Background: an optimization exercise with open tools, aiming at small area. Do not read the settings as production practice.
The RTL was checked by simulation tests, not by an equivalence proof against the original design.
The series may have gaps, and a smaller design here may also do less where the tests do not look.
Power figures rest on the tool's default switching activity, not on a simulated workload.

run_1/power_grid.png
The bar under the picture is 50 um long. Pins as bars on the die edge. Tap cells in gray.
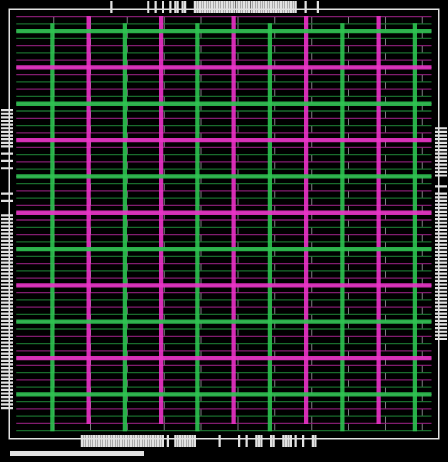
run_1/placement_by_type.png
The bar under the picture is 50 um long. Fill, decap, tap and diode cells in gray.
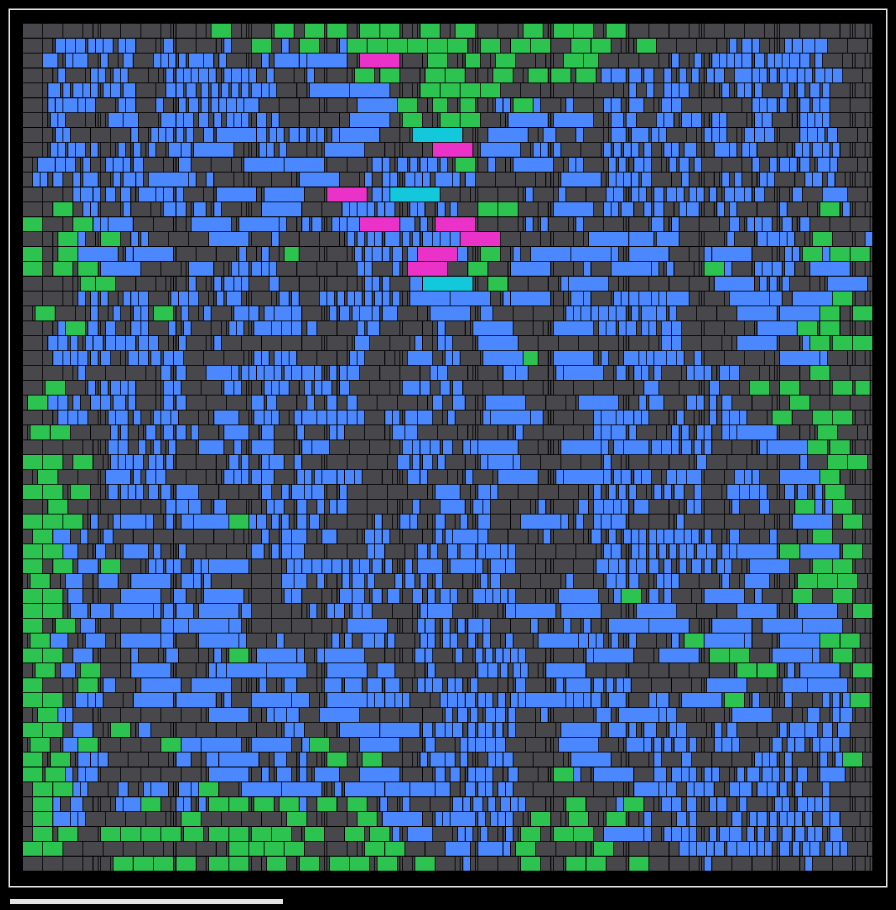
run_1/clk_routes.png
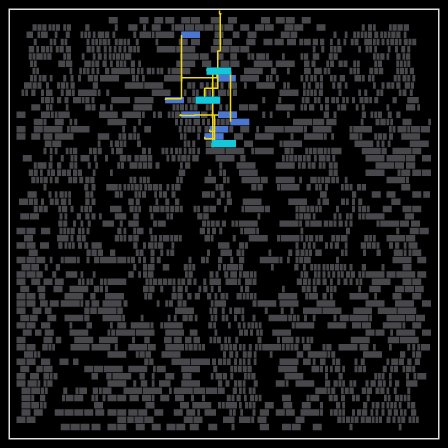
run_1/wires.png
Only two layers are drawn.
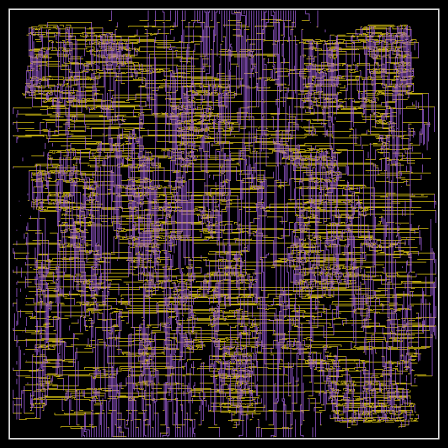
## flow/design.v in outline (module list and top-level ports)
// module SubRenderer: 6986 lines
module SubRenderer(clk, rst, hcount, vcount, blank, startscreen, collision,
                   yPos, fish1X, fish1Y, fish2X, fish2Y, octo1X, octo1Y,
                   rock1X, rock1Y, shark1X, shark1Y,
                   bub1Y, bub2Y, bub3Y, bub4Y, bub5Y, waveX,
                   R, G, B);
  // ...
==> flow/run.sh <==
#!/bin/bash
# synth_recipe.tcl (not shown) runs the flow's synth.tcl, then flattens the netlist and writes it again
# the make line also repeats each setting of config.mk as NAME=value (left out here)
make -C /OpenROAD-flow-scripts/flow DESIGN_CONFIG=/design/flow/config.mk WORK_HOME=/design/flow/orfs CLKGATE_MAP_FILE= SYNTH_SCRIPT=/design/flow/synth_recipe.tcl finish
==> flow/config.mk <==
export PLATFORM = sky130hd
export DESIGN_NAME = SubRenderer
export DESIGN_NICKNAME = SubRenderer
export VERILOG_FILES = /design/flow/design.v
export SDC_FILE = /design/flow/constraint.sdc
export NUM_CORES = 4
export LEC_CHECK = 0
export ABC_AREA = 1
export CAP_MARGIN = 20
export CORE_MARGIN = 2
export CORE_UTILIZATION = 40
export SLEW_MARGIN = 20
==> flow/constraint.sdc <==
create_clock -name core_clock -period 25.0 [get_ports {clk}]
set_input_delay 5.0000 -clock core_clock [delete_from_list [all_inputs] [get_ports {clk}]]
set_output_delay 5.0000 -clock core_clock [all_outputs]
set_load 0.01 [all_outputs]
==> impl_results.md, run 1 <==
* Worst slew margin relative to its limit at 45.6%
* Pwr Density at 29.1 mW/mm2
* Die Footprint at 0.0257 mm2
* Synth Warn # at 1
* Sequential share of cell area at 1.28%
* Comb pwr at 325 uW
* Setup-failing EPs final at 0
* Most frequent cells in the layout: 394 x nand2_1, 263 x inv_1, 238 x clkdlybuf4s50_1, 168 x nand3_1, 153 x nor2_1
* Multi-In Gates at 1269
* Least-Margin Pin Slew at 815 ps
* Met1 Usage GRT at 39.6%
* Drt drc at 0
* Top sig layer: met4
* ClkCell Share at 0.598%
* Clk power at 27.9 uW
* Sw frac at 56.4%
* Netlist Area Pre-Place at 0.00976 mm2
* Design area at 0.0126 mm2
* Flop-to-flop setup slack at 24280 ps
* Clock Power Share at 7.6%
* Worst Path Buf+Inv at 6
* Post-synth cell types at 53
* Layout cell share with drive strength beyond 1 at 2.27%
* Critical Path Start Type: primary input
* Critical path peak fanout at 15
* Comb power frac at 88.8%
* Synth top area share at 28.5%
* Metal1 wirelength at 16.4 mm
* Setup WS pre-CTS at 10790 ps
* Layout fillers at 2521
* #FFs+latches synth at 8
* Reg clk slew, reported paths at 40 ps
* Slowest-stage cell, CP: clkdlybuf4s50_1
* Post-CTS Resized at 0
* Post-DRT Antenna Nets at 0
* Nonclk buf count at 247
* Top power group: combinational logic
* Post-synthesis compound-gate area fraction at 15.6%
* Maximum clock rate at 71.2 MHz
* Post-Synth Simple-Gate Area at 37.7%
* Vias in the first global route at 11500
* Synth Area in XOR/XNOR at 0.179%
* Hpwl dp at 31.6 mm
* Hold Path Depth at 2
* Finished Layout Cells at 2132
* Area of the multi-input gates at 0.00841 mm2
* TritonCTS clock tree: built
* Largest net degree at the start of global routing at 17
* Crit path DAT at 14190 ps
* Dominant cells by area after synthesis: fa_1 29%, nand2_1 15%, inv_1 10%, nand3_1 8.6%, nor2_1 5.9%
* Port-buffer cells at 238
* P_sw at 206 uW
* Sequential area share after synthesis at 1.64%
* Outcome: complete, no violations
* CTS buffer count at 3
* Fraction of area in multi-input gates at 67.0%
* Busiest grt layer: met2
* Post-route setup slack at 10960 ps
* Depth of the most critical reg-to-reg path at 2
* Routed Wire Length at 38.5 mm
* Synth top cells by count: 394 x nand2_1, 263 x inv_1, 168 x nand3_1, 153 x nor2_1, 139 x fa_1
* Starting Density at 40.5%
* Crit-path leading delay family: adder cells
* Crit end category: register
* RePlAce Congestion at 0.954
* N_taps at 324
* Hold WC Path Type: register to register
* Seq power at 13.0 uW
* Root buffer cell: clkbuf_16
* Post-layout power at 366 uW
* Clk_buf instances at 3
* Number of top-level pins at 239
* Clock latency (worst-skew pair) at 240 ps
* CTS max path bufs at 2
* Vias per inst at 5.48
* Final hold vios at 0
* Cells after DPL at 2129
* Layout area overhead at 28.7%
* Gr usage total at 29.8%
* Internal power at 159 uW
* Post-synthesis mux area share at 0%
* Top FF cell, synth: dfxtp_1
* Wire per inst at 18.1 um
* Non-clock buffer share of cell area at 19.5%
* Hold WS at 475 ps
* Post-CTS Repair Setup Buffers at 0
* Placed inst area at 0.0125 mm2
* EDFF count, synth at 0
-- power_grid.png (at the start) --
| net | color |
|---|---|
| VDD | magenta |
| VSS | green |
tap cells: 324
met1 rails: 58
met5 straps: 11
rows: 57
die height: 160 um
core box area: 0.0241 mm2
die width: 160 um
peak supply drop: 0.0172 mV

-- placement_by_type.png (at the start) --
| class | color | cells | share of their area |
|---|---|---|---|
| sequential cells | magenta | 8 | 1.3% |
| clock drivers | cyan | 3 | 0.62% |
| remaining buffers and delay cells | green | 247 | 20% |
| combinational and other logic | blue | 1550 | 78% |

-- clk_routes.png (at the start) --
[clock drivers] cyan | count: 3
[clock wires] yellow | length: 183 um
[flip-flops] blue | count: 8
routed clock nets: 4
flops lie: north

-- wires.png (at the start) --
| layer | color | wire length |
|---|---|---|
| metal 1 | yellow | 16400 um |
| metal 2 | purple | 18800 um |

==> run 2: changes to the inputs <==
==> flow/flow/run.sh (new file) <==
#!/bin/bash
# The standard layout (standard.sh), with the smallest buffer, buf_1, as the buffer
# that placement puts on every input and output port.
set -euo pipefail
export BUFFER_PORTS_ARGS="-buffer_cell sky130_fd_sc_hd__buf_1"
bash standard.sh > standard.log 2>&1
==> flow/standard.sh (new file) <==
#!/bin/bash
# synth_recipe.tcl (not shown) runs the flow's synth.tcl, then flattens the netlist and writes it again
# the make line also repeats each setting of config.mk as NAME=value (left out here)
make -C /OpenROAD-flow-scripts/flow DESIGN_CONFIG=/design/flow/config.mk WORK_HOME=/design/flow/orfs CLKGATE_MAP_FILE= SYNTH_SCRIPT=/design/flow/synth_recipe.tcl "${@:-finish}"
removed: flow/run.sh
==> impl_results.md, run 2 <==
* Top sig layer: met4
* Dominant cells by area after synthesis: fa_1 29%, nand2_1 15%, inv_1 10%, nand3_1 8.6%, nor2_1 5.9%
* Top power group: combinational logic
* Comb power frac at 88.1%
* Hpwl dp at 31.0 mm
* Die Footprint at 0.0257 mm2
* Least-Margin Pin Slew at 842 ps
* Number of top-level pins at 239
* Hold WS at 486 ps
* Vias in the first global route at 11400
* Design area at 0.0111 mm2
* Top FF cell, synth: dfxtp_1
* Post-synth cell types at 53
* Sw frac at 60.2%
* Final hold vios at 0
* Setup WS pre-CTS at 11190 ps
* Gr usage total at 29.1%
* WL met3 at 2.91 mm
* Routed Wire Length at 37.5 mm
* Crit-path leading delay family: adder cells
* P_sw at 206 uW
* Setup-failing EPs final at 0
* Comb pwr at 301 uW
* Outcome: complete, no violations
* Layout area overhead at 13.7%
* Starting Density at 40.5%
* Pwr Density at 30.8 mW/mm2
* Critical Path Start Type: primary input
* Synth Warn # at 1
* Crit end category: register
* Post-route setup slack at 11380 ps
* Fraction of area in multi-input gates at 75.8%
* Critical path peak fanout at 15
* Hold Path Depth at 2
* Worst slew margin relative to its limit at 43.9%
* Post-synthesis compound-gate area fraction at 15.6%
* Area of the multi-input gates at 0.00841 mm2
* Metal1 wirelength at 15.3 mm
* Synth top area share at 28.5%
* Met1 Usage GRT at 38.0%
* CTS buffer count at 3
* Post-synthesis mux area share at 0%
* Non-clock buffer share of cell area at 8.93%
* Vias per inst at 5.48
* Port-buffer cells at 238
* Synth top cells by count: 394 x nand2_1, 263 x inv_1, 168 x nand3_1, 153 x nor2_1, 139 x fa_1
* Busiest grt layer: met2
* Post-Synth Simple-Gate Area at 37.7%
* ClkCell Share at 0.676%
* Cells after DPL at 2133
* Post-CTS Repair Setup Buffers at 0
* Placed inst area at 0.0110 mm2
* Netlist Area Pre-Place at 0.00976 mm2
* Depth of the most critical reg-to-reg path at 2
* Flop-to-flop setup slack at 24270 ps
* #FFs+latches synth at 8
* Reg clk slew, reported paths at 40 ps
* RePlAce Congestion at 0.973
* Sequential area share after synthesis at 1.64%
* EDFF count, synth at 0
* Wire per inst at 17.6 um
* Slowest-stage cell, CP: inv_1
* Largest net degree at the start of global routing at 17
* Die width at 160 um
* Post-layout power at 342 uW
* Post-DRT Antenna Nets at 0
* Average cell area after synthesis at 6.16 um2
* CTS max path bufs at 2
* Post-CTS Resized at 0
* Hold WC Path Type: register to register
* Nonclk buf count at 251
* Peak supply drop at 0.0166 mV
* TritonCTS clock tree: built
* Multi-In Gates at 1269
* Layout cell share with drive strength beyond 1 at 2.48%
* Clk_buf instances at 3
* Internal power at 136 uW
* Synth Area in XOR/XNOR at 0.179%
* Seq power at 13.0 uW
* Maximum clock rate at 73.4 MHz
* Root buffer cell: clkbuf_16
* Core box area at 0.0241 mm2
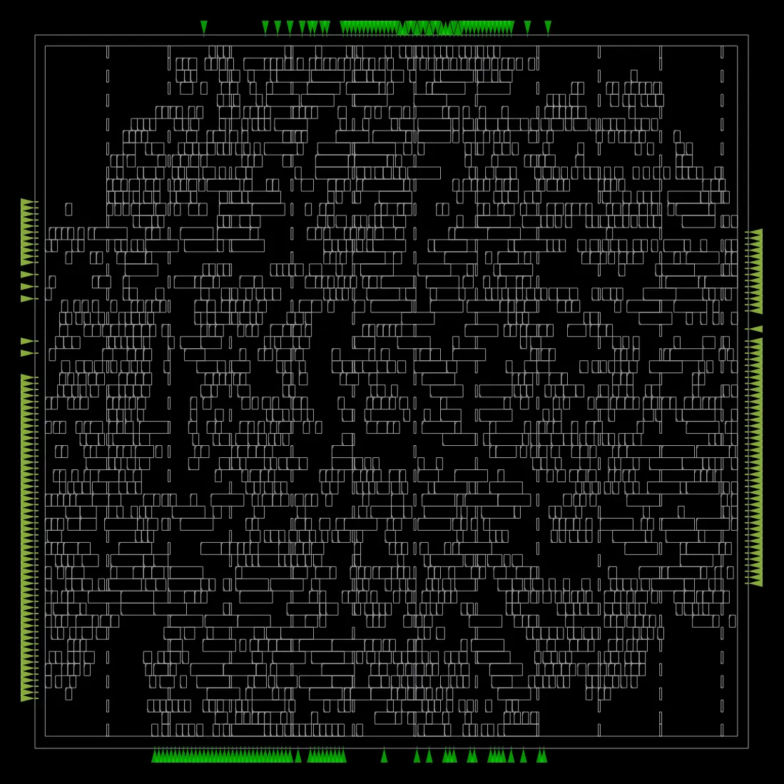
run_2/placement.png
Layout fillers: 2702
n_taps: 324
sequential cell count: 8
sequential share of cell area: 1.44%
Finished Layout Cells: 2136

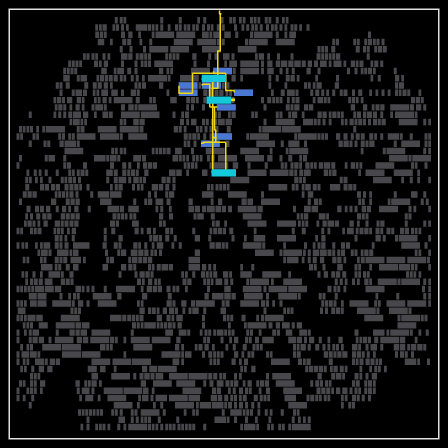
run_2/clk_routes.png
[clock wires] yellow | length: 179 um
[flip-flops] blue | count: 8
[clock drivers] cyan | count: 3
routed clock nets: 4
flops lie: north
Fin Clk Skew: 0 ps
Clk power: 27.8 uW
Clock Power Share: 8.1%
clock latency (worst-skew pair): 240 ps

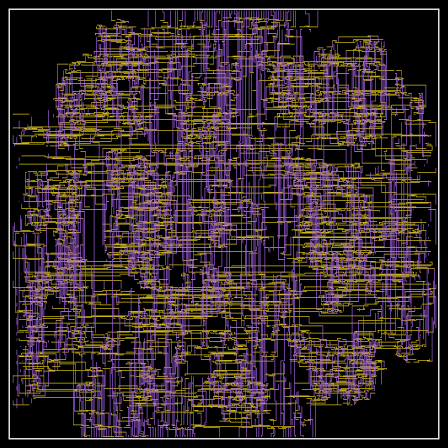
run_2/wires.png
Only two layers are drawn.
| layer | color | wire length |
|---|---|---|
| metal 1 | yellow | 15300 um |
| metal 2 | purple | 17800 um |

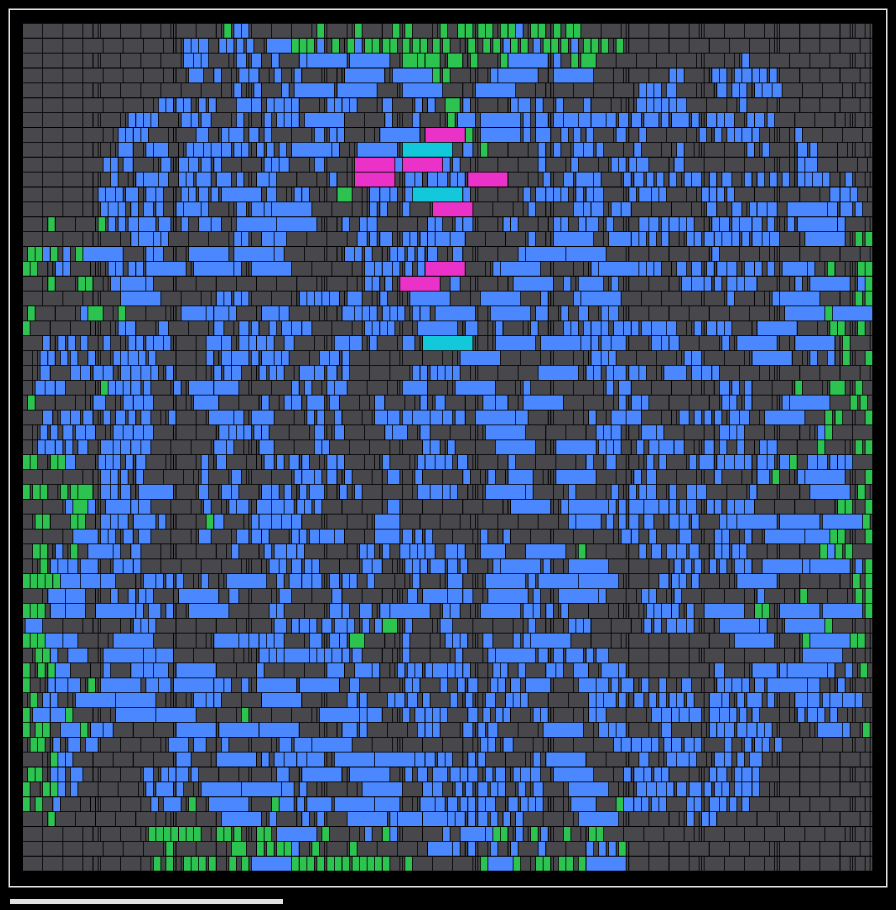
run_2/placement_by_type.png
The bar under the picture is 50 um long. Fill, decap, tap and diode cells in gray.
| class | color | cells | share of their area |
|---|---|---|---|
| sequential cells | magenta | 8 | 1.5% |
| clock drivers | cyan | 3 | 0.70% |
| remaining buffers and delay cells | green | 251 | 9.3% |
| combinational and other logic | blue | 1550 | 89% |

==> run 3: changes to the inputs <==
==> flow/flow/run.sh (replaced) <==
#!/bin/bash
# The standard layout (standard.sh) with two changes:
#  - synthesis maps the logic with flow/abc_deep.script (ABC's deepsyn, then area
#    mapping) in place of ORFS's abc_area.script; everything else in the synthesis
#    is synth_recipe.tcl unchanged;
#  - placement buffers every input and output port with buf_1, the smallest buffer.
# Each tool's output goes to the ORFS logs under orfs/logs; standard.sh's own output
# goes to standard.log.
set -euo pipefail
HERE=$(pwd)
export MY_ABC_SCRIPT="$HERE/flow/abc_deep.script"
export BUFFER_PORTS_ARGS="-buffer_cell sky130_fd_sc_hd__buf_1"
{
  cat <<'EOT'
proc abc {args} {
  set i [lsearch -exact $args -script]
  if {$i >= 0} {
    set args [lreplace $args [expr {$i + 1}] [expr {$i + 1}] $::env(MY_ABC_SCRIPT)]
  }
  yosys abc {*}$args
}
EOT
  cat synth_recipe.tcl
} > own_synth.tcl
sed "s#SYNTH_SCRIPT=[^ ]*#SYNTH_SCRIPT=$HERE/own_synth.tcl#" standard.sh > own_standard.sh
grep -q "SYNTH_SCRIPT=$HERE/own_synth.tcl" own_standard.sh
bash own_standard.sh > standard.log 2>&1
==> flow/flow/abc_deep.script (new file) <==
strash; &get -n; &deepsyn -T 60; &put; strash; dch -f; amap; topo
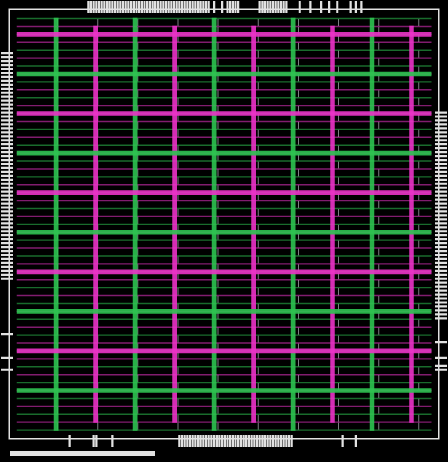
run_3/power_grid.png
The bar under the picture is 50 um long. Pins as bars on the die edge. Tap cells in gray.
| net | color |
|---|---|
| VSS | green |
| VDD | magenta |
met4 straps: 10
met1 rails: 53
rows: 52
met5 straps: 10
tap cells: 270
die height: 147 um
peak supply drop: 0.0147 mV
core box area: 0.0202 mm2
die width: 147 um

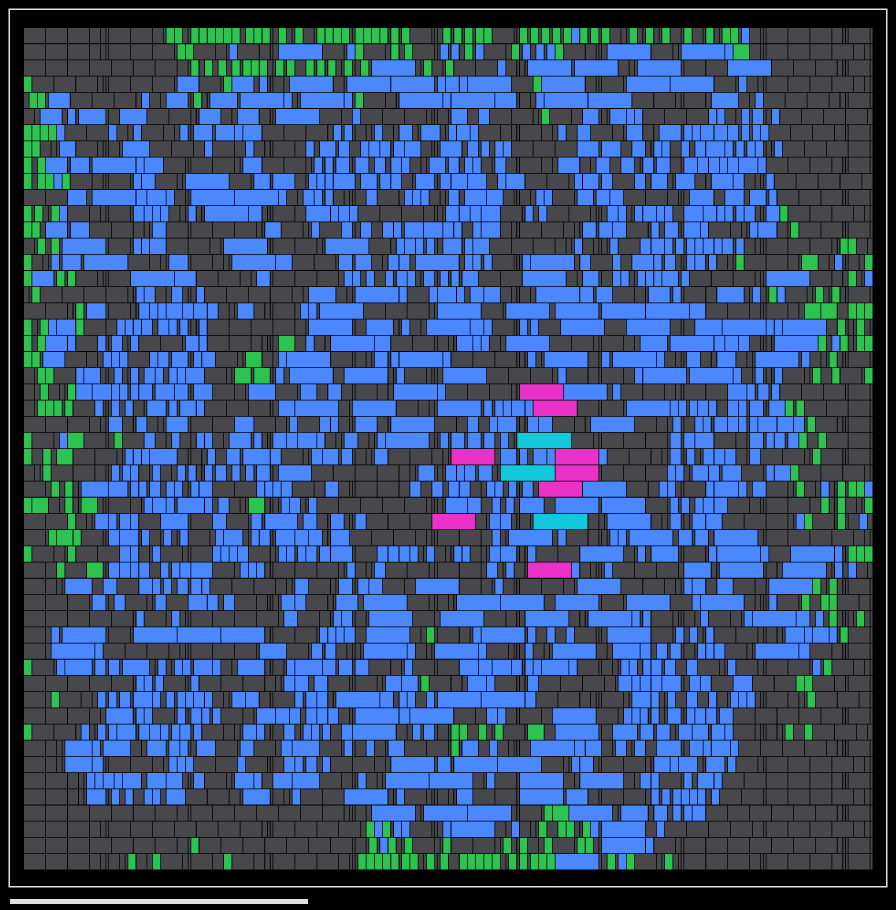
run_3/placement_by_type.png
The bar under the picture is 50 um long. Fill, decap, tap and diode cells in gray.
| class | color | cells | share of their area |
|---|---|---|---|
| clock drivers | cyan | 3 | 0.81% |
| remaining buffers and delay cells | green | 255 | 11% |
| combinational and other logic | blue | 1109 | 87% |
| sequential cells | magenta | 8 | 1.7% |

==> impl_results.md, run 3 <==
* Outcome: complete, no violations
* ClkCell Share at 0.778%
* Clk_buf instances at 3
* Post-synth cell types at 52
* Starting Density at 40.6%
* Comb power frac at 87.0%
* Dominant cells by area after synthesis: fa_1 34%, clkinv_1 10%, nor2_1 7.7%, ha_1 5.0%, o21ai_0 4.0%
* Max-slew violations at 0
* Hpwl dp at 27.3 mm
* Hold WC Path Type: register to register
* Synth Area in XOR/XNOR at 0%
* Crit-path leading delay family: adder cells
* Post-CTS Repair Setup Buffers at 0
* WL met3 at 3.19 mm
* Post-synthesis compound-gate area fraction at 24.7%
* Placed inst area at 0.00957 mm2
* Finished Layout Cells at 1645
* Drt drc at 0
* Nonclk buf count at 255
* Vias in the first global route at 9386
* Clock sinks at 8
* Flop-to-flop setup slack at 24160 ps
* Max_cap viols at 0
* Sequential area share after synthesis at 1.96%
* Synth top cells by count: 228 x clkinv_1, 169 x nor2_1, 139 x fa_1, 83 x nand2_1, 66 x o21ai_0
* Sw frac at 57.0%
* Critical Path Start Type: primary input
* Sequential cell count at 8
* Comb pwr at 267 uW
* Design area at 0.00965 mm2
* Layout area overhead at 17.8%
* Most frequent cells in the layout: 238 x buf_1, 228 x clkinv_1, 169 x nor2_1, 139 x fa_1, 83 x nand2_1
* Slowest-stage cell, CP: clkinv_1
* GR Layer Usage met2 at 48.0%
* Crit path DAT at 15520 ps
* Worst slew margin relative to its limit at 46.1%
* Top FF cell, synth: dfxtp_1
* Layout fillers at 2147
* Top power group: combinational logic
* Post-synthesis mux area share at 0%
* Netlist Area Pre-Place at 0.00819 mm2
* TritonCTS clock tree: built
* Non-clock buffer share of cell area at 10.6%
* Fraction of area in multi-input gates at 74.6%
* Clock Power Share at 8.7%
* RePlAce Congestion at 0.994
* Leak Pwr at 3.14 nW
* Post-Synth Simple-Gate Area at 23.9%
* Row count at 52
* Clock latency (worst-skew pair) at 230 ps
* N_taps at 270
* CTS buffer count at 3
* Port-buffer cells at 238
* Fin Clk Skew at 0 ps
* Average cell area after synthesis at 7.33 um2
* Post-layout power at 307 uW
* Hold Path Depth at 2
* Cells after DPL at 1642
* Depth of the most critical reg-to-reg path at 3
* Layout cell share with drive strength beyond 1 at 1.75%
* Internal power at 132 uW
* Setup WS pre-CTS at 9490 ps
* Invs w/o clock at 228
* Most instantiated library cell after synthesis: clkinv_1
* Seq power at 13.0 uW
* Largest net degree at the start of global routing at 17
* Busiest grt layer: met2
* Vias per inst at 5.90
* Number of top-level pins at 239
* Post-route setup slack at 9620 ps
* Critical path peak fanout at 13
* Crit path time final at 15380 ps
* Max incr delay on CP at 700 ps
* Crit path required time at 25130 ps
* Async SR Flop Fraction at 0%
* Final hold vios at 0
* Die Footprint at 0.0216 mm2
* P_sw at 175 uW
* Worst Path Buf+Inv at 6
* Top sig layer: met4
* Post-DRT Antenna Nets at 0
* Multi-In Gates at 881
* Area leader, netlist: fa_1
* Post-CTS Resized at 0
* Final worst-path cycle share at 61.5%
* H-tree depth at 1
* Crit end category: register
* Maximum clock rate at 65.0 MHz
* #FFs+latches synth at 8
* Hold WS at 504 ps
* Synth top area share at 34.0%
* Root buffer cell: clkbuf_16
* Met1 Usage GRT at 40.4%
* Metal1 wirelength at 13.1 mm
* Setup-failing EPs final at 0
* Least-Margin Pin Slew at 788 ps
* Area of the multi-input gates at 0.00720 mm2
* Register Area at 160 um2
* Reg clk slew, reported paths at 40 ps
* Clk power at 26.8 uW
* Synth Warn # at 1
* Remaining Overflow, GRT at 0
* EDFF count, synth at 0
* CTS max path bufs at 2
* Sequential share of cell area at 1.66%
* Setup TNS at 0 ps
* Pwr Density at 31.8 mW/mm2
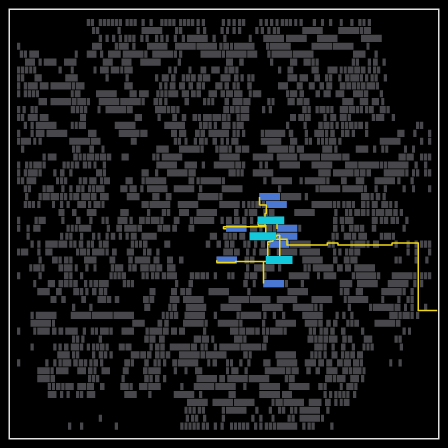
run_3/clk_routes.png
[clock drivers] cyan | count: 3
[flip-flops] blue | count: 8
[clock wires] yellow | length: 197 um
routed clock nets: 4

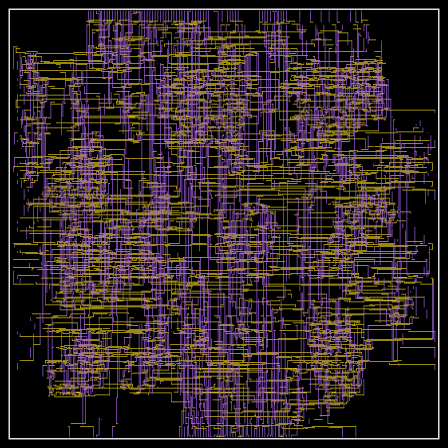
run_3/wires.png
Only two layers are drawn.
| layer | color | wire length |
|---|---|---|
| metal 2 | purple | 14900 um |
| metal 1 | yellow | 13100 um |
Routed Wire Length: 32.4 mm
gr usage total: 29.5%
wire per inst: 19.7 um
Via Count: 9704

## Run 4: files that changed since run 3, shown whole
==> flow/design.v <==
`timescale 1ns / 1ps
module add12(a, b, s);
	input [11:0] a, b;
	output [11:0] s;
	function [11:0] f(input [11:0] a, input [11:0] b);
		integer i;
		reg c;
		begin
			c = 1'b0;
			for (i = 0; i < 12; i = i + 1) begin
				f[i] = a[i] ^ b[i] ^ c;
				c = (a[i] & b[i]) | (a[i] & c) | (b[i] & c);
			end
		end
	endfunction
	assign s = f(a, b);
endmodule
module add13(a, b, s);
	input [12:0] a, b;
	output [12:0] s;
	function [12:0] f(input [12:0] a, input [12:0] b);
		integer i;
		reg c;
		begin
			c = 1'b0;
			for (i = 0; i < 13; i = i + 1) begin
				f[i] = a[i] ^ b[i] ^ c;
				c = (a[i] & b[i]) | (a[i] & c) | (b[i] & c);
			end
		end
	endfunction
	assign s = f(a, b);
endmodule
module SubRenderer(clk, rst, hcount, vcount, blank, startscreen, collision,
                   yPos, fish1X, fish1Y, fish2X, fish2Y, octo1X, octo1Y,
                   rock1X, rock1Y, shark1X, shark1Y,
                   bub1Y, bub2Y, bub3Y, bub4Y, bub5Y, waveX,
                   R, G, B);
	input clk;
	input rst;	 
	input [10:0] hcount, vcount;	 
	input blank;	 
	input startscreen, collision;	 
	input signed [11:0] yPos,
		fish1X, fish1Y,
		fish2X, fish2Y,
		octo1X, octo1Y,
		rock1X, rock1Y,
		shark1X, shark1Y,
		bub1Y, bub2Y, bub3Y, bub4Y, bub5Y,
		waveX;
	output reg [2:0] R, G;
	output reg [1:0] B;
	wire nb = ~blank;
	wire [11:0] nhs = ~{hcount[10], hcount};
	wire [11:0] nvs = ~{vcount[10], vcount};
	wire [12:0] nhu = ~{2'b00, hcount};
	wire [12:0] nvu = ~{2'b00, vcount};
	wire submarine, moon, fish1, fishEyes1, fish2, fishEyes2, octopus1, octoEyes1,
		shark1, sharkEyes1, bubble, wave, rock1;
	wire [12:0] hu = {2'b00, hcount};
	wire [12:0] vu = {2'b00, vcount};
	wire [12:0] sn;
	add13 sa(nvu, {1'b0, yPos}, sn);
	wire [11:0] f1x, f1y, f2x, f2y, ox, oy, rx, ry, bn, wn, bY;
	wire [12:0] kx, ky;
	add12 af1x(nhs, fish1X, f1x);
	add12 af1y(nvs, fish1Y, f1y);
	add12 af2x(nhs, fish2X, f2x);
	add12 af2y(nvs, fish2Y, f2y);
	add12 aox(nhs, octo1X, ox);
	add12 aoy(nvs, octo1Y, oy);
	add13 akx(nhu, {shark1X[11], shark1X}, kx);
	add13 aky(nvu, {shark1Y[11], shark1Y}, ky);
	add12 arx(nhs, rock1X, rx);
	add12 ary(nvs, rock1Y, ry);
	add12 abn(nvs, bY, bn);	 
	add12 awn(nhs, waveX, wn);	 
	function geu(input [12:0] x, input integer k);
		integer i;
		reg r;
		begin
			r = 1'b1;
			for (i = 0; i < 13; i = i + 1) r = k[i] ? (x[i] & r) : (x[i] | r);
			geu = r;
		end
	endfunction
	function leu(input [12:0] x, input integer k);
		integer i;
		reg r;
		begin
			r = 1'b1;
			for (i = 0; i < 13; i = i + 1) r = k[i] ? (~x[i] | r) : (~x[i] & r);
			leu = r;
		end
	endfunction
	function les6(input [5:0] a, input [5:0] b, input s);
		integer i;
		reg r;
		begin
			r = ~s;
			for (i = 0; i < 6; i = i + 1) r = (a[i] == b[i]) ? r : b[i];
			les6 = r;
		end
	endfunction
	function lev6(input [5:0] a, input [5:0] b);
		integer i;
		reg r;
		begin
			r = 1'b1;
			for (i = 0; i < 6; i = i + 1) r = (a[i] == b[i]) ? r : b[i];
			lev6 = r;
		end
	endfunction
	function [5:0] moon_w(input [5:0] i);
		case (i)
		6'd0: moon_w = 6'd34;
		6'd1: moon_w = 6'd34;
		6'd2: moon_w = 6'd34;
		6'd3: moon_w = 6'd34;
		6'd4: moon_w = 6'd34;
		6'd5: moon_w = 6'd34;
		6'd6: moon_w = 6'd34;
		6'd7: moon_w = 6'd34;
		6'd8: moon_w = 6'd34;
		6'd9: moon_w = 6'd33;
		6'd10: moon_w = 6'd33;
		6'd11: moon_w = 6'd33;
		6'd12: moon_w = 6'd32;
		6'd13: moon_w = 6'd32;
		6'd14: moon_w = 6'd32;
		6'd15: moon_w = 6'd31;
		6'd16: moon_w = 6'd31;
		6'd17: moon_w = 6'd30;
		6'd18: moon_w = 6'd30;
		6'd19: moon_w = 6'd29;
		6'd20: moon_w = 6'd28;
		6'd21: moon_w = 6'd27;
		6'd22: moon_w = 6'd27;
		6'd23: moon_w = 6'd26;
		6'd24: moon_w = 6'd25;
		6'd25: moon_w = 6'd24;
		6'd26: moon_w = 6'd23;
		6'd27: moon_w = 6'd22;
		6'd28: moon_w = 6'd20;
		6'd29: moon_w = 6'd19;
		6'd30: moon_w = 6'd18;
		6'd31: moon_w = 6'd16;
		6'd32: moon_w = 6'd14;
		6'd33: moon_w = 6'd11;
		6'd34: moon_w = 6'd8;
		6'd35: moon_w = 6'd0;
		6'd36: moon_w = 6'd0;
		6'd37: moon_w = 6'd0;
		6'd38: moon_w = 6'd0;
		6'd39: moon_w = 6'd0;
		6'd40: moon_w = 6'd0;
		6'd41: moon_w = 6'd0;
		6'd42: moon_w = 6'd0;
		6'd43: moon_w = 6'd0;
		6'd44: moon_w = 6'd0;
		6'd45: moon_w = 6'd0;
		6'd46: moon_w = 6'd0;
		6'd47: moon_w = 6'd0;
		6'd48: moon_w = 6'd0;
		6'd49: moon_w = 6'd0;
		6'd50: moon_w = 6'd0;
		6'd51: moon_w = 6'd0;
		6'd52: moon_w = 6'd0;
		6'd53: moon_w = 6'd0;
		6'd54: moon_w = 6'd0;
		6'd55: moon_w = 6'd0;
		6'd56: moon_w = 6'd0;
		6'd57: moon_w = 6'd0;
		6'd58: moon_w = 6'd0;
		6'd59: moon_w = 6'd0;
		6'd60: moon_w = 6'd0;
		6'd61: moon_w = 6'd0;
		6'd62: moon_w = 6'd0;
		6'd63: moon_w = 6'd0;
		default: moon_w = 6'd0;
		endcase
	endfunction
	function [0:0] ring(input [7:0] i);
		case (i)
		8'd0: ring = 1'd0;
		8'd1: ring = 1'd0;
		8'd2: ring = 1'd0;
		8'd3: ring = 1'd0;
		8'd4: ring = 1'd0;
		8'd5: ring = 1'd1;
		8'd6: ring = 1'd1;
		8'd7: ring = 1'd1;
		8'd8: ring = 1'd0;
		8'd9: ring = 1'd1;
		8'd10: ring = 1'd1;
		8'd11: ring = 1'd1;
		8'd12: ring = 1'd0;
		8'd13: ring = 1'd0;
		8'd14: ring = 1'd0;
		8'd15: ring = 1'd0;
		8'd16: ring = 1'd0;
		8'd17: ring = 1'd0;
		8'd18: ring = 1'd0;
		8'd19: ring = 1'd0;
		8'd20: ring = 1'd0;
		8'd21: ring = 1'd1;
		8'd22: ring = 1'd1;
		8'd23: ring = 1'd0;
		8'd24: ring = 1'd0;
		8'd25: ring = 1'd0;
		8'd26: ring = 1'd1;
		8'd27: ring = 1'd1;
		8'd28: ring = 1'd0;
		8'd29: ring = 1'd0;
		8'd30: ring = 1'd0;
		8'd31: ring = 1'd0;
		8'd32: ring = 1'd0;
		8'd33: ring = 1'd0;
		8'd34: ring = 1'd0;
		8'd35: ring = 1'd0;
		8'd36: ring = 1'd0;
		8'd37: ring = 1'd1;
		8'd38: ring = 1'd1;
		8'd39: ring = 1'd0;
		8'd40: ring = 1'd0;
		8'd41: ring = 1'd0;
		8'd42: ring = 1'd1;
		8'd43: ring = 1'd1;
		8'd44: ring = 1'd0;
		8'd45: ring = 1'd0;
		8'd46: ring = 1'd0;
		8'd47: ring = 1'd0;
		8'd48: ring = 1'd0;
		8'd49: ring = 1'd0;
		8'd50: ring = 1'd0;
		8'd51: ring = 1'd0;
		8'd52: ring = 1'd1;
		8'd53: ring = 1'd1;
		8'd54: ring = 1'd1;
		8'd55: ring = 1'd0;
		8'd56: ring = 1'd0;
		8'd57: ring = 1'd0;
		8'd58: ring = 1'd1;
		8'd59: ring = 1'd1;
		8'd60: ring = 1'd1;
		8'd61: ring = 1'd0;
		8'd62: ring = 1'd0;
		8'd63: ring = 1'd0;
		8'd64: ring = 1'd0;
		8'd65: ring = 1'd0;
		8'd66: ring = 1'd0;
		8'd67: ring = 1'd1;
		8'd68: ring = 1'd1;
		8'd69: ring = 1'd1;
		8'd70: ring = 1'd0;
		8'd71: ring = 1'd0;
		8'd72: ring = 1'd0;
		8'd73: ring = 1'd0;
		8'd74: ring = 1'd0;
		8'd75: ring = 1'd1;
		8'd76: ring = 1'd1;
		8'd77: ring = 1'd1;
		8'd78: ring = 1'd0;
		8'd79: ring = 1'd0;
		8'd80: ring = 1'd1;
		8'd81: ring = 1'd1;
		8'd82: ring = 1'd1;
		8'd83: ring = 1'd1;
		8'd84: ring = 1'd1;
		8'd85: ring = 1'd0;
		8'd86: ring = 1'd0;
		8'd87: ring = 1'd0;
		8'd88: ring = 1'd0;
		8'd89: ring = 1'd0;
		8'd90: ring = 1'd0;
		8'd91: ring = 1'd0;
		8'd92: ring = 1'd1;
		8'd93: ring = 1'd1;
		8'd94: ring = 1'd1;
		8'd95: ring = 1'd1;
		8'd96: ring = 1'd1;
		8'd97: ring = 1'd1;
		8'd98: ring = 1'd1;
		8'd99: ring = 1'd1;
		8'd100: ring = 1'd0;
		8'd101: ring = 1'd0;
		8'd102: ring = 1'd0;
		8'd103: ring = 1'd0;
		8'd104: ring = 1'd0;
		8'd105: ring = 1'd0;
		8'd106: ring = 1'd0;
		8'd107: ring = 1'd0;
		8'd108: ring = 1'd0;
		8'd109: ring = 1'd1;
		8'd110: ring = 1'd1;
		8'd111: ring = 1'd1;
		8'd112: ring = 1'd1;
		8'd113: ring = 1'd0;
		8'd114: ring = 1'd0;
		8'd115: ring = 1'd0;
		8'd116: ring = 1'd0;
		8'd117: ring = 1'd0;
		8'd118: ring = 1'd0;
		8'd119: ring = 1'd0;
		8'd120: ring = 1'd0;
		8'd121: ring = 1'd0;
		8'd122: ring = 1'd0;
		8'd123: ring = 1'd0;
		8'd124: ring = 1'd0;
		8'd125: ring = 1'd0;
		8'd126: ring = 1'd0;
		8'd127: ring = 1'd0;
		8'd128: ring = 1'd0;
		8'd129: ring = 1'd0;
		8'd130: ring = 1'd0;
		8'd131: ring = 1'd0;
		8'd132: ring = 1'd0;
		8'd133: ring = 1'd0;
		8'd134: ring = 1'd0;
		8'd135: ring = 1'd0;
		8'd136: ring = 1'd0;
		8'd137: ring = 1'd0;
		8'd138: ring = 1'd0;
		8'd139: ring = 1'd0;
		8'd140: ring = 1'd0;
		8'd141: ring = 1'd0;
		8'd142: ring = 1'd0;
		8'd143: ring = 1'd0;
		8'd144: ring = 1'd1;
		8'd145: ring = 1'd0;
		8'd146: ring = 1'd0;
		8'd147: ring = 1'd0;
		8'd148: ring = 1'd0;
		8'd149: ring = 1'd0;
		8'd150: ring = 1'd0;
		8'd151: ring = 1'd0;
		8'd152: ring = 1'd0;
		8'd153: ring = 1'd0;
		8'd154: ring = 1'd0;
		8'd155: ring = 1'd0;
		8'd156: ring = 1'd0;
		8'd157: ring = 1'd0;
		8'd158: ring = 1'd0;
		8'd159: ring = 1'd0;
		8'd160: ring = 1'd1;
		8'd161: ring = 1'd1;
		8'd162: ring = 1'd1;
		8'd163: ring = 1'd1;
		8'd164: ring = 1'd0;
		8'd165: ring = 1'd0;
		8'd166: ring = 1'd0;
		8'd167: ring = 1'd0;
		8'd168: ring = 1'd0;
		8'd169: ring = 1'd0;
		8'd170: ring = 1'd0;
		8'd171: ring = 1'd0;
		8'd172: ring = 1'd0;
		8'd173: ring = 1'd1;
		8'd174: ring = 1'd1;
		8'd175: ring = 1'd1;
		8'd176: ring = 1'd1;
		8'd177: ring = 1'd1;
		8'd178: ring = 1'd1;
		8'd179: ring = 1'd1;
		8'd180: ring = 1'd1;
		8'd181: ring = 1'd0;
		8'd182: ring = 1'd0;
		8'd183: ring = 1'd0;
		8'd184: ring = 1'd0;
		8'd185: ring = 1'd0;
		8'd186: ring = 1'd0;
		8'd187: ring = 1'd0;
		8'd188: ring = 1'd1;
		8'd189: ring = 1'd1;
		8'd190: ring = 1'd1;
		8'd191: ring = 1'd1;
		8'd192: ring = 1'd0;
		8'd193: ring = 1'd0;
		8'd194: ring = 1'd0;
		8'd195: ring = 1'd1;
		8'd196: ring = 1'd1;
		8'd197: ring = 1'd1;
		8'd198: ring = 1'd0;
		8'd199: ring = 1'd0;
		8'd200: ring = 1'd0;
		8'd201: ring = 1'd0;
		8'd202: ring = 1'd0;
		8'd203: ring = 1'd1;
		8'd204: ring = 1'd1;
		8'd205: ring = 1'd1;
		8'd206: ring = 1'd0;
		8'd207: ring = 1'd0;
		8'd208: ring = 1'd0;
		8'd209: ring = 1'd0;
		8'd210: ring = 1'd0;
		8'd211: ring = 1'd0;
		8'd212: ring = 1'd1;
		8'd213: ring = 1'd1;
		8'd214: ring = 1'd1;
		8'd215: ring = 1'd0;
		8'd216: ring = 1'd0;
		8'd217: ring = 1'd0;
		8'd218: ring = 1'd1;
		8'd219: ring = 1'd1;
		8'd220: ring = 1'd1;
		8'd221: ring = 1'd0;
		8'd222: ring = 1'd0;
		8'd223: ring = 1'd0;
		8'd224: ring = 1'd0;
		8'd225: ring = 1'd0;
		8'd226: ring = 1'd0;
		8'd227: ring = 1'd0;
		8'd228: ring = 1'd0;
		8'd229: ring = 1'd1;
		8'd230: ring = 1'd1;
		8'd231: ring = 1'd0;
		8'd232: ring = 1'd0;
		8'd233: ring = 1'd0;
		8'd234: ring = 1'd1;
		8'd235: ring = 1'd1;
		8'd236: ring = 1'd0;
		8'd237: ring = 1'd0;
		8'd238: ring = 1'd0;
		8'd239: ring = 1'd0;
		8'd240: ring = 1'd0;
		8'd241: ring = 1'd0;
		8'd242: ring = 1'd0;
		8'd243: ring = 1'd0;
		8'd244: ring = 1'd0;
		8'd245: ring = 1'd1;
		8'd246: ring = 1'd1;
		8'd247: ring = 1'd0;
		8'd248: ring = 1'd0;
		8'd249: ring = 1'd0;
		8'd250: ring = 1'd1;
		8'd251: ring = 1'd1;
		8'd252: ring = 1'd0;
		8'd253: ring = 1'd0;
		8'd254: ring = 1'd0;
		8'd255: ring = 1'd0;
		default: ring = 1'd0;
		endcase
	endfunction
	function [5:0] wave_w(input [6:0] i);
		case (i)
		7'd0: wave_w = 6'd11;
		7'd1: wave_w = 6'd13;
		7'd2: wave_w = 6'd15;
		7'd3: wave_w = 6'd17;
		7'd4: wave_w = 6'd18;
		7'd5: wave_w = 6'd19;
		7'd6: wave_w = 6'd21;
		7'd7: wave_w = 6'd22;
		7'd8: wave_w = 6'd23;
		7'd9: wave_w = 6'd24;
		7'd10: wave_w = 6'd24;
		7'd11: wave_w = 6'd25;
		7'd12: wave_w = 6'd26;
		7'd13: wave_w = 6'd27;
		7'd14: wave_w = 6'd27;
		7'd15: wave_w = 6'd28;
		7'd16: wave_w = 6'd28;
		7'd17: wave_w = 6'd29;
		7'd18: wave_w = 6'd29;
		7'd19: wave_w = 6'd30;
		7'd20: wave_w = 6'd30;
		7'd21: wave_w = 6'd30;
		7'd22: wave_w = 6'd30;
		7'd23: wave_w = 6'd31;
		7'd24: wave_w = 6'd31;
		7'd25: wave_w = 6'd31;
		7'd26: wave_w = 6'd31;
		7'd27: wave_w = 6'd31;
		7'd28: wave_w = 6'd31;
		7'd29: wave_w = 6'd31;
		7'd30: wave_w = 6'd32;
		7'd31: wave_w = 6'd31;
		7'd32: wave_w = 6'd31;
		7'd33: wave_w = 6'd31;
		7'd34: wave_w = 6'd31;
		7'd35: wave_w = 6'd31;
		7'd36: wave_w = 6'd31;
		7'd37: wave_w = 6'd31;
		7'd38: wave_w = 6'd30;
		7'd39: wave_w = 6'd30;
		7'd40: wave_w = 6'd30;
		7'd41: wave_w = 6'd30;
		7'd42: wave_w = 6'd29;
		7'd43: wave_w = 6'd29;
		7'd44: wave_w = 6'd28;
		7'd45: wave_w = 6'd28;
		7'd46: wave_w = 6'd27;
		7'd47: wave_w = 6'd27;
		7'd48: wave_w = 6'd26;
		7'd49: wave_w = 6'd25;
		7'd50: wave_w = 6'd24;
		7'd51: wave_w = 6'd24;
		7'd52: wave_w = 6'd23;
		7'd53: wave_w = 6'd22;
		7'd54: wave_w = 6'd21;
		7'd55: wave_w = 6'd19;
		7'd56: wave_w = 6'd18;
		7'd57: wave_w = 6'd17;
		7'd58: wave_w = 6'd15;
		7'd59: wave_w = 6'd13;
		7'd60: wave_w = 6'd11;
		7'd61: wave_w = 6'd7;
		7'd62: wave_w = 6'd0;
		7'd63: wave_w = 6'd0;
		7'd64: wave_w = 6'd0;
		7'd65: wave_w = 6'd0;
		7'd66: wave_w = 6'd0;
		7'd67: wave_w = 6'd0;
		7'd68: wave_w = 6'd0;
		7'd69: wave_w = 6'd0;
		7'd70: wave_w = 6'd0;
		7'd71: wave_w = 6'd0;
		7'd72: wave_w = 6'd0;
		7'd73: wave_w = 6'd0;
		7'd74: wave_w = 6'd0;
		7'd75: wave_w = 6'd0;
		7'd76: wave_w = 6'd0;
		7'd77: wave_w = 6'd0;
		7'd78: wave_w = 6'd0;
		7'd79: wave_w = 6'd0;
		7'd80: wave_w = 6'd0;
		7'd81: wave_w = 6'd0;
		7'd82: wave_w = 6'd0;
		7'd83: wave_w = 6'd0;
		7'd84: wave_w = 6'd0;
		7'd85: wave_w = 6'd0;
		7'd86: wave_w = 6'd0;
		7'd87: wave_w = 6'd0;
		7'd88: wave_w = 6'd0;
		7'd89: wave_w = 6'd0;
		7'd90: wave_w = 6'd0;
		7'd91: wave_w = 6'd0;
		7'd92: wave_w = 6'd0;
		7'd93: wave_w = 6'd0;
		7'd94: wave_w = 6'd0;
		7'd95: wave_w = 6'd0;
		7'd96: wave_w = 6'd0;
		7'd97: wave_w = 6'd0;
		7'd98: wave_w = 6'd0;
		7'd99: wave_w = 6'd0;
		7'd100: wave_w = 6'd0;
		7'd101: wave_w = 6'd0;
		7'd102: wave_w = 6'd0;
		7'd103: wave_w = 6'd0;
		7'd104: wave_w = 6'd0;
		7'd105: wave_w = 6'd0;
		7'd106: wave_w = 6'd0;
		7'd107: wave_w = 6'd0;
		7'd108: wave_w = 6'd0;
		7'd109: wave_w = 6'd0;
		7'd110: wave_w = 6'd0;
		7'd111: wave_w = 6'd0;
		7'd112: wave_w = 6'd0;
		7'd113: wave_w = 6'd0;
		7'd114: wave_w = 6'd0;
		7'd115: wave_w = 6'd0;
		7'd116: wave_w = 6'd0;
		7'd117: wave_w = 6'd0;
		7'd118: wave_w = 6'd0;
		7'd119: wave_w = 6'd0;
		7'd120: wave_w = 6'd0;
		7'd121: wave_w = 6'd0;
		7'd122: wave_w = 6'd0;
		7'd123: wave_w = 6'd0;
		7'd124: wave_w = 6'd0;
		7'd125: wave_w = 6'd0;
		7'd126: wave_w = 6'd0;
		7'd127: wave_w = 6'd7;
		default: wave_w = 6'd0;
		endcase
	endfunction
	wire f1_inx = ((f1x[11:7] == 0) | (&f1x[11:7]));
	wire f1_iny = ((f1y[11:5] == 0) | (&f1y[11:5]));
	wire f1_b = f1_inx & f1_iny & (((geu({~f1x[7], f1x[6:0]}, 207) & leu({~f1x[7], f1x[6:0]}, 217)) & ((geu({~f1y[5], f1y[4:0]}, 26) & leu({~f1y[5], f1y[4:0]}, 61)) | (geu({~f1y[5], f1y[4:0]}, 1) & leu({~f1y[5], f1y[4:0]}, 14)))) |
			((geu({~f1x[7], f1x[6:0]}, 200) & leu({~f1x[7], f1x[6:0]}, 206)) & ((geu({~f1y[5], f1y[4:0]}, 32) & leu({~f1y[5], f1y[4:0]}, 61)) | (geu({~f1y[5], f1y[4:0]}, 1) & leu({~f1y[5], f1y[4:0]}, 19)))) |
			((geu({~f1x[7], f1x[6:0]}, 198) & leu({~f1x[7], f1x[6:0]}, 199)) & ((geu({~f1y[5], f1y[4:0]}, 32) & leu({~f1y[5], f1y[4:0]}, 61)) | (geu({~f1y[5], f1y[4:0]}, 1) & leu({~f1y[5], f1y[4:0]}, 14)))) |
			((geu({~f1x[7], f1x[6:0]}, 192) & leu({~f1x[7], f1x[6:0]}, 197)) & ((geu({~f1y[5], f1y[4:0]}, 26) & leu({~f1y[5], f1y[4:0]}, 61)) | (geu({~f1y[5], f1y[4:0]}, 1) & leu({~f1y[5], f1y[4:0]}, 14)))) |
			((geu({~f1x[7], f1x[6:0]}, 185) & leu({~f1x[7], f1x[6:0]}, 191)) & ((geu({~f1y[5], f1y[4:0]}, 32) & leu({~f1y[5], f1y[4:0]}, 61)) | (geu({~f1y[5], f1y[4:0]}, 1) & leu({~f1y[5], f1y[4:0]}, 19)))) |
			((geu({~f1x[7], f1x[6:0]}, 184) & leu({~f1x[7], f1x[6:0]}, 184)) & ((geu({~f1y[5], f1y[4:0]}, 32) & leu({~f1y[5], f1y[4:0]}, 61)) | (geu({~f1y[5], f1y[4:0]}, 1) & leu({~f1y[5], f1y[4:0]}, 14)))) |
			((geu({~f1x[7], f1x[6:0]}, 181) & leu({~f1x[7], f1x[6:0]}, 183)) & ((geu({~f1y[5], f1y[4:0]}, 26) & leu({~f1y[5], f1y[4:0]}, 61)) | (geu({~f1y[5], f1y[4:0]}, 1) & leu({~f1y[5], f1y[4:0]}, 14)))) |
			((geu({~f1x[7], f1x[6:0]}, 176) & leu({~f1x[7], f1x[6:0]}, 180)) & ((geu({~f1y[5], f1y[4:0]}, 32) & leu({~f1y[5], f1y[4:0]}, 61)) | (geu({~f1y[5], f1y[4:0]}, 1) & leu({~f1y[5], f1y[4:0]}, 14)))) |
			((geu({~f1x[7], f1x[6:0]}, 157) & leu({~f1x[7], f1x[6:0]}, 175)) & ((geu({~f1y[5], f1y[4:0]}, 1) & leu({~f1y[5], f1y[4:0]}, 61)))) |
			((geu({~f1x[7], f1x[6:0]}, 147) & leu({~f1x[7], f1x[6:0]}, 156)) & ((geu({~f1y[5], f1y[4:0]}, 8) & leu({~f1y[5], f1y[4:0]}, 51)))) |
			((geu({~f1x[7], f1x[6:0]}, 142) & leu({~f1x[7], f1x[6:0]}, 146)) & ((geu({~f1y[5], f1y[4:0]}, 16) & leu({~f1y[5], f1y[4:0]}, 41)))) |
			((geu({~f1x[7], f1x[6:0]}, 138) & leu({~f1x[7], f1x[6:0]}, 141)) & ((geu({~f1y[5], f1y[4:0]}, 21) & leu({~f1y[5], f1y[4:0]}, 31)))) |
			((geu({~f1x[7], f1x[6:0]}, 137) & leu({~f1x[7], f1x[6:0]}, 137)) & ((geu({~f1y[5], f1y[4:0]}, 14) & leu({~f1y[5], f1y[4:0]}, 36)))) |
			((geu({~f1x[7], f1x[6:0]}, 136) & leu({~f1x[7], f1x[6:0]}, 136)) & ((geu({~f1y[5], f1y[4:0]}, 13) & leu({~f1y[5], f1y[4:0]}, 37)))) |
			((geu({~f1x[7], f1x[6:0]}, 135) & leu({~f1x[7], f1x[6:0]}, 135)) & ((geu({~f1y[5], f1y[4:0]}, 12) & leu({~f1y[5], f1y[4:0]}, 38)))) |
			((geu({~f1x[7], f1x[6:0]}, 134) & leu({~f1x[7], f1x[6:0]}, 134)) & ((geu({~f1y[5], f1y[4:0]}, 11) & leu({~f1y[5], f1y[4:0]}, 39)))) |
			((geu({~f1x[7], f1x[6:0]}, 133) & leu({~f1x[7], f1x[6:0]}, 133)) & ((geu({~f1y[5], f1y[4:0]}, 10) & leu({~f1y[5], f1y[4:0]}, 40)))) |
			((geu({~f1x[7], f1x[6:0]}, 132) & leu({~f1x[7], f1x[6:0]}, 132)) & ((geu({~f1y[5], f1y[4:0]}, 9) & leu({~f1y[5], f1y[4:0]}, 41)))) |
			((geu({~f1x[7], f1x[6:0]}, 131) & leu({~f1x[7], f1x[6:0]}, 131)) & ((geu({~f1y[5], f1y[4:0]}, 8) & leu({~f1y[5], f1y[4:0]}, 42)))) |
			((geu({~f1x[7], f1x[6:0]}, 130) & leu({~f1x[7], f1x[6:0]}, 130)) & ((geu({~f1y[5], f1y[4:0]}, 7) & leu({~f1y[5], f1y[4:0]}, 43)))) |
			((geu({~f1x[7], f1x[6:0]}, 129) & leu({~f1x[7], f1x[6:0]}, 129)) & ((geu({~f1y[5], f1y[4:0]}, 6) & leu({~f1y[5], f1y[4:0]}, 44)))) |
			((geu({~f1x[7], f1x[6:0]}, 127) & leu({~f1x[7], f1x[6:0]}, 128)) & ((geu({~f1y[5], f1y[4:0]}, 5) & leu({~f1y[5], f1y[4:0]}, 45)))));
	wire f1_e1 = f1_inx & f1_iny & (((geu({~f1x[7], f1x[6:0]}, 202) & leu({~f1x[7], f1x[6:0]}, 212)) & ((geu({~f1y[5], f1y[4:0]}, 43) & leu({~f1y[5], f1y[4:0]}, 51)))));
	wire f1_e2 = f1_inx & f1_iny & (((geu({~f1x[7], f1x[6:0]}, 187) & leu({~f1x[7], f1x[6:0]}, 199)) & ((geu({~f1y[5], f1y[4:0]}, 42) & leu({~f1y[5], f1y[4:0]}, 54)))));
	assign fish1 = nb & f1_b;
	assign fishEyes1 = (nb & f1_e1) | f1_e2;
	wire f2_inx = ((f2x[11:7] == 0) | (&f2x[11:7]));
	wire f2_iny = ((f2y[11:5] == 0) | (&f2y[11:5]));
	wire f2_b = f2_inx & f2_iny & (((geu({~f2x[7], f2x[6:0]}, 207) & leu({~f2x[7], f2x[6:0]}, 217)) & ((geu({~f2y[5], f2y[4:0]}, 26) & leu({~f2y[5], f2y[4:0]}, 61)) | (geu({~f2y[5], f2y[4:0]}, 1) & leu({~f2y[5], f2y[4:0]}, 14)))) |
			((geu({~f2x[7], f2x[6:0]}, 200) & leu({~f2x[7], f2x[6:0]}, 206)) & ((geu({~f2y[5], f2y[4:0]}, 32) & leu({~f2y[5], f2y[4:0]}, 61)) | (geu({~f2y[5], f2y[4:0]}, 1) & leu({~f2y[5], f2y[4:0]}, 19)))) |
			((geu({~f2x[7], f2x[6:0]}, 198) & leu({~f2x[7], f2x[6:0]}, 199)) & ((geu({~f2y[5], f2y[4:0]}, 32) & leu({~f2y[5], f2y[4:0]}, 61)) | (geu({~f2y[5], f2y[4:0]}, 1) & leu({~f2y[5], f2y[4:0]}, 14)))) |
			((geu({~f2x[7], f2x[6:0]}, 192) & leu({~f2x[7], f2x[6:0]}, 197)) & ((geu({~f2y[5], f2y[4:0]}, 26) & leu({~f2y[5], f2y[4:0]}, 61)) | (geu({~f2y[5], f2y[4:0]}, 1) & leu({~f2y[5], f2y[4:0]}, 14)))) |
			((geu({~f2x[7], f2x[6:0]}, 185) & leu({~f2x[7], f2x[6:0]}, 191)) & ((geu({~f2y[5], f2y[4:0]}, 32) & leu({~f2y[5], f2y[4:0]}, 61)) | (geu({~f2y[5], f2y[4:0]}, 1) & leu({~f2y[5], f2y[4:0]}, 19)))) |
			((geu({~f2x[7], f2x[6:0]}, 184) & leu({~f2x[7], f2x[6:0]}, 184)) & ((geu({~f2y[5], f2y[4:0]}, 32) & leu({~f2y[5], f2y[4:0]}, 61)) | (geu({~f2y[5], f2y[4:0]}, 1) & leu({~f2y[5], f2y[4:0]}, 14)))) |
			((geu({~f2x[7], f2x[6:0]}, 181) & leu({~f2x[7], f2x[6:0]}, 183)) & ((geu({~f2y[5], f2y[4:0]}, 26) & leu({~f2y[5], f2y[4:0]}, 61)) | (geu({~f2y[5], f2y[4:0]}, 1) & leu({~f2y[5], f2y[4:0]}, 14)))) |
			((geu({~f2x[7], f2x[6:0]}, 176) & leu({~f2x[7], f2x[6:0]}, 180)) & ((geu({~f2y[5], f2y[4:0]}, 32) & leu({~f2y[5], f2y[4:0]}, 61)) | (geu({~f2y[5], f2y[4:0]}, 1) & leu({~f2y[5], f2y[4:0]}, 14)))) |
			((geu({~f2x[7], f2x[6:0]}, 157) & leu({~f2x[7], f2x[6:0]}, 175)) & ((geu({~f2y[5], f2y[4:0]}, 1) & leu({~f2y[5], f2y[4:0]}, 61)))) |
			((geu({~f2x[7], f2x[6:0]}, 147) & leu({~f2x[7], f2x[6:0]}, 156)) & ((geu({~f2y[5], f2y[4:0]}, 8) & leu({~f2y[5], f2y[4:0]}, 51)))) |
			((geu({~f2x[7], f2x[6:0]}, 142) & leu({~f2x[7], f2x[6:0]}, 146)) & ((geu({~f2y[5], f2y[4:0]}, 16) & leu({~f2y[5], f2y[4:0]}, 41)))) |
			((geu({~f2x[7], f2x[6:0]}, 138) & leu({~f2x[7], f2x[6:0]}, 141)) & ((geu({~f2y[5], f2y[4:0]}, 21) & leu({~f2y[5], f2y[4:0]}, 31)))) |
			((geu({~f2x[7], f2x[6:0]}, 137) & leu({~f2x[7], f2x[6:0]}, 137)) & ((geu({~f2y[5], f2y[4:0]}, 14) & leu({~f2y[5], f2y[4:0]}, 36)))) |
			((geu({~f2x[7], f2x[6:0]}, 136) & leu({~f2x[7], f2x[6:0]}, 136)) & ((geu({~f2y[5], f2y[4:0]}, 13) & leu({~f2y[5], f2y[4:0]}, 37)))) |
			((geu({~f2x[7], f2x[6:0]}, 135) & leu({~f2x[7], f2x[6:0]}, 135)) & ((geu({~f2y[5], f2y[4:0]}, 12) & leu({~f2y[5], f2y[4:0]}, 38)))) |
			((geu({~f2x[7], f2x[6:0]}, 134) & leu({~f2x[7], f2x[6:0]}, 134)) & ((geu({~f2y[5], f2y[4:0]}, 11) & leu({~f2y[5], f2y[4:0]}, 39)))) |
			((geu({~f2x[7], f2x[6:0]}, 133) & leu({~f2x[7], f2x[6:0]}, 133)) & ((geu({~f2y[5], f2y[4:0]}, 10) & leu({~f2y[5], f2y[4:0]}, 40)))) |
			((geu({~f2x[7], f2x[6:0]}, 132) & leu({~f2x[7], f2x[6:0]}, 132)) & ((geu({~f2y[5], f2y[4:0]}, 9) & leu({~f2y[5], f2y[4:0]}, 41)))) |
			((geu({~f2x[7], f2x[6:0]}, 131) & leu({~f2x[7], f2x[6:0]}, 131)) & ((geu({~f2y[5], f2y[4:0]}, 8) & leu({~f2y[5], f2y[4:0]}, 42)))) |
			((geu({~f2x[7], f2x[6:0]}, 130) & leu({~f2x[7], f2x[6:0]}, 130)) & ((geu({~f2y[5], f2y[4:0]}, 7) & leu({~f2y[5], f2y[4:0]}, 43)))) |
			((geu({~f2x[7], f2x[6:0]}, 129) & leu({~f2x[7], f2x[6:0]}, 129)) & ((geu({~f2y[5], f2y[4:0]}, 6) & leu({~f2y[5], f2y[4:0]}, 44)))) |
			((geu({~f2x[7], f2x[6:0]}, 127) & leu({~f2x[7], f2x[6:0]}, 128)) & ((geu({~f2y[5], f2y[4:0]}, 5) & leu({~f2y[5], f2y[4:0]}, 45)))));
	wire f2_e1 = f2_inx & f2_iny & (((geu({~f2x[7], f2x[6:0]}, 202) & leu({~f2x[7], f2x[6:0]}, 212)) & ((geu({~f2y[5], f2y[4:0]}, 43) & leu({~f2y[5], f2y[4:0]}, 51)))));
	wire f2_e2 = f2_inx & f2_iny & (((geu({~f2x[7], f2x[6:0]}, 187) & leu({~f2x[7], f2x[6:0]}, 199)) & ((geu({~f2y[5], f2y[4:0]}, 42) & leu({~f2y[5], f2y[4:0]}, 54)))));
	assign fish2 = nb & f2_b;
	assign fishEyes2 = (nb & f2_e1) | f2_e2;
	wire o_inx = ((ox[11:7] == 0) | (&ox[11:7]));
	wire o_iny = ((oy[11:6] == 0) | (&oy[11:6]));
	wire o_b = o_inx & o_iny & (((geu({~ox[7], ox[6:0]}, 147) & leu({~ox[7], ox[6:0]}, 192)) & ((geu({~oy[6], oy[5:0]}, 43) & leu({~oy[6], oy[5:0]}, 88)))));
	wire o_l = o_inx & o_iny & (((geu({~ox[7], ox[6:0]}, 218) & leu({~ox[7], ox[6:0]}, 227)) & ((geu({~oy[6], oy[5:0]}, 33) & leu({~oy[6], oy[5:0]}, 43)))) |
			((geu({~ox[7], ox[6:0]}, 207) & leu({~ox[7], ox[6:0]}, 217)) & ((geu({~oy[6], oy[5:0]}, 33) & leu({~oy[6], oy[5:0]}, 56)))) |
			((geu({~ox[7], ox[6:0]}, 198) & leu({~ox[7], ox[6:0]}, 206)) & ((geu({~oy[6], oy[5:0]}, 43) & leu({~oy[6], oy[5:0]}, 56)))) |
			((geu({~ox[7], ox[6:0]}, 193) & leu({~ox[7], ox[6:0]}, 197)) & ((geu({~oy[6], oy[5:0]}, 43) & leu({~oy[6], oy[5:0]}, 56)) | (geu({~oy[6], oy[5:0]}, 8) & leu({~oy[6], oy[5:0]}, 23)))) |
			((geu({~ox[7], ox[6:0]}, 192) & leu({~ox[7], ox[6:0]}, 192)) & ((geu({~oy[6], oy[5:0]}, 8) & leu({~oy[6], oy[5:0]}, 56)))) |
			((geu({~ox[7], ox[6:0]}, 187) & leu({~ox[7], ox[6:0]}, 191)) & ((geu({~oy[6], oy[5:0]}, 8) & leu({~oy[6], oy[5:0]}, 43)))) |
			((geu({~ox[7], ox[6:0]}, 182) & leu({~ox[7], ox[6:0]}, 186)) & ((geu({~oy[6], oy[5:0]}, 18) & leu({~oy[6], oy[5:0]}, 43)))) |
			((geu({~ox[7], ox[6:0]}, 163) & leu({~ox[7], ox[6:0]}, 172)) & ((geu({~oy[6], oy[5:0]}, 18) & leu({~oy[6], oy[5:0]}, 43)))) |
			((geu({~ox[7], ox[6:0]}, 162) & leu({~ox[7], ox[6:0]}, 162)) & ((geu({~oy[6], oy[5:0]}, 3) & leu({~oy[6], oy[5:0]}, 43)))) |
			((geu({~ox[7], ox[6:0]}, 158) & leu({~ox[7], ox[6:0]}, 161)) & ((geu({~oy[6], oy[5:0]}, 3) & leu({~oy[6], oy[5:0]}, 28)))) |
			((geu({~ox[7], ox[6:0]}, 152) & leu({~ox[7], ox[6:0]}, 157)) & ((geu({~oy[6], oy[5:0]}, 33) & leu({~oy[6], oy[5:0]}, 43)) | (geu({~oy[6], oy[5:0]}, 3) & leu({~oy[6], oy[5:0]}, 28)))) |
			((geu({~ox[7], ox[6:0]}, 147) & leu({~ox[7], ox[6:0]}, 151)) & ((geu({~oy[6], oy[5:0]}, 33) & leu({~oy[6], oy[5:0]}, 43)) | (geu({~oy[6], oy[5:0]}, 3) & leu({~oy[6], oy[5:0]}, 13)))) |
			((geu({~ox[7], ox[6:0]}, 143) & leu({~ox[7], ox[6:0]}, 146)) & ((geu({~oy[6], oy[5:0]}, 33) & leu({~oy[6], oy[5:0]}, 43)))) |
			((geu({~ox[7], ox[6:0]}, 132) & leu({~ox[7], ox[6:0]}, 142)) & ((geu({~oy[6], oy[5:0]}, 18) & leu({~oy[6], oy[5:0]}, 43)))) |
			((geu({~ox[7], ox[6:0]}, 127) & leu({~ox[7], ox[6:0]}, 131)) & ((geu({~oy[6], oy[5:0]}, 18) & leu({~oy[6], oy[5:0]}, 28)))));
	wire o_e1 = o_inx & o_iny & (((geu({~ox[7], ox[6:0]}, 172) & leu({~ox[7], ox[6:0]}, 184)) & ((geu({~oy[6], oy[5:0]}, 68) & leu({~oy[6], oy[5:0]}, 83)))));
	wire o_e2 = o_inx & o_iny & (((geu({~ox[7], ox[6:0]}, 157) & leu({~ox[7], ox[6:0]}, 167)) & ((geu({~oy[6], oy[5:0]}, 68) & leu({~oy[6], oy[5:0]}, 80)))));
	assign octopus1 = (nb & o_b) | o_l;
	assign octoEyes1 = (nb & o_e1) | o_e2;
	wire k_inx = ((kx[12:6] == 0) | (&kx[12:6]));
	wire k_iny = ((ky[12:4] == 0) | (&ky[12:4]));
	wire k_b = k_inx & k_iny & (((geu({~kx[6], kx[5:0]}, 116) & leu({~kx[6], kx[5:0]}, 118)) & ((geu({~ky[4], ky[3:0]}, 10) & leu({~ky[4], ky[3:0]}, 19)))) |
			((geu({~kx[6], kx[5:0]}, 113) & leu({~kx[6], kx[5:0]}, 115)) & ((geu({~ky[4], ky[3:0]}, 9) & leu({~ky[4], ky[3:0]}, 19)))) |
			((geu({~kx[6], kx[5:0]}, 110) & leu({~kx[6], kx[5:0]}, 112)) & ((geu({~ky[4], ky[3:0]}, 8) & leu({~ky[4], ky[3:0]}, 19)))) |
			((geu({~kx[6], kx[5:0]}, 107) & leu({~kx[6], kx[5:0]}, 109)) & ((geu({~ky[4], ky[3:0]}, 7) & leu({~ky[4], ky[3:0]}, 19)))) |
			((geu({~kx[6], kx[5:0]}, 98) & leu({~kx[6], kx[5:0]}, 106)) & ((geu({~ky[4], ky[3:0]}, 6) & leu({~ky[4], ky[3:0]}, 19)))) |
			((geu({~kx[6], kx[5:0]}, 97) & leu({~kx[6], kx[5:0]}, 97)) & ((geu({~ky[4], ky[3:0]}, 6) & leu({~ky[4], ky[3:0]}, 21)))) |
			((geu({~kx[6], kx[5:0]}, 96) & leu({~kx[6], kx[5:0]}, 96)) & ((geu({~ky[4], ky[3:0]}, 6) & leu({~ky[4], ky[3:0]}, 22)))) |
			((geu({~kx[6], kx[5:0]}, 95) & leu({~kx[6], kx[5:0]}, 95)) & ((geu({~ky[4], ky[3:0]}, 6) & leu({~ky[4], ky[3:0]}, 23)))) |
			((geu({~kx[6], kx[5:0]}, 94) & leu({~kx[6], kx[5:0]}, 94)) & ((geu({~ky[4], ky[3:0]}, 6) & leu({~ky[4], ky[3:0]}, 24)))) |
			((geu({~kx[6], kx[5:0]}, 93) & leu({~kx[6], kx[5:0]}, 93)) & ((geu({~ky[4], ky[3:0]}, 6) & leu({~ky[4], ky[3:0]}, 25)))) |
			((geu({~kx[6], kx[5:0]}, 92) & leu({~kx[6], kx[5:0]}, 92)) & ((geu({~ky[4], ky[3:0]}, 6) & leu({~ky[4], ky[3:0]}, 26)))) |
			((geu({~kx[6], kx[5:0]}, 91) & leu({~kx[6], kx[5:0]}, 91)) & ((geu({~ky[4], ky[3:0]}, 6) & leu({~ky[4], ky[3:0]}, 27)))) |
			((geu({~kx[6], kx[5:0]}, 90) & leu({~kx[6], kx[5:0]}, 90)) & ((geu({~ky[4], ky[3:0]}, 6) & leu({~ky[4], ky[3:0]}, 28)))) |
			((geu({~kx[6], kx[5:0]}, 88) & leu({~kx[6], kx[5:0]}, 89)) & ((geu({~ky[4], ky[3:0]}, 6) & leu({~ky[4], ky[3:0]}, 29)))) |
			((geu({~kx[6], kx[5:0]}, 87) & leu({~kx[6], kx[5:0]}, 87)) & ((geu({~ky[4], ky[3:0]}, 6) & leu({~ky[4], ky[3:0]}, 19)))) |
			((geu({~kx[6], kx[5:0]}, 86) & leu({~kx[6], kx[5:0]}, 86)) & ((geu({~ky[4], ky[3:0]}, 7) & leu({~ky[4], ky[3:0]}, 19)))) |
			((geu({~kx[6], kx[5:0]}, 85) & leu({~kx[6], kx[5:0]}, 85)) & ((geu({~ky[4], ky[3:0]}, 8) & leu({~ky[4], ky[3:0]}, 19)))) |
			((geu({~kx[6], kx[5:0]}, 84) & leu({~kx[6], kx[5:0]}, 84)) & ((geu({~ky[4], ky[3:0]}, 9) & leu({~ky[4], ky[3:0]}, 19)))) |
			((geu({~kx[6], kx[5:0]}, 83) & leu({~kx[6], kx[5:0]}, 83)) & ((geu({~ky[4], ky[3:0]}, 10) & leu({~ky[4], ky[3:0]}, 19)))) |
			((geu({~kx[6], kx[5:0]}, 72) & leu({~kx[6], kx[5:0]}, 82)) & ((geu({~ky[4], ky[3:0]}, 11) & leu({~ky[4], ky[3:0]}, 19)))) |
			((geu({~kx[6], kx[5:0]}, 71) & leu({~kx[6], kx[5:0]}, 71)) & ((geu({~ky[4], ky[3:0]}, 12) & leu({~ky[4], ky[3:0]}, 19)))) |
			((geu({~kx[6], kx[5:0]}, 70) & leu({~kx[6], kx[5:0]}, 70)) & ((geu({~ky[4], ky[3:0]}, 13) & leu({~ky[4], ky[3:0]}, 19)))) |
			((geu({~kx[6], kx[5:0]}, 69) & leu({~kx[6], kx[5:0]}, 69)) & ((geu({~ky[4], ky[3:0]}, 14) & leu({~ky[4], ky[3:0]}, 19)))) |
			((geu({~kx[6], kx[5:0]}, 61) & leu({~kx[6], kx[5:0]}, 68)) & ((geu({~ky[4], ky[3:0]}, 8) & leu({~ky[4], ky[3:0]}, 25)))));
	wire k_e = k_inx & k_iny & (((geu({~kx[6], kx[5:0]}, 109) & leu({~kx[6], kx[5:0]}, 113)) & ((geu({~ky[4], ky[3:0]}, 15) & leu({~ky[4], ky[3:0]}, 18)))));
	assign shark1 = nb & k_b;
	assign sharkEyes1 = nb & k_e;
	wire r_inx = ((rx[11:5] == 0) | (&rx[11:5]));
	wire r_iny = ((ry[11:5] == 0) | (&ry[11:5]));
	wire r_b = r_inx & r_iny & (((geu({~rx[5], rx[4:0]}, 31) & leu({~rx[5], rx[4:0]}, 56)) & ((geu({~ry[5], ry[4:0]}, 6) & leu({~ry[5], ry[4:0]}, 31)))));
	assign rock1 = nb & r_b;
	assign submarine = nb & ((sn[12:4] == 0) | (&sn[12:4])) & (((geu(hu, 100) & leu(hu, 130)) & (geu({~sn[4], sn[3:0]}, 5) & leu({~sn[4], sn[3:0]}, 15))) |
		((geu(hu, 130) & leu(hu, 132)) & (geu({~sn[4], sn[3:0]}, 6) & leu({~sn[4], sn[3:0]}, 14))) |
		((geu(hu, 132) & leu(hu, 134)) & (geu({~sn[4], sn[3:0]}, 7) & leu({~sn[4], sn[3:0]}, 13))) |
		((geu(hu, 134) & leu(hu, 136)) & (geu({~sn[4], sn[3:0]}, 8) & leu({~sn[4], sn[3:0]}, 12))) |
		((geu(hu, 95) & leu(hu, 100)) & (geu({~sn[4], sn[3:0]}, 7) & leu({~sn[4], sn[3:0]}, 13))) |
		((geu(hu, 105) & leu(hu, 115)) & (geu({~sn[4], sn[3:0]}, 15) & leu({~sn[4], sn[3:0]}, 19)) & (yPos[11:2] != 0)));
	wire [2:0] mh = {hcount[6] ^ ~(hcount[5] | hcount[4]), ~(hcount[5] ^ hcount[4]), ~hcount[4]};
	wire ms = mh[2];
	wire [5:0] mx = {mh[1:0], hcount[3:0]} ^ {6{ms}};
	assign moon = nb & geu(hu, 366) & leu(hu, 434) & (vcount[10:6] == 5'd0) & leu(vu, 34) &
		les6(mx, moon_w(vcount[5:0]), ms);
	wire bc1 = geu(hu, 493) & leu(hu, 507);
	wire bc2 = geu(hu, 393) & leu(hu, 407);
	wire bc3 = geu(hu, 293) & leu(hu, 307);
	wire bc4 = geu(hu, 193) & leu(hu, 207);
	wire bc5 = geu(hu, 93) & leu(hu, 107);
	assign bY = ({12{bc1}} & bub1Y) | ({12{bc2}} & bub2Y) | ({12{bc3}} & bub3Y) |
	            ({12{bc4}} & bub4Y) | ({12{bc5}} & bub5Y);
	wire [1:0] bj = {bc3 | bc4, bc1 | bc3 | bc5};
	wire [3:0] bdx = {hcount[3] ^ bj[1] ^ (~hcount[2] & bj[0]), hcount[2] ^ bj[0], hcount[1:0]};
	assign bubble = nb & (bc1 | bc2 | bc3 | bc4 | bc5) & ((bn[11:3] == 0) | (&bn[11:3])) & (leu({~bn[3], bn[2:0]}, 14)) &
		ring({bdx, ~bn[3:0]});
	wire ws = ~wn[5];
	wire [5:0] wx = {1'b0, wn[4:0] ^ {5{wn[5]}}};
	wire wvy = ((vcount[10:6] == 5'd0) & (vcount[5:0] != 6'd63)) | ((&vcount[10:6]) & (&vcount[5:1]));
	wire wcirc = ((wn[11:10] == 0) | (&wn[11:10])) & (geu({~wn[10], wn[9:0]}, 991) & leu({~wn[10], wn[9:0]}, 1695)) & wvy &
		les6(wx, wave_w({vcount[10], vcount[5:0]}), ws);
	assign wave = (nb & wcirc) | (leu(hu, 640) & leu(vu, 36));
	wire water = nb & leu(hu, 640) & geu(vu, 30) & leu(vu, 480);
	always @ (posedge clk) begin
	if (rst) begin
		R <= 0;
		G <= 0;
		B <= 0;
	end
	else if (submarine)	begin    
			if (collision) begin
				if (~startscreen) begin
					R <= 3'b111;
					G <= 3'b001;
					B <= 2'b00;
				end
			end
			else
				begin
					R <= 3'b111;
					G <= 3'b110;
					B <= 2'b01;
				end
		end
		else if (moon) begin
			R <= 3'b111;
			G <= 3'b111;
			B <= 2'b11;
		end
		else if (fishEyes1 | fishEyes2 ) begin
			R <= 3'b111;
			G <= 3'b010;
			B <= 2'b00;
		end
		else if (fish1 | fish2) begin
			R <= 3'b111;
			G <= 3'b010;
			B <= 2'b11;
		end
		else if (octoEyes1)begin
			R <= 3'b111;
			G <= 3'b000;
			B <= 2'b01;
		end
		else if (sharkEyes1) begin
				R <= 3'b100;
				G <= 3'b000;
				B <= 2'b01;
		end
		else if (shark1) begin
				R <= 3'b110;
				G <= 3'b110;
				B <= 2'b11;
		end
		else if (octopus1) begin
			R <= 3'b001;
			G <= 3'b111;
			B <= 2'b11;
		end
		else if (bubble)begin
			R <= 3'b001;
			G <= 3'b110;
			B <= 2'b11;
		end
		else if (wave) begin
			R <= 3'b000;
			G <= 3'b000;
			B <= 2'b00;
		end
		else if (rock1) begin
				R <= 3'b011;
				G <= 3'b110;
				B <= 2'b01;
		end
		else if (water) begin
			R <= 3'b000;
			G <= 3'b000;
			B <= 2'b11;
		end
		else begin	 
			R <= 0;
			G <= 0;
			B <= 0;
		end
	end
endmodule
==> flow/config.mk <==
export PLATFORM = sky130hd
export DESIGN_NAME = SubRenderer
export DESIGN_NICKNAME = SubRenderer
export VERILOG_FILES = /design/flow/design.v
export SDC_FILE = /design/flow/constraint.sdc
export NUM_CORES = 4
export LEC_CHECK = 0
export ABC_AREA = 1
export CAP_MARGIN = 20
export CORE_MARGIN = 2
export CORE_UTILIZATION = 40
export SLEW_MARGIN = 20
export SYNTH_HIERARCHICAL = 1
export SYNTH_MINIMUM_KEEP_SIZE = 0
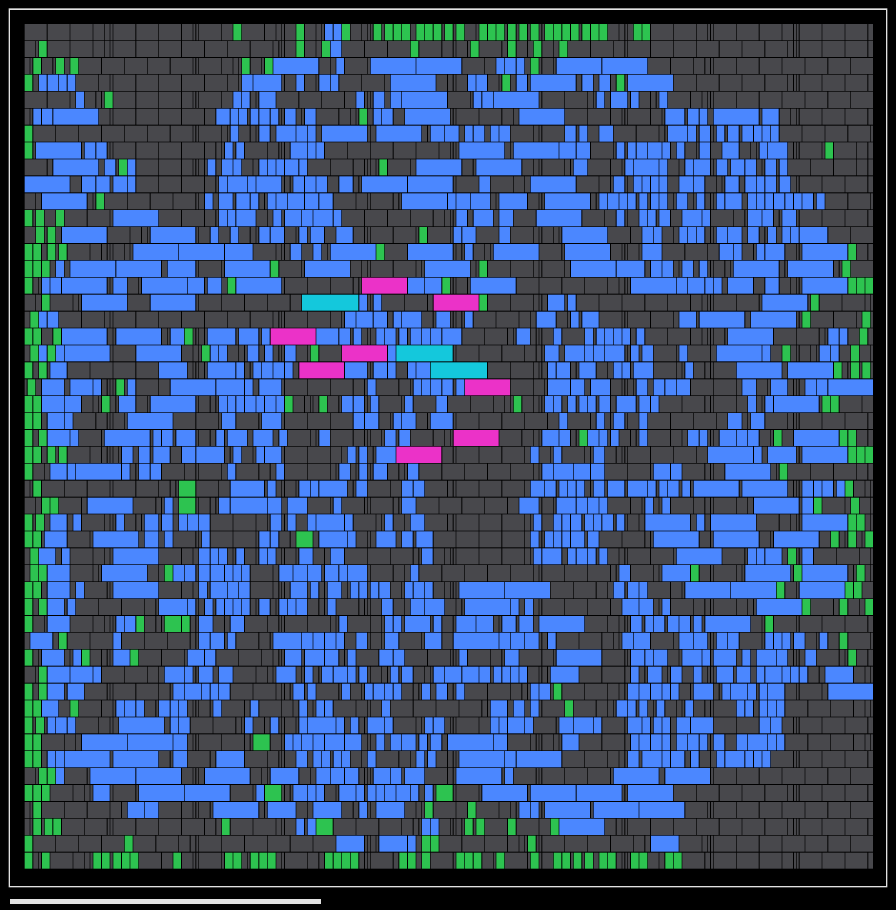
run_4/placement_by_type.png
The bar under the picture is 50 um long. Fill, decap, tap and diode cells in gray.
| class | color | cells | share of their area |
|---|---|---|---|
| combinational and other logic | blue | 1014 | 86% |
| clock drivers | cyan | 3 | 0.87% |
| remaining buffers and delay cells | green | 246 | 11% |
| sequential cells | magenta | 8 | 1.9% |
final core utilization: 47.8%
sequential share of cell area: 1.80%
row count: 50
design area: 0.00888 mm2
core box area: 0.0186 mm2

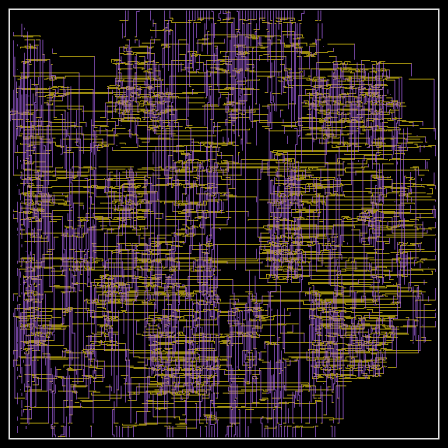
run_4/wires.png
Only two layers are drawn.
| layer | color | wire length |
|---|---|---|
| metal 2 | purple | 13600 um |
| metal 1 | yellow | 11200 um |

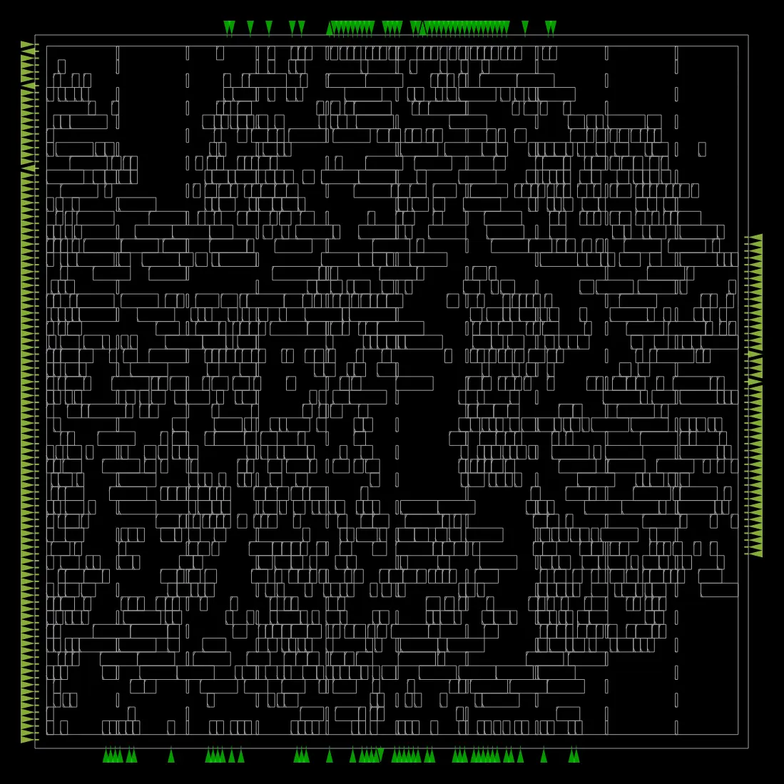
run_4/placement.png
Layout fillers: 1964
Finished Layout Cells: 1506

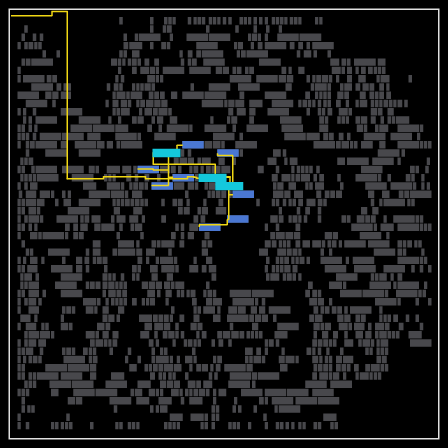
run_4/clk_routes.png
[clock drivers] cyan | count: 3
[clock wires] yellow | length: 238 um
[flip-flops] blue | count: 8
routed clock nets: 4
flops lie: center
Clk power: 27.0 uW
Clock Power Share: 9.2%
clock latency (worst-skew pair): 230 ps

==> impl_results.md, run 4 <==
* Outcome: complete, no violations
* ClkCell Share at 0.845%
* Drt drc at 0
* Hpwl dp at 24.1 mm
* Starting Density at 40.4%
* Number of top-level pins at 239
* Synth Warn # at 9
* CTS buffer count at 3
* Post-synth cell types at 52
* Leak Pwr at 3.09 nW
* Invs w/o clock at 117
* Post-layout power at 294 uW
* Flop-to-flop setup slack at 24210 ps
* Die Footprint at 0.0199 mm2
* Layout cell share with drive strength beyond 1 at 1.18%
* Post-Synth Simple-Gate Area at 26.1%
* Average cell area after synthesis at 7.40 um2
* Metal1 wirelength at 11.2 mm
* N_taps at 234
* Fin Clk Skew at 0 ps
* Register Area at 160 um2
* Least-Margin Pin Slew at 962 ps
* Top FF cell, synth: dfxtp_1
* Post-synthesis mux area share at 0%
* Peak supply drop at 0.0174 mV
* Most frequent cells in the layout: 238 x buf_1, 191 x nor2_1, 133 x fa_1, 117 x clkinv_1, 84 x nand2_1
* Pwr Density at 33.1 mW/mm2
* Met1 Usage GRT at 36.0%
* Crit path DAT at 13130 ps
* Slowest-stage cell, CP: clkinv_1
* Dominant cells by area after synthesis: fa_1 36%, nor2_1 9.6%, clkinv_1 5.9%, a21oi_1 5.1%, ha_1 4.5%
* Depth of the most critical reg-to-reg path at 3
* Reg clk slew, reported paths at 40 ps
* Comb power frac at 86.4%
* GR Layer Usage met2 at 49.6%
* H-tree depth at 1
* Fraction of area in multi-input gates at 78.3%
* Synth top area share at 35.5%
* Cells after DPL at 1502
* Max_cap viols at 0
* Busiest grt layer: met2
* Seq power at 13.0 uW
* Crit path required time at 25110 ps
* Max-slew violations at 0
* Vias per inst at 5.90
* RePlAce Congestion at 1.00
* Port-buffer cells at 238
* TritonCTS clock tree: built
* Setup-failing EPs final at 0
* Top power group: combinational logic
* Netlist Area Pre-Place at 0.00750 mm2
* Final hold vios at 0
* Comb pwr at 254 uW
* Max incr delay on CP at 790 ps
* Hold WS at 458 ps
* Post-synthesis compound-gate area fraction at 25.8%
* Root buffer cell: clkbuf_16
* Post-CTS Resized at 0
* Area leader, netlist: fa_1
## Run 5: large edit since run 4, in outline
flow/design.v: 800 -> 810 lines; modules unchanged: 0
  adds: new, 19 lines
  addk: new, 19 lines
  addy: new, 19 lines
  SubRenderer: edited, 767 -> 752 lines
  removed: add12, add13
==> module adds as of run 5 <==
module adds(a, b, s);
	input [10:0] a;
	input [11:0] b;
	output [11:0] s;
	wire [11:0] x = {a[10], a};
	wire [11:0] y = b;
	function [11:0] f(input [11:0] a, input [11:0] b);
		integer i;
		reg c;
		begin
			c = 1'b0;
			for (i = 0; i < 12; i = i + 1) begin
				f[i] = a[i] ^ b[i] ^ c;
				c = (a[i] & b[i]) | (a[i] & c) | (b[i] & c);
			end
		end
	endfunction
	assign s = f(x, y);
endmodule
==> module addk as of run 5 <==
module addk(a, b, s);
	input [10:0] a;
	input [11:0] b;
	output [12:0] s;
	wire [12:0] x = {2'b11, a};
	wire [12:0] y = {b[11], b};
	function [12:0] f(input [12:0] a, input [12:0] b);
		integer i;
		reg c;
		begin
			c = 1'b0;
			for (i = 0; i < 13; i = i + 1) begin
				f[i] = a[i] ^ b[i] ^ c;
				c = (a[i] & b[i]) | (a[i] & c) | (b[i] & c);
			end
		end
	endfunction
	assign s = f(x, y);
endmodule
==> module addy as of run 5 <==
module addy(a, b, s);
	input [10:0] a;
	input [11:0] b;
	output [12:0] s;
	wire [12:0] x = {2'b11, a};
	wire [12:0] y = {1'b0, b};
	function [12:0] f(input [12:0] a, input [12:0] b);
		integer i;
		reg c;
		begin
			c = 1'b0;
			for (i = 0; i < 13; i = i + 1) begin
				f[i] = a[i] ^ b[i] ^ c;
				c = (a[i] & b[i]) | (a[i] & c) | (b[i] & c);
			end
		end
	endfunction
	assign s = f(x, y);
endmodule
--- a/flow/flow/run.sh
+++ b/flow/flow/run.sh
@@ -1,5 +1,5 @@
 #!/bin/bash
 # The standard layout (standard.sh) with two changes:
-#  - synthesis maps the logic with flow/abc_deep.script (ABC's deepsyn, then area
+#  - synthesis maps the logic with flow/abc_deep.script (rounds of ABC deepsyn and area
 #    mapping) in place of ORFS's abc_area.script; everything else in the synthesis
 #    is synth_recipe.tcl unchanged;
==> flow/flow/abc_deep.script (replaced) <==
strash; &get -n; &deepsyn -T 40; &put; strash; dch -f; amap; &get -n; &deepsyn -T 40; &put; strash; dch -f; amap; &get -n; &deepsyn -T 40; &dch -f; &nf -R 1000 -p -F 8 -A 4; &put; topo
--- a/flow/config.mk
+++ b/flow/config.mk
@@ -10,4 +10,5 @@
 export CORE_MARGIN = 2
 export CORE_UTILIZATION = 40
+export CTS_BUF_LIST = sky130_fd_sc_hd__clkbuf_2
 export SLEW_MARGIN = 20
 export SYNTH_HIERARCHICAL = 1
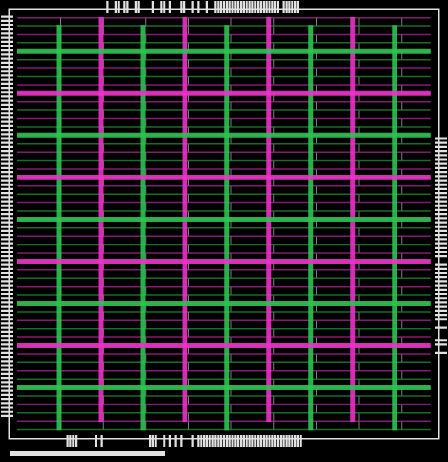
run_5/power_grid.png
The bar under the picture is 50 um long. Pins as bars on the die edge. Tap cells in gray.
| net | color |
|---|---|
| VDD | magenta |
| VSS | green |
met1 rails: 50
rows: 49
signal pins: 239
core box area: 0.0178 mm2
peak supply drop: 0.0168 mV
die width: 138 um
die height: 138 um

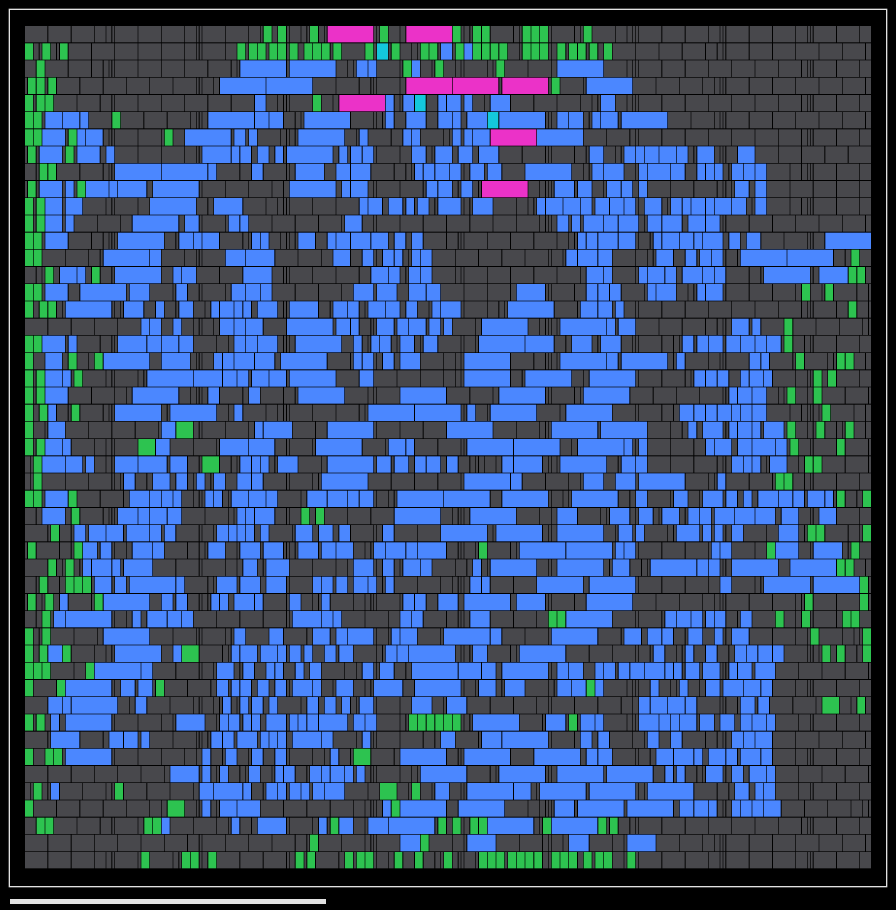
run_5/placement_by_type.png
The bar under the picture is 50 um long. Fill, decap, tap and diode cells in gray.
| class | color | cells | share of their area |
|---|---|---|---|
| remaining buffers and delay cells | green | 246 | 12% |
| sequential cells | magenta | 8 | 1.9% |
| clock drivers | cyan | 3 | 0.18% |
| combinational and other logic | blue | 867 | 86% |

==> impl_results.md, run 5 <==
* Remaining Overflow, GRT at 0
* Critical path peak fanout at 13
* Sequential share of cell area at 1.88%
* Comb power frac at 92.4%
* Post-route setup slack at 12020 ps
* EDFF count, synth at 0
* Hold WC Path Type: register to register
* Flop-to-flop setup slack at 24220 ps
* Max_cap viols at 0
* Crit path required time at 25180 ps
* TritonCTS clock tree: built
* Multi-In Gates at 825
* Maximum clock rate at 77.0 MHz
* Setup WS pre-CTS at 11840 ps
* Worst slew margin relative to its limit at 35.9%
* Sequential cell count at 8
* Cells after DPL at 1350
* Most instantiated library cell after synthesis: fa_1
* Drt drc at 0
* Sequential area share after synthesis at 2.21%
* Post-Synth Simple-Gate Area at 23.9%
* Placed inst area at 0.00849 mm2
* Max incr delay on CP at 540 ps
* CTS buffer count at 3
* Clock Power Share at 2.9%
* Hold Path Depth at 1
* Setup TNS at 0 ps
* Final core utilization at 47.7%
* Average cell area after synthesis at 8.27 um2
* Post-synthesis mux area share at 0%
* Synth top area share at 36.0%
* Layout area overhead at 17.6%
* Reg clk slew, reported paths at 80 ps
* P_sw at 158 uW
* Async SR Flop Fraction at 0%
* Nonclk buf count at 246
* Post-CTS Resized at 0
* Post-synth cell types at 58
* GR Layer Usage met2 at 48.5%
* Dominant cells by area after synthesis: fa_1 36%, ha_1 5.2%, o21ai_0 4.4%, nor2_1 4.3%, a21oi_1 3.6%
* ClkCell Share at 0.176%
* Layout cell share with drive strength beyond 1 at 1.25%
* Slowest-stage cell, CP: clkinv_1
* Critical Path Start Type: primary input
* CTS max path bufs at 2
* Design area at 0.00851 mm2
* Least-Margin Pin Slew at 956 ps
* Vias in the first global route at 8311
* Post-layout power at 273 uW
* Met1 Usage GRT at 40.5%
* Post-synthesis compound-gate area fraction at 26.5%
* RePlAce Congestion at 0.971
* Post-DRT Antenna Nets at 0
* Outcome: complete, no violations
* Synth Area in XOR/XNOR at 3.87%
* Area of the multi-input gates at 0.00693 mm2
* Depth of the most critical reg-to-reg path at 2
* Post-CTS Repair Setup Buffers at 0
* Synth Warn # at 10
* Clock latency (worst-skew pair) at 240 ps
* Max-slew violations at 0
* Pwr Density at 32.1 mW/mm2
* Fraction of area in multi-input gates at 81.5%
* Crit path DAT at 13160 ps
* #FFs+latches synth at 8
* Clk_buf instances at 3
* Invs w/o clock at 42
* Crit path time final at 12980 ps
* Top sig layer: met4
* Starting Density at 40.5%
* Top FF cell, synth: dfxtp_1
* Hold WS at 485 ps
* Busiest grt layer: met2
* Worst Path Buf+Inv at 4
* Crit-path leading delay family: adder cells
* Non-clock buffer share of cell area at 11.2%
* Synth top cells by count: 130 x fa_1, 83 x nor2_1, 67 x nand2_1, 63 x o21ai_0, 52 x a21oi_1
* WL met3 at 2.36 mm
* Netlist Area Pre-Place at 0.00723 mm2
* Comb pwr at 252 uW
* H-tree depth at 1
* Sw frac at 57.8%
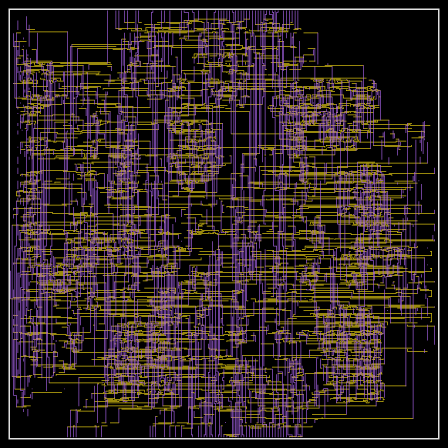
run_5/wires.png
Only two layers are drawn.
| layer | color | wire length |
|---|---|---|
| metal 2 | purple | 13500 um |
| metal 1 | yellow | 11700 um |
Routed Wire Length: 29.0 mm
wire per inst: 21.4 um
gr usage total: 29.9%
Via Count: 8447

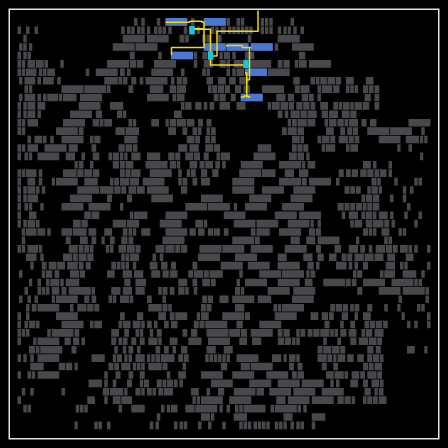
run_5/clk_routes.png
[clock drivers] cyan | count: 3
[clock wires] yellow | length: 131 um
[flip-flops] blue | count: 8
routed clock nets: 4

==> run 6: changes to the inputs <==
--- a/flow/config.mk
+++ b/flow/config.mk
@@ -10,5 +10,5 @@
 export CORE_MARGIN = 2
 export CORE_UTILIZATION = 40
-export CTS_BUF_LIST = sky130_fd_sc_hd__clkbuf_2
+export CTS_BUF_LIST = sky130_fd_sc_hd__clkbuf_4
 export SLEW_MARGIN = 20
 export SYNTH_HIERARCHICAL = 1
==> impl_results.md, run 6 <==
* Outcome: complete, no violations
* Starting Density at 40.6%
* Port-buffer cells at 238
* Clock latency (worst-skew pair) at 250 ps
* Nonclk buf count at 248
* Design area at 0.00857 mm2
* Post-synthesis compound-gate area fraction at 25.5%
* Comb power frac at 91.4%
* TritonCTS clock tree: built
* Area of the multi-input gates at 0.00695 mm2
* Async SR Flop Fraction at 0%
* Final worst-path cycle share at 51.4%
* Sw frac at 56.9%
* Least-Margin Pin Slew at 847 ps
* Netlist Area Pre-Place at 0.00727 mm2
* Reg clk slew, reported paths at 60 ps
* Met1 Usage GRT at 36.1%
* Post-CTS Resized at 0
* Die width at 139 um
* Depth of the most critical reg-to-reg path at 4
* Post-route setup slack at 12150 ps
* Critical Path Start Type: primary input
* Post-layout power at 269 uW
* Die Footprint at 0.0193 mm2
* Post-CTS Repair Setup Buffers at 0
* Largest net degree at the start of global routing at 29
* Maximum clock rate at 77.8 MHz
* Hold WS at 508 ps
* Seq power at 13.0 uW
* Busiest grt layer: met2
* Most instantiated library cell after synthesis: fa_1
* Post-DRT Antenna Nets at 0
* CTS max path bufs at 2
* Root buffer cell: clkbuf_4
* Top FF cell, synth: dfxtp_1
* Max_cap viols at 0
* ClkCell Share at 0.263%
* Clock Power Share at 3.8%
* Drt drc at 0
* Comb pwr at 246 uW
* Top sig layer: met4
* Most frequent cells in the layout: 238 x buf_1, 130 x fa_1, 83 x o21ai_0, 81 x nand2_1, 78 x nor2_1
* Leak Pwr at 2.90 nW
* Crit path required time at 25200 ps
* Dominant cells by area after synthesis: fa_1 36%, o21ai_0 5.7%, ha_1 5.2%, nand2_1 4.2%, nor2_1 4.0%
* CTS buffer count at 3
* Area leader, netlist: fa_1
* Top power group: combinational logic
* Crit path time final at 12850 ps
* Post-synthesis mux area share at 0.138%
* Setup WS pre-CTS at 11880 ps
* Post-synth cell types at 56
* Setup-failing EPs final at 0
* Max incr delay on CP at 500 ps
* Synth top area share at 35.8%
* WL met3 at 2.41 mm
* Row count at 49
* Setup TNS at 0 ps
* Synth Warn # at 10
* Vias in the first global route at 8187
* Clock sinks at 8
* Register Area at 160 um2
* GR Layer Usage met2 at 48.1%
* Cells after DPL at 1381
* Sequential area share after synthesis at 2.20%
* Fin Clk Skew at 0 ps
* Synth Area in XOR/XNOR at 3.85%
* Non-clock buffer share of cell area at 11.3%
* Remaining Overflow, GRT at 0
* Hpwl dp at 23.2 mm
* Crit-path leading delay family: adder cells
* Gr usage total at 28.4%
* H-tree depth at 1
* #FFs+latches synth at 8
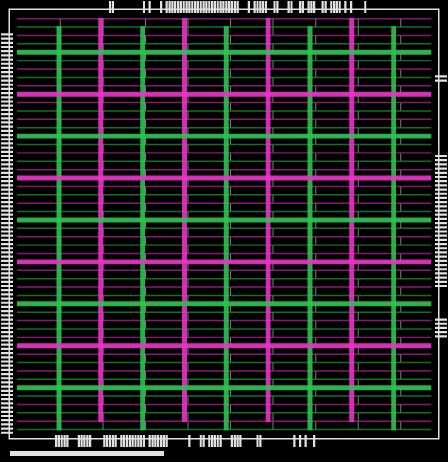
run_6/power_grid.png
The bar under the picture is 50 um long. Pins as bars on the die edge. Tap cells in gray.
| net | color |
|---|---|
| VDD | magenta |
| VSS | green |
tap cells: 229
rows: 49
met1 rails: 50
signal pins: 239
met4 straps: 9
die height: 139 um
peak supply drop: 0.0244 mV
core box area: 0.0179 mm2

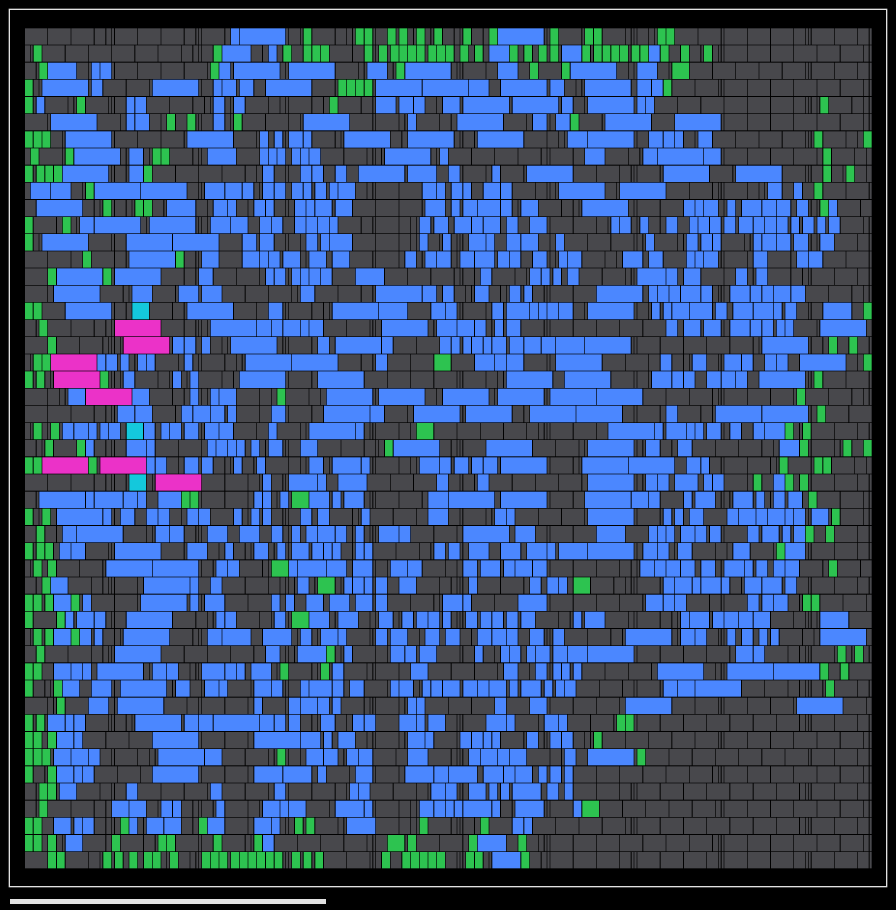
run_6/placement_by_type.png
The bar under the picture is 50 um long. Fill, decap, tap and diode cells in gray.
| class | color | cells | share of their area |
|---|---|---|---|
| clock drivers | cyan | 3 | 0.27% |
| sequential cells | magenta | 8 | 1.9% |
| combinational and other logic | blue | 896 | 86% |
| remaining buffers and delay cells | green | 248 | 12% |

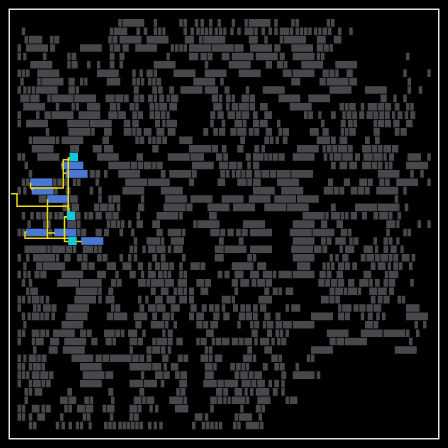
run_6/clk_routes.png
[clock drivers] cyan | count: 3
[clock wires] yellow | length: 120 um
[flip-flops] blue | count: 8
flops lie: west
routed clock nets: 4

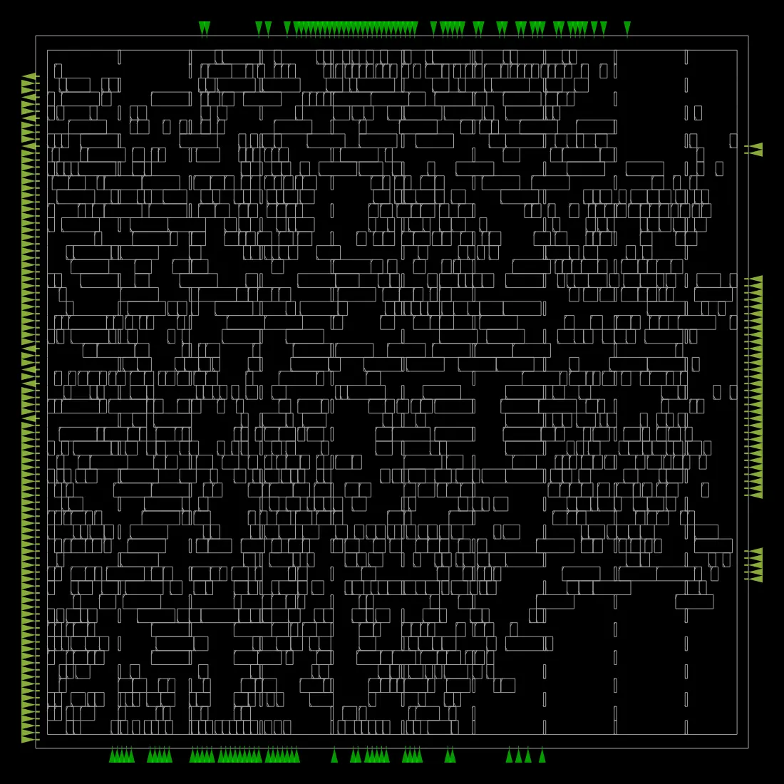
run_6/placement.png
n_taps: 229
final core utilization: 47.9%
Finished Layout Cells: 1385
sequential share of cell area: 1.87%
Layout fillers: 1836

==> run 7: changes to the inputs <==
==> flow/flow/abc_deep.script (replaced) <==
strash; &get -n; &deepsyn -T 40; &put; strash; dch -f; amap; &get -n; &deepsyn -T 40; &put; strash; dch -f; amap; &get -n; &deepsyn -T 40; &put; strash; dch -f; amap; &get -n; &deepsyn -T 40; &put; strash; dch -f; amap; &get -n; &deepsyn -T 40; &put; strash; dch -f; amap; &get -n; &deepsyn -T 40; &dch -f; &nf -R 1000 -p -F 8 -A 4; &put; topo
--- a/flow/config.mk
+++ b/flow/config.mk
@@ -7,9 +7,9 @@
 export LEC_CHECK = 0
 export ABC_AREA = 1
-export CAP_MARGIN = 20
+export CAP_MARGIN = 0
 export CORE_MARGIN = 2
 export CORE_UTILIZATION = 40
-export CTS_BUF_LIST = sky130_fd_sc_hd__clkbuf_4
-export SLEW_MARGIN = 20
+export CTS_BUF_LIST = sky130_fd_sc_hd__clkbuf_2
+export SLEW_MARGIN = 0
 export SYNTH_HIERARCHICAL = 1
 export SYNTH_MINIMUM_KEEP_SIZE = 0
==> impl_results.md, run 7 <==
* Met1 Usage GRT at 37.1%
* Most instantiated library cell after synthesis: fa_1
* Number of top-level pins at 239
* Comb pwr at 247 uW
* Comb power frac at 92.3%
* Peak supply drop at 0.0108 mV
* Area leader, netlist: fa_1
* Synth Area in XOR/XNOR at 3.90%
* Routed Wire Length at 27.6 mm
* Fin Clk Skew at 0 ps
* Post-DRT Antenna Nets at 0
* Vias in the first global route at 8040
* Layout fillers at 1835
* Final hold vios at 0
* Dominant cells by area after synthesis: fa_1 36%, ha_1 5.2%, nand2_1 5.1%, nor2_1 4.8%, a21oi_1 4.5%
* Gr usage total at 28.2%
* Sw frac at 57.6%
* TritonCTS clock tree: built
* Crit path time final at 13020 ps
* Crit-path leading delay family: adder cells
* Internal power at 114 uW
* Average cell area after synthesis at 8.03 um2
* Depth of the most critical reg-to-reg path at 2
* P_sw at 154 uW
* Setup WS pre-CTS at 11770 ps
* Crit path DAT at 13190 ps
* Hpwl dp at 22.4 mm
* EDFF count, synth at 0
* Placed inst area at 0.00846 mm2
* Post-synthesis mux area share at 0.139%
* WL met3 at 2.11 mm
* Clock latency (worst-skew pair) at 230 ps
* Critical path peak fanout at 13
* Synth top cells by count: 130 x fa_1, 97 x nand2_1, 92 x nor2_1, 65 x a21oi_1, 53 x o21ai_0
* Leak Pwr at 2.85 nW
* Outcome: complete, no violations
* Setup-failing EPs final at 0
* Sequential area share after synthesis at 2.23%
* Hold WS at 459 ps
* Core box area at 0.0178 mm2
* Die width at 138 um
* Root buffer cell: clkbuf_2
* Post-synthesis compound-gate area fraction at 24.6%
* Vias per inst at 6.06
* Max-slew violations at 0
* Remaining Overflow, GRT at 0
* Top power group: combinational logic
* Netlist Area Pre-Place at 0.00719 mm2
* Starting Density at 40.5%
* Synth top area share at 36.2%
* Clock sinks at 8
* Design area at 0.00848 mm2
* Port-buffer cells at 238
* Multi-In Gates at 843
* GR Layer Usage met2 at 47.6%
* Post-synth cell types at 57
* Non-clock buffer share of cell area at 11.3%
* Largest net degree at the start of global routing at 16
* Reg clk slew, reported paths at 80 ps
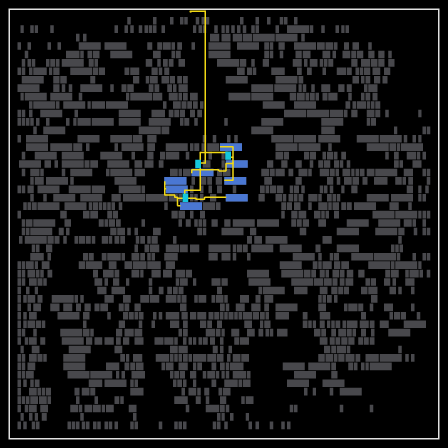
run_7/clk_routes.png
[flip-flops] blue | count: 8
[clock drivers] cyan | count: 3
[clock wires] yellow | length: 152 um
routed clock nets: 4
Clk power: 7.87 uW
Clock Power Share: 2.9%

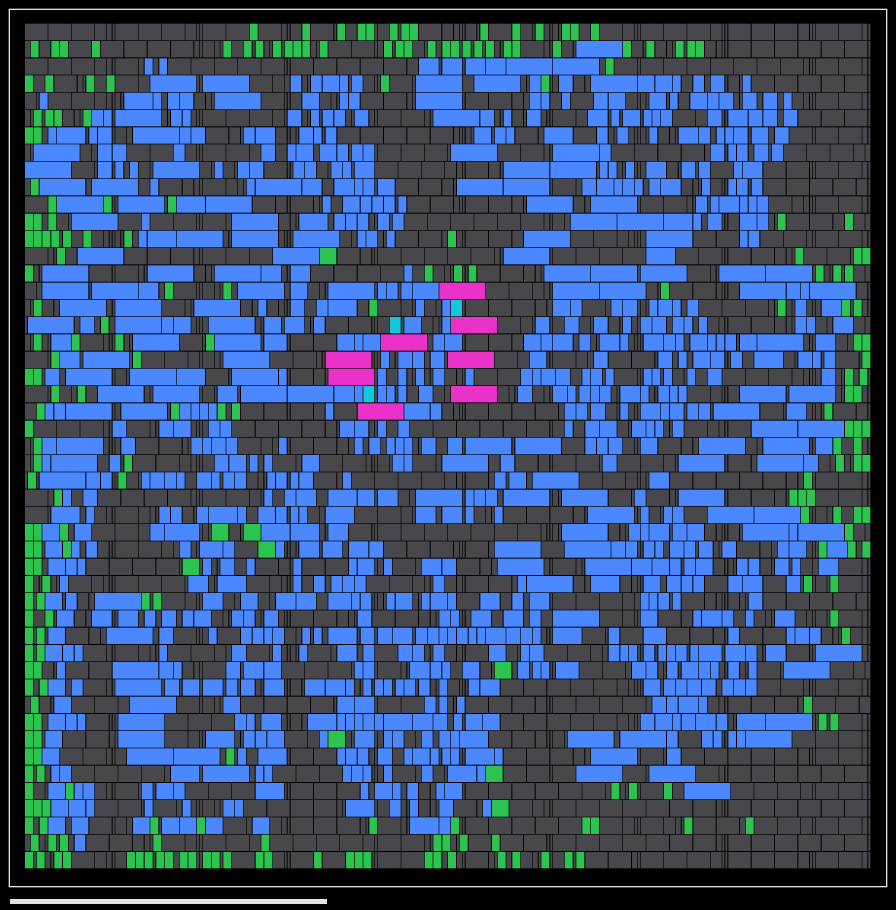
run_7/placement_by_type.png
The bar under the picture is 50 um long. Fill, decap, tap and diode cells in gray.
| class | color | cells | share of their area |
|---|---|---|---|
| combinational and other logic | blue | 888 | 86% |
| remaining buffers and delay cells | green | 247 | 12% |
| clock drivers | cyan | 3 | 0.18% |
| sequential cells | magenta | 8 | 2.0% |

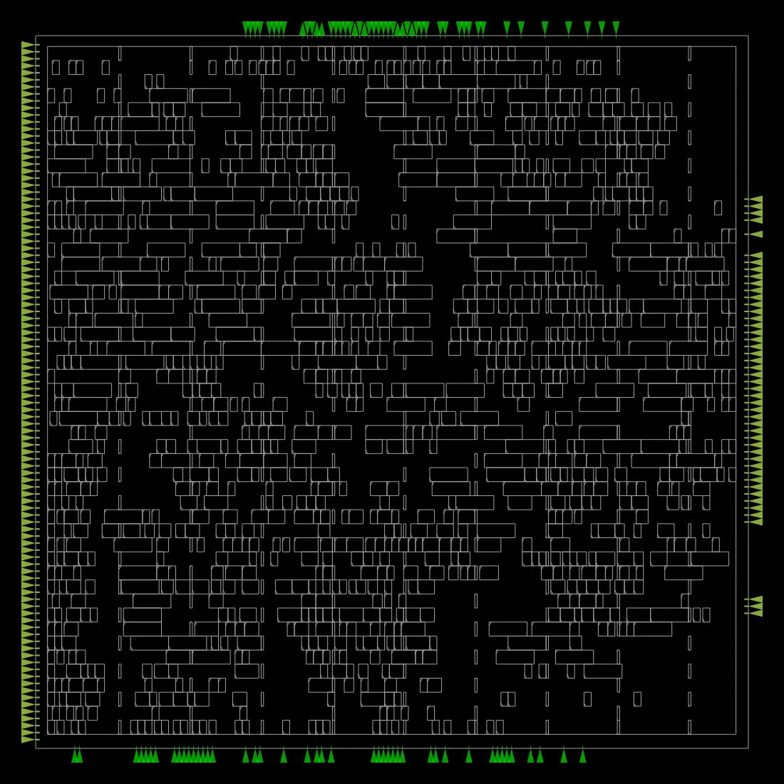
run_7/placement.png
Finished Layout Cells: 1375
row count: 49

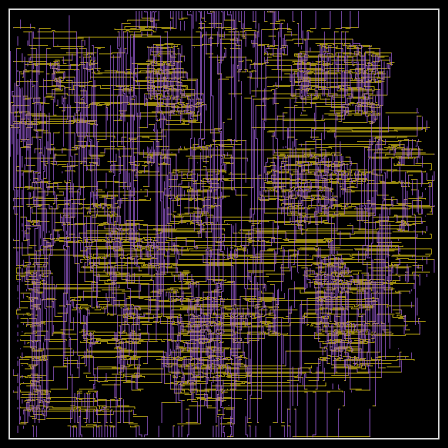
run_7/wires.png
Only two layers are drawn.
| layer | color | wire length |
|---|---|---|
| metal 2 | purple | 13200 um |
| metal 1 | yellow | 11100 um |

==> run 8: changes to the inputs <==
--- a/flow/design.v
+++ b/flow/design.v
@@ -122,5 +122,5 @@
 		begin
 			r = ~s;
-			for (i = 0; i < 6; i = i + 1) r = (a[i] == b[i]) ? r : b[i];
+			for (i = 0; i < 6; i = i + 1) r = a[i] ? (b[i] & r) : (b[i] | r);
 			les6 = r;
 		end
==> flow/flow/run.sh (replaced) <==
#!/bin/bash
# The standard layout (standard.sh) with two changes:
#  - synthesis maps the top module's logic with flow/abc_deep.script (rounds of ABC
#    deepsyn and area mapping) and the adder modules with flow/abc_small.script, in
#    place of ORFS's abc_area.script; everything else in the synthesis is
#    synth_recipe.tcl unchanged;
#  - placement buffers every input and output port with buf_1, the smallest buffer.
# Each tool's output goes to the ORFS logs under orfs/logs; standard.sh's own output
# goes to standard.log.
set -euo pipefail
HERE=$(pwd)
export MY_ABC_DEEP="$HERE/flow/abc_deep.script"
export MY_ABC_SMALL="$HERE/flow/abc_small.script"
export BUFFER_PORTS_ARGS="-buffer_cell sky130_fd_sc_hd__buf_1"
{
  cat <<'EOT'
proc abc {args} {
  set i [lsearch -exact $args -script]
  if {$i < 0} {
    yosys abc {*}$args
    return
  }
  set j [expr {$i + 1}]
  yosys abc {*}[lreplace $args $j $j $::env(MY_ABC_DEEP)] SubRenderer
  yosys abc {*}[lreplace $args $j $j $::env(MY_ABC_SMALL)] add*
}
EOT
  cat synth_recipe.tcl
} > own_synth.tcl
sed "s#SYNTH_SCRIPT=[^ ]*#SYNTH_SCRIPT=$HERE/own_synth.tcl#" standard.sh > own_standard.sh
grep -q "SYNTH_SCRIPT=$HERE/own_synth.tcl" own_standard.sh
bash own_standard.sh > standard.log 2>&1
==> flow/flow/abc_deep.script (replaced) <==
strash; &get -n; &deepsyn -T 40; &put; strash; dch -f; amap; &get -n; &deepsyn -T 40; &put; strash; dch -f; amap; &get -n; &deepsyn -T 40; &put; strash; dch -f; amap; &get -n; &deepsyn -T 40; &put; strash; dch -f; amap; &get -n; &deepsyn -T 40; &put; strash; dch -f; amap; &get -n; &deepsyn -T 40; &put; strash; dch -f; amap; &get -n; &deepsyn -T 40; &put; strash; dch -f; amap; &get -n; &deepsyn -T 40; &dch -f; &nf -R 1000 -p -F 8 -A 4; &put; topo
==> flow/flow/abc_small.script (new file) <==
strash; dch -f; amap; topo
--- a/flow/config.mk
+++ b/flow/config.mk
@@ -7,9 +7,9 @@
 export LEC_CHECK = 0
 export ABC_AREA = 1
-export CAP_MARGIN = 0
+export CAP_MARGIN = 20
 export CORE_MARGIN = 2
 export CORE_UTILIZATION = 40
 export CTS_BUF_LIST = sky130_fd_sc_hd__clkbuf_2
-export SLEW_MARGIN = 0
+export SLEW_MARGIN = 20
 export SYNTH_HIERARCHICAL = 1
 export SYNTH_MINIMUM_KEEP_SIZE = 0
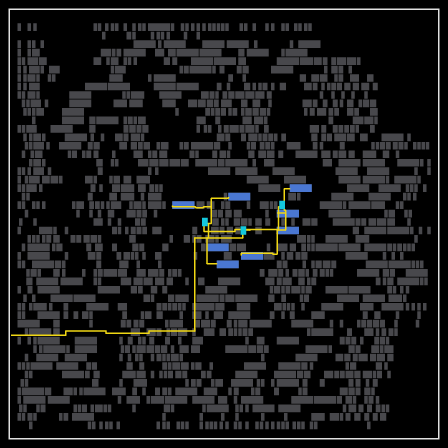
run_8/clk_routes.png
[flip-flops] blue | count: 8
[clock drivers] cyan | count: 3
[clock wires] yellow | length: 233 um
routed clock nets: 4
clock latency (worst-skew pair): 250 ps
Clock Power Share: 3.2%

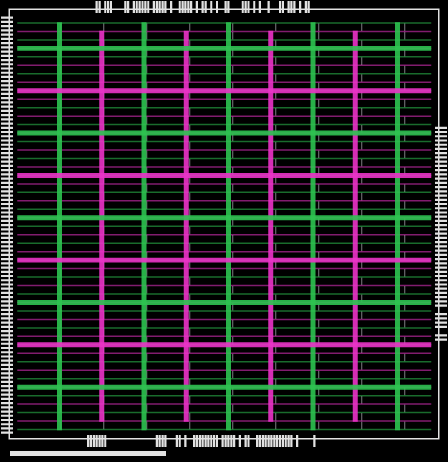
run_8/power_grid.png
The bar under the picture is 50 um long. Pins as bars on the die edge. Tap cells in gray.
| net | color |
|---|---|
| VSS | green |
| VDD | magenta |
met4 straps: 9
tap cells: 225
core box area: 0.0174 mm2
die height: 137 um

==> impl_results.md, run 8 <==
* Synth top cells by count: 130 x fa_1, 111 x nor2_1, 87 x a21oi_1, 84 x nand2_1, 57 x o21ai_0
* Starting Density at 41.0%
* Post-synthesis mux area share at 0.281%
* H-tree depth at 1
* Fraction of area in multi-input gates at 81.0%
* Drt drc at 0
* Invs w/o clock at 50
* Crit path time final at 12980 ps
* Crit-path leading delay family: adder cells
* Root buffer cell: clkbuf_2
* Top sig layer: met4
* Most instantiated library cell after synthesis: fa_1
* Register Area at 160 um2
* Hold WC Path Type: register to register
* Setup TNS at 0 ps
* Post-synthesis compound-gate area fraction at 26.5%
* Remaining Overflow, GRT at 0
* Crit path DAT at 13170 ps
* Final core utilization at 48.3%
* Maximum clock rate at 77.1 MHz
* Synth top area share at 36.5%
* Comb pwr at 240 uW
* CTS max path bufs at 2
* GR Layer Usage met2 at 47.4%
* Crit path required time at 25200 ps
* Sequential area share after synthesis at 2.25%
* Area leader, netlist: fa_1
* Hold WS at 530 ps
* #FFs+latches synth at 8
* Hold Path Depth at 2
* Top power group: combinational logic
* Number of top-level pins at 239
* Max_cap viols at 0
* Critical Path Start Type: primary input
* Die width at 137 um
* ClkCell Share at 0.179%
* Clk_buf instances at 3
* Post-layout power at 261 uW
* Layout area overhead at 17.7%
* Post-CTS Resized at 0
* Average cell area after synthesis at 7.97 um2
* Sw frac at 57.6%
* Outcome: complete, no violations
* Post-DRT Antenna Nets at 0
* Pwr Density at 31.1 mW/mm2
* Reg clk slew, reported paths at 90 ps
* Fin Clk Skew at 0 ps
* Nonclk buf count at 245
* Depth of the most critical reg-to-reg path at 2
* Sequential cell count at 8
* Row count at 48
* Synth Warn # at 10
* Slowest-stage cell, CP: clkinv_1
* Port-buffer cells at 238
* WL met3 at 2.08 mm
* Multi-In Gates at 836
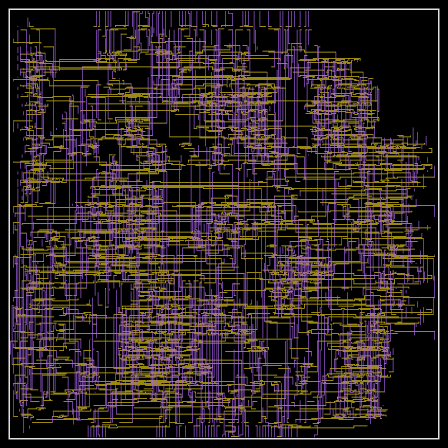
run_8/wires.png
Only two layers are drawn.
| layer | color | wire length |
|---|---|---|
| metal 2 | purple | 12400 um |
| metal 1 | yellow | 11600 um |
Via Count: 8160
Routed Wire Length: 26.8 mm
wire per inst: 19.6 um

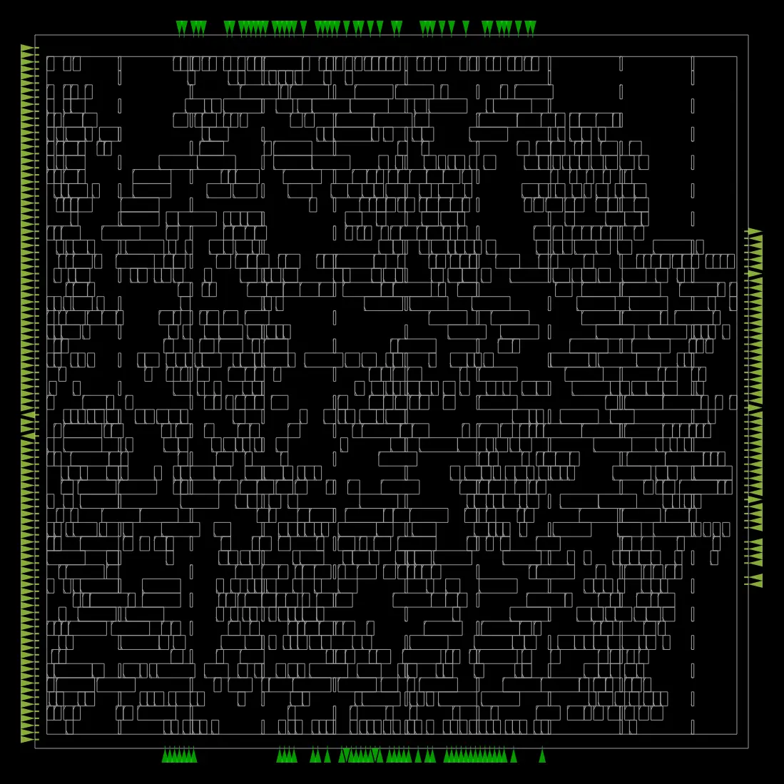
run_8/placement.png
Finished Layout Cells: 1367
Layout fillers: 1786
n_taps: 225

## Run 9: large edit since run 8, in outline
flow/design.v: 810 -> 829 lines; modules unchanged: 3
  adds1: new, 19 lines
  SubRenderer: edited, 752 -> 752 lines
==> module adds1 as of run 9 <==
module adds1(a, b, s);
	input [10:0] a;
	input [11:0] b;
	output [11:0] s;
	wire [11:0] x = {a[10], a};
	wire [11:0] y = b;
	function [11:0] f(input [11:0] a, input [11:0] b);
		integer i;
		reg c;
		begin
			c = 1'b1;
			for (i = 0; i < 12; i = i + 1) begin
				f[i] = a[i] ^ b[i] ^ c;
				c = (a[i] & b[i]) | (a[i] & c) | (b[i] & c);
			end
		end
	endfunction
	assign s = f(x, y);
endmodule
==> impl_results.md, run 9 <==
* Post-DRT Antenna Nets at 0
* Starting Density at 40.9%
* Final core utilization at 48.1%
* Crit path time final at 13080 ps
* Post-route setup slack at 11920 ps
* Final hold vios at 0
* ClkCell Share at 0.180%
* TritonCTS clock tree: built
* Register Area at 160 um2
* Sequential cell count at 8
* Clock sinks at 8
* Average cell area after synthesis at 8.06 um2
* Crit-path leading delay family: adder cells
* Post-layout power at 258 uW
* Setup-failing EPs final at 0
* Max-slew violations at 0
* Seq power at 12.9 uW
* Port-buffer cells at 238
* Non-clock buffer share of cell area at 11.4%
* Layout area overhead at 17.8%
* Met1 Usage GRT at 41.0%
* Depth of the most critical reg-to-reg path at 3
* Hold WC Path Type: register to register
* Outcome: complete, no violations
* Crit path required time at 25190 ps
* Setup TNS at 0 ps
* Post-CTS Repair Setup Buffers at 0
* Vias in the first global route at 7914
* Internal power at 109 uW
* Clk power at 7.84 uW
* Post-CTS Resized at 0
* RePlAce Congestion at 1.01
* Hold WS at 486 ps
* Critical path peak fanout at 14
* Drt drc at 0
* Worst Path Buf+Inv at 5
* Most frequent cells in the layout: 238 x buf_1, 130 x fa_1, 93 x nand2_1, 76 x nor2_1, 70 x a21oi_1
* Comb pwr at 238 uW
* GR Layer Usage met2 at 48.6%
* Crit path DAT at 13270 ps
* N_taps at 225
* CTS buffer count at 3
* Number of top-level pins at 239
* Pwr Density at 31.0 mW/mm2
* Flop-to-flop setup slack at 24160 ps
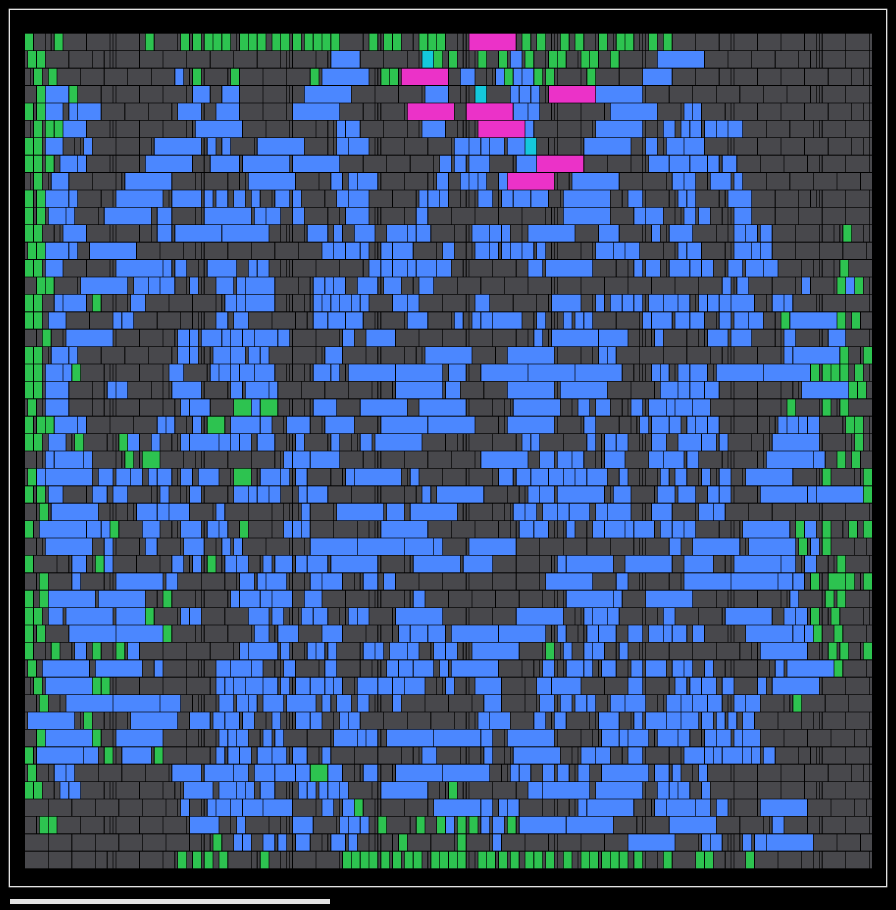
run_9/placement_by_type.png
The bar under the picture is 50 um long. Fill, decap, tap and diode cells in gray.
| class | color | cells | share of their area |
|---|---|---|---|
| clock drivers | cyan | 3 | 0.19% |
| sequential cells | magenta | 8 | 2.0% |
| remaining buffers and delay cells | green | 245 | 12% |
| combinational and other logic | blue | 869 | 86% |

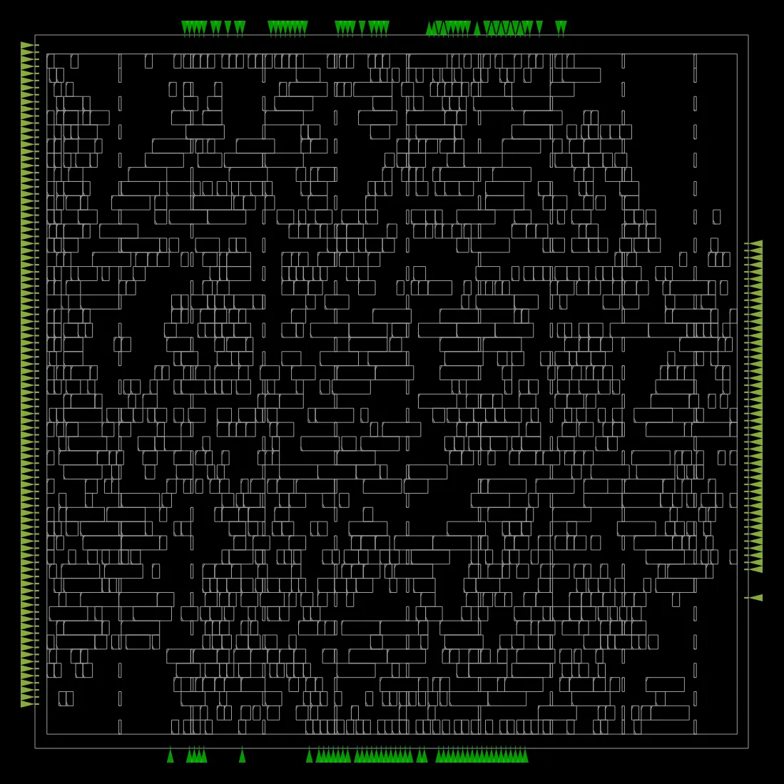
run_9/placement.png
row count: 48
Finished Layout Cells: 1350
core box area: 0.0173 mm2
sequential share of cell area: 1.92%

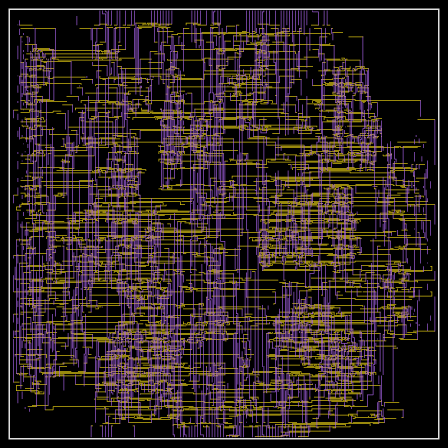
run_9/wires.png
Only two layers are drawn.
| layer | color | wire length |
|---|---|---|
| metal 1 | yellow | 11300 um |
| metal 2 | purple | 12800 um |
gr usage total: 29.9%
Via Count: 8302
Routed Wire Length: 27.8 mm
wire per inst: 20.6 um

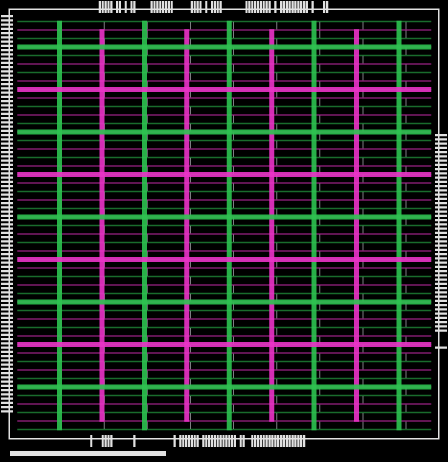
run_9/power_grid.png
The bar under the picture is 50 um long. Pins as bars on the die edge. Tap cells in gray.
| net | color |
|---|---|
| VDD | magenta |
| VSS | green |
met1 rails: 49
rows: 48
met5 straps: 9
die width: 137 um
peak supply drop: 0.0110 mV
die height: 137 um

re-timing with driven ports:
How much do the figures lean on ideal ports? The routed layouts below were timed once more, with nothing changed but the port constraints.
Step 1 assumes that a clkbuf_16 drives the clock port and a buf_2 every other input.
Step 2 adds t to the input delays and takes it off the output delays; t is the mean of the earliest and latest rising clock arrival at the registers after step 1. Input paths then give back, and output paths get back, about the clock's delay inside the block.
a / b / c = ideal ports / drivers / drivers and shift; a / b = the first two.
| run | shift t [ns] | slack for setup (ns) | pins driven straight from the clock port |
|---|---|---|---|
| run 1 | 0.263 | 10.962 / 10.969 / 10.706 | 1 |
| run 2 | 0.265 | 11.382 / 11.388 / 11.124 | 1 |
| run 3 | 0.269 | 9.615 / 9.626 / 9.358 | 1 |
| run 4 | 0.277 | 11.985 / 12.006 / 11.729 | 1 |
| run 5 | 0.256 | 12.017 / 11.980 / 11.724 | 1 |
| run 6 | 0.274 | 12.148 / 12.118 / 11.845 | 1 |
| run 7 | 0.261 | 11.985 / 11.975 / 11.714 | 1 |
| run 8 | 0.285 | 12.023 / 12.012 / 11.727 | 1 |
| run 9 | 0.256 | 11.923 / 11.891 / 11.635 | 1 |
After both steps every run listed still meets setup and hold. For run 6, which loses most, drivers alone change the setup slack by -0.030 ns; drivers and shift together by -0.303 ns.
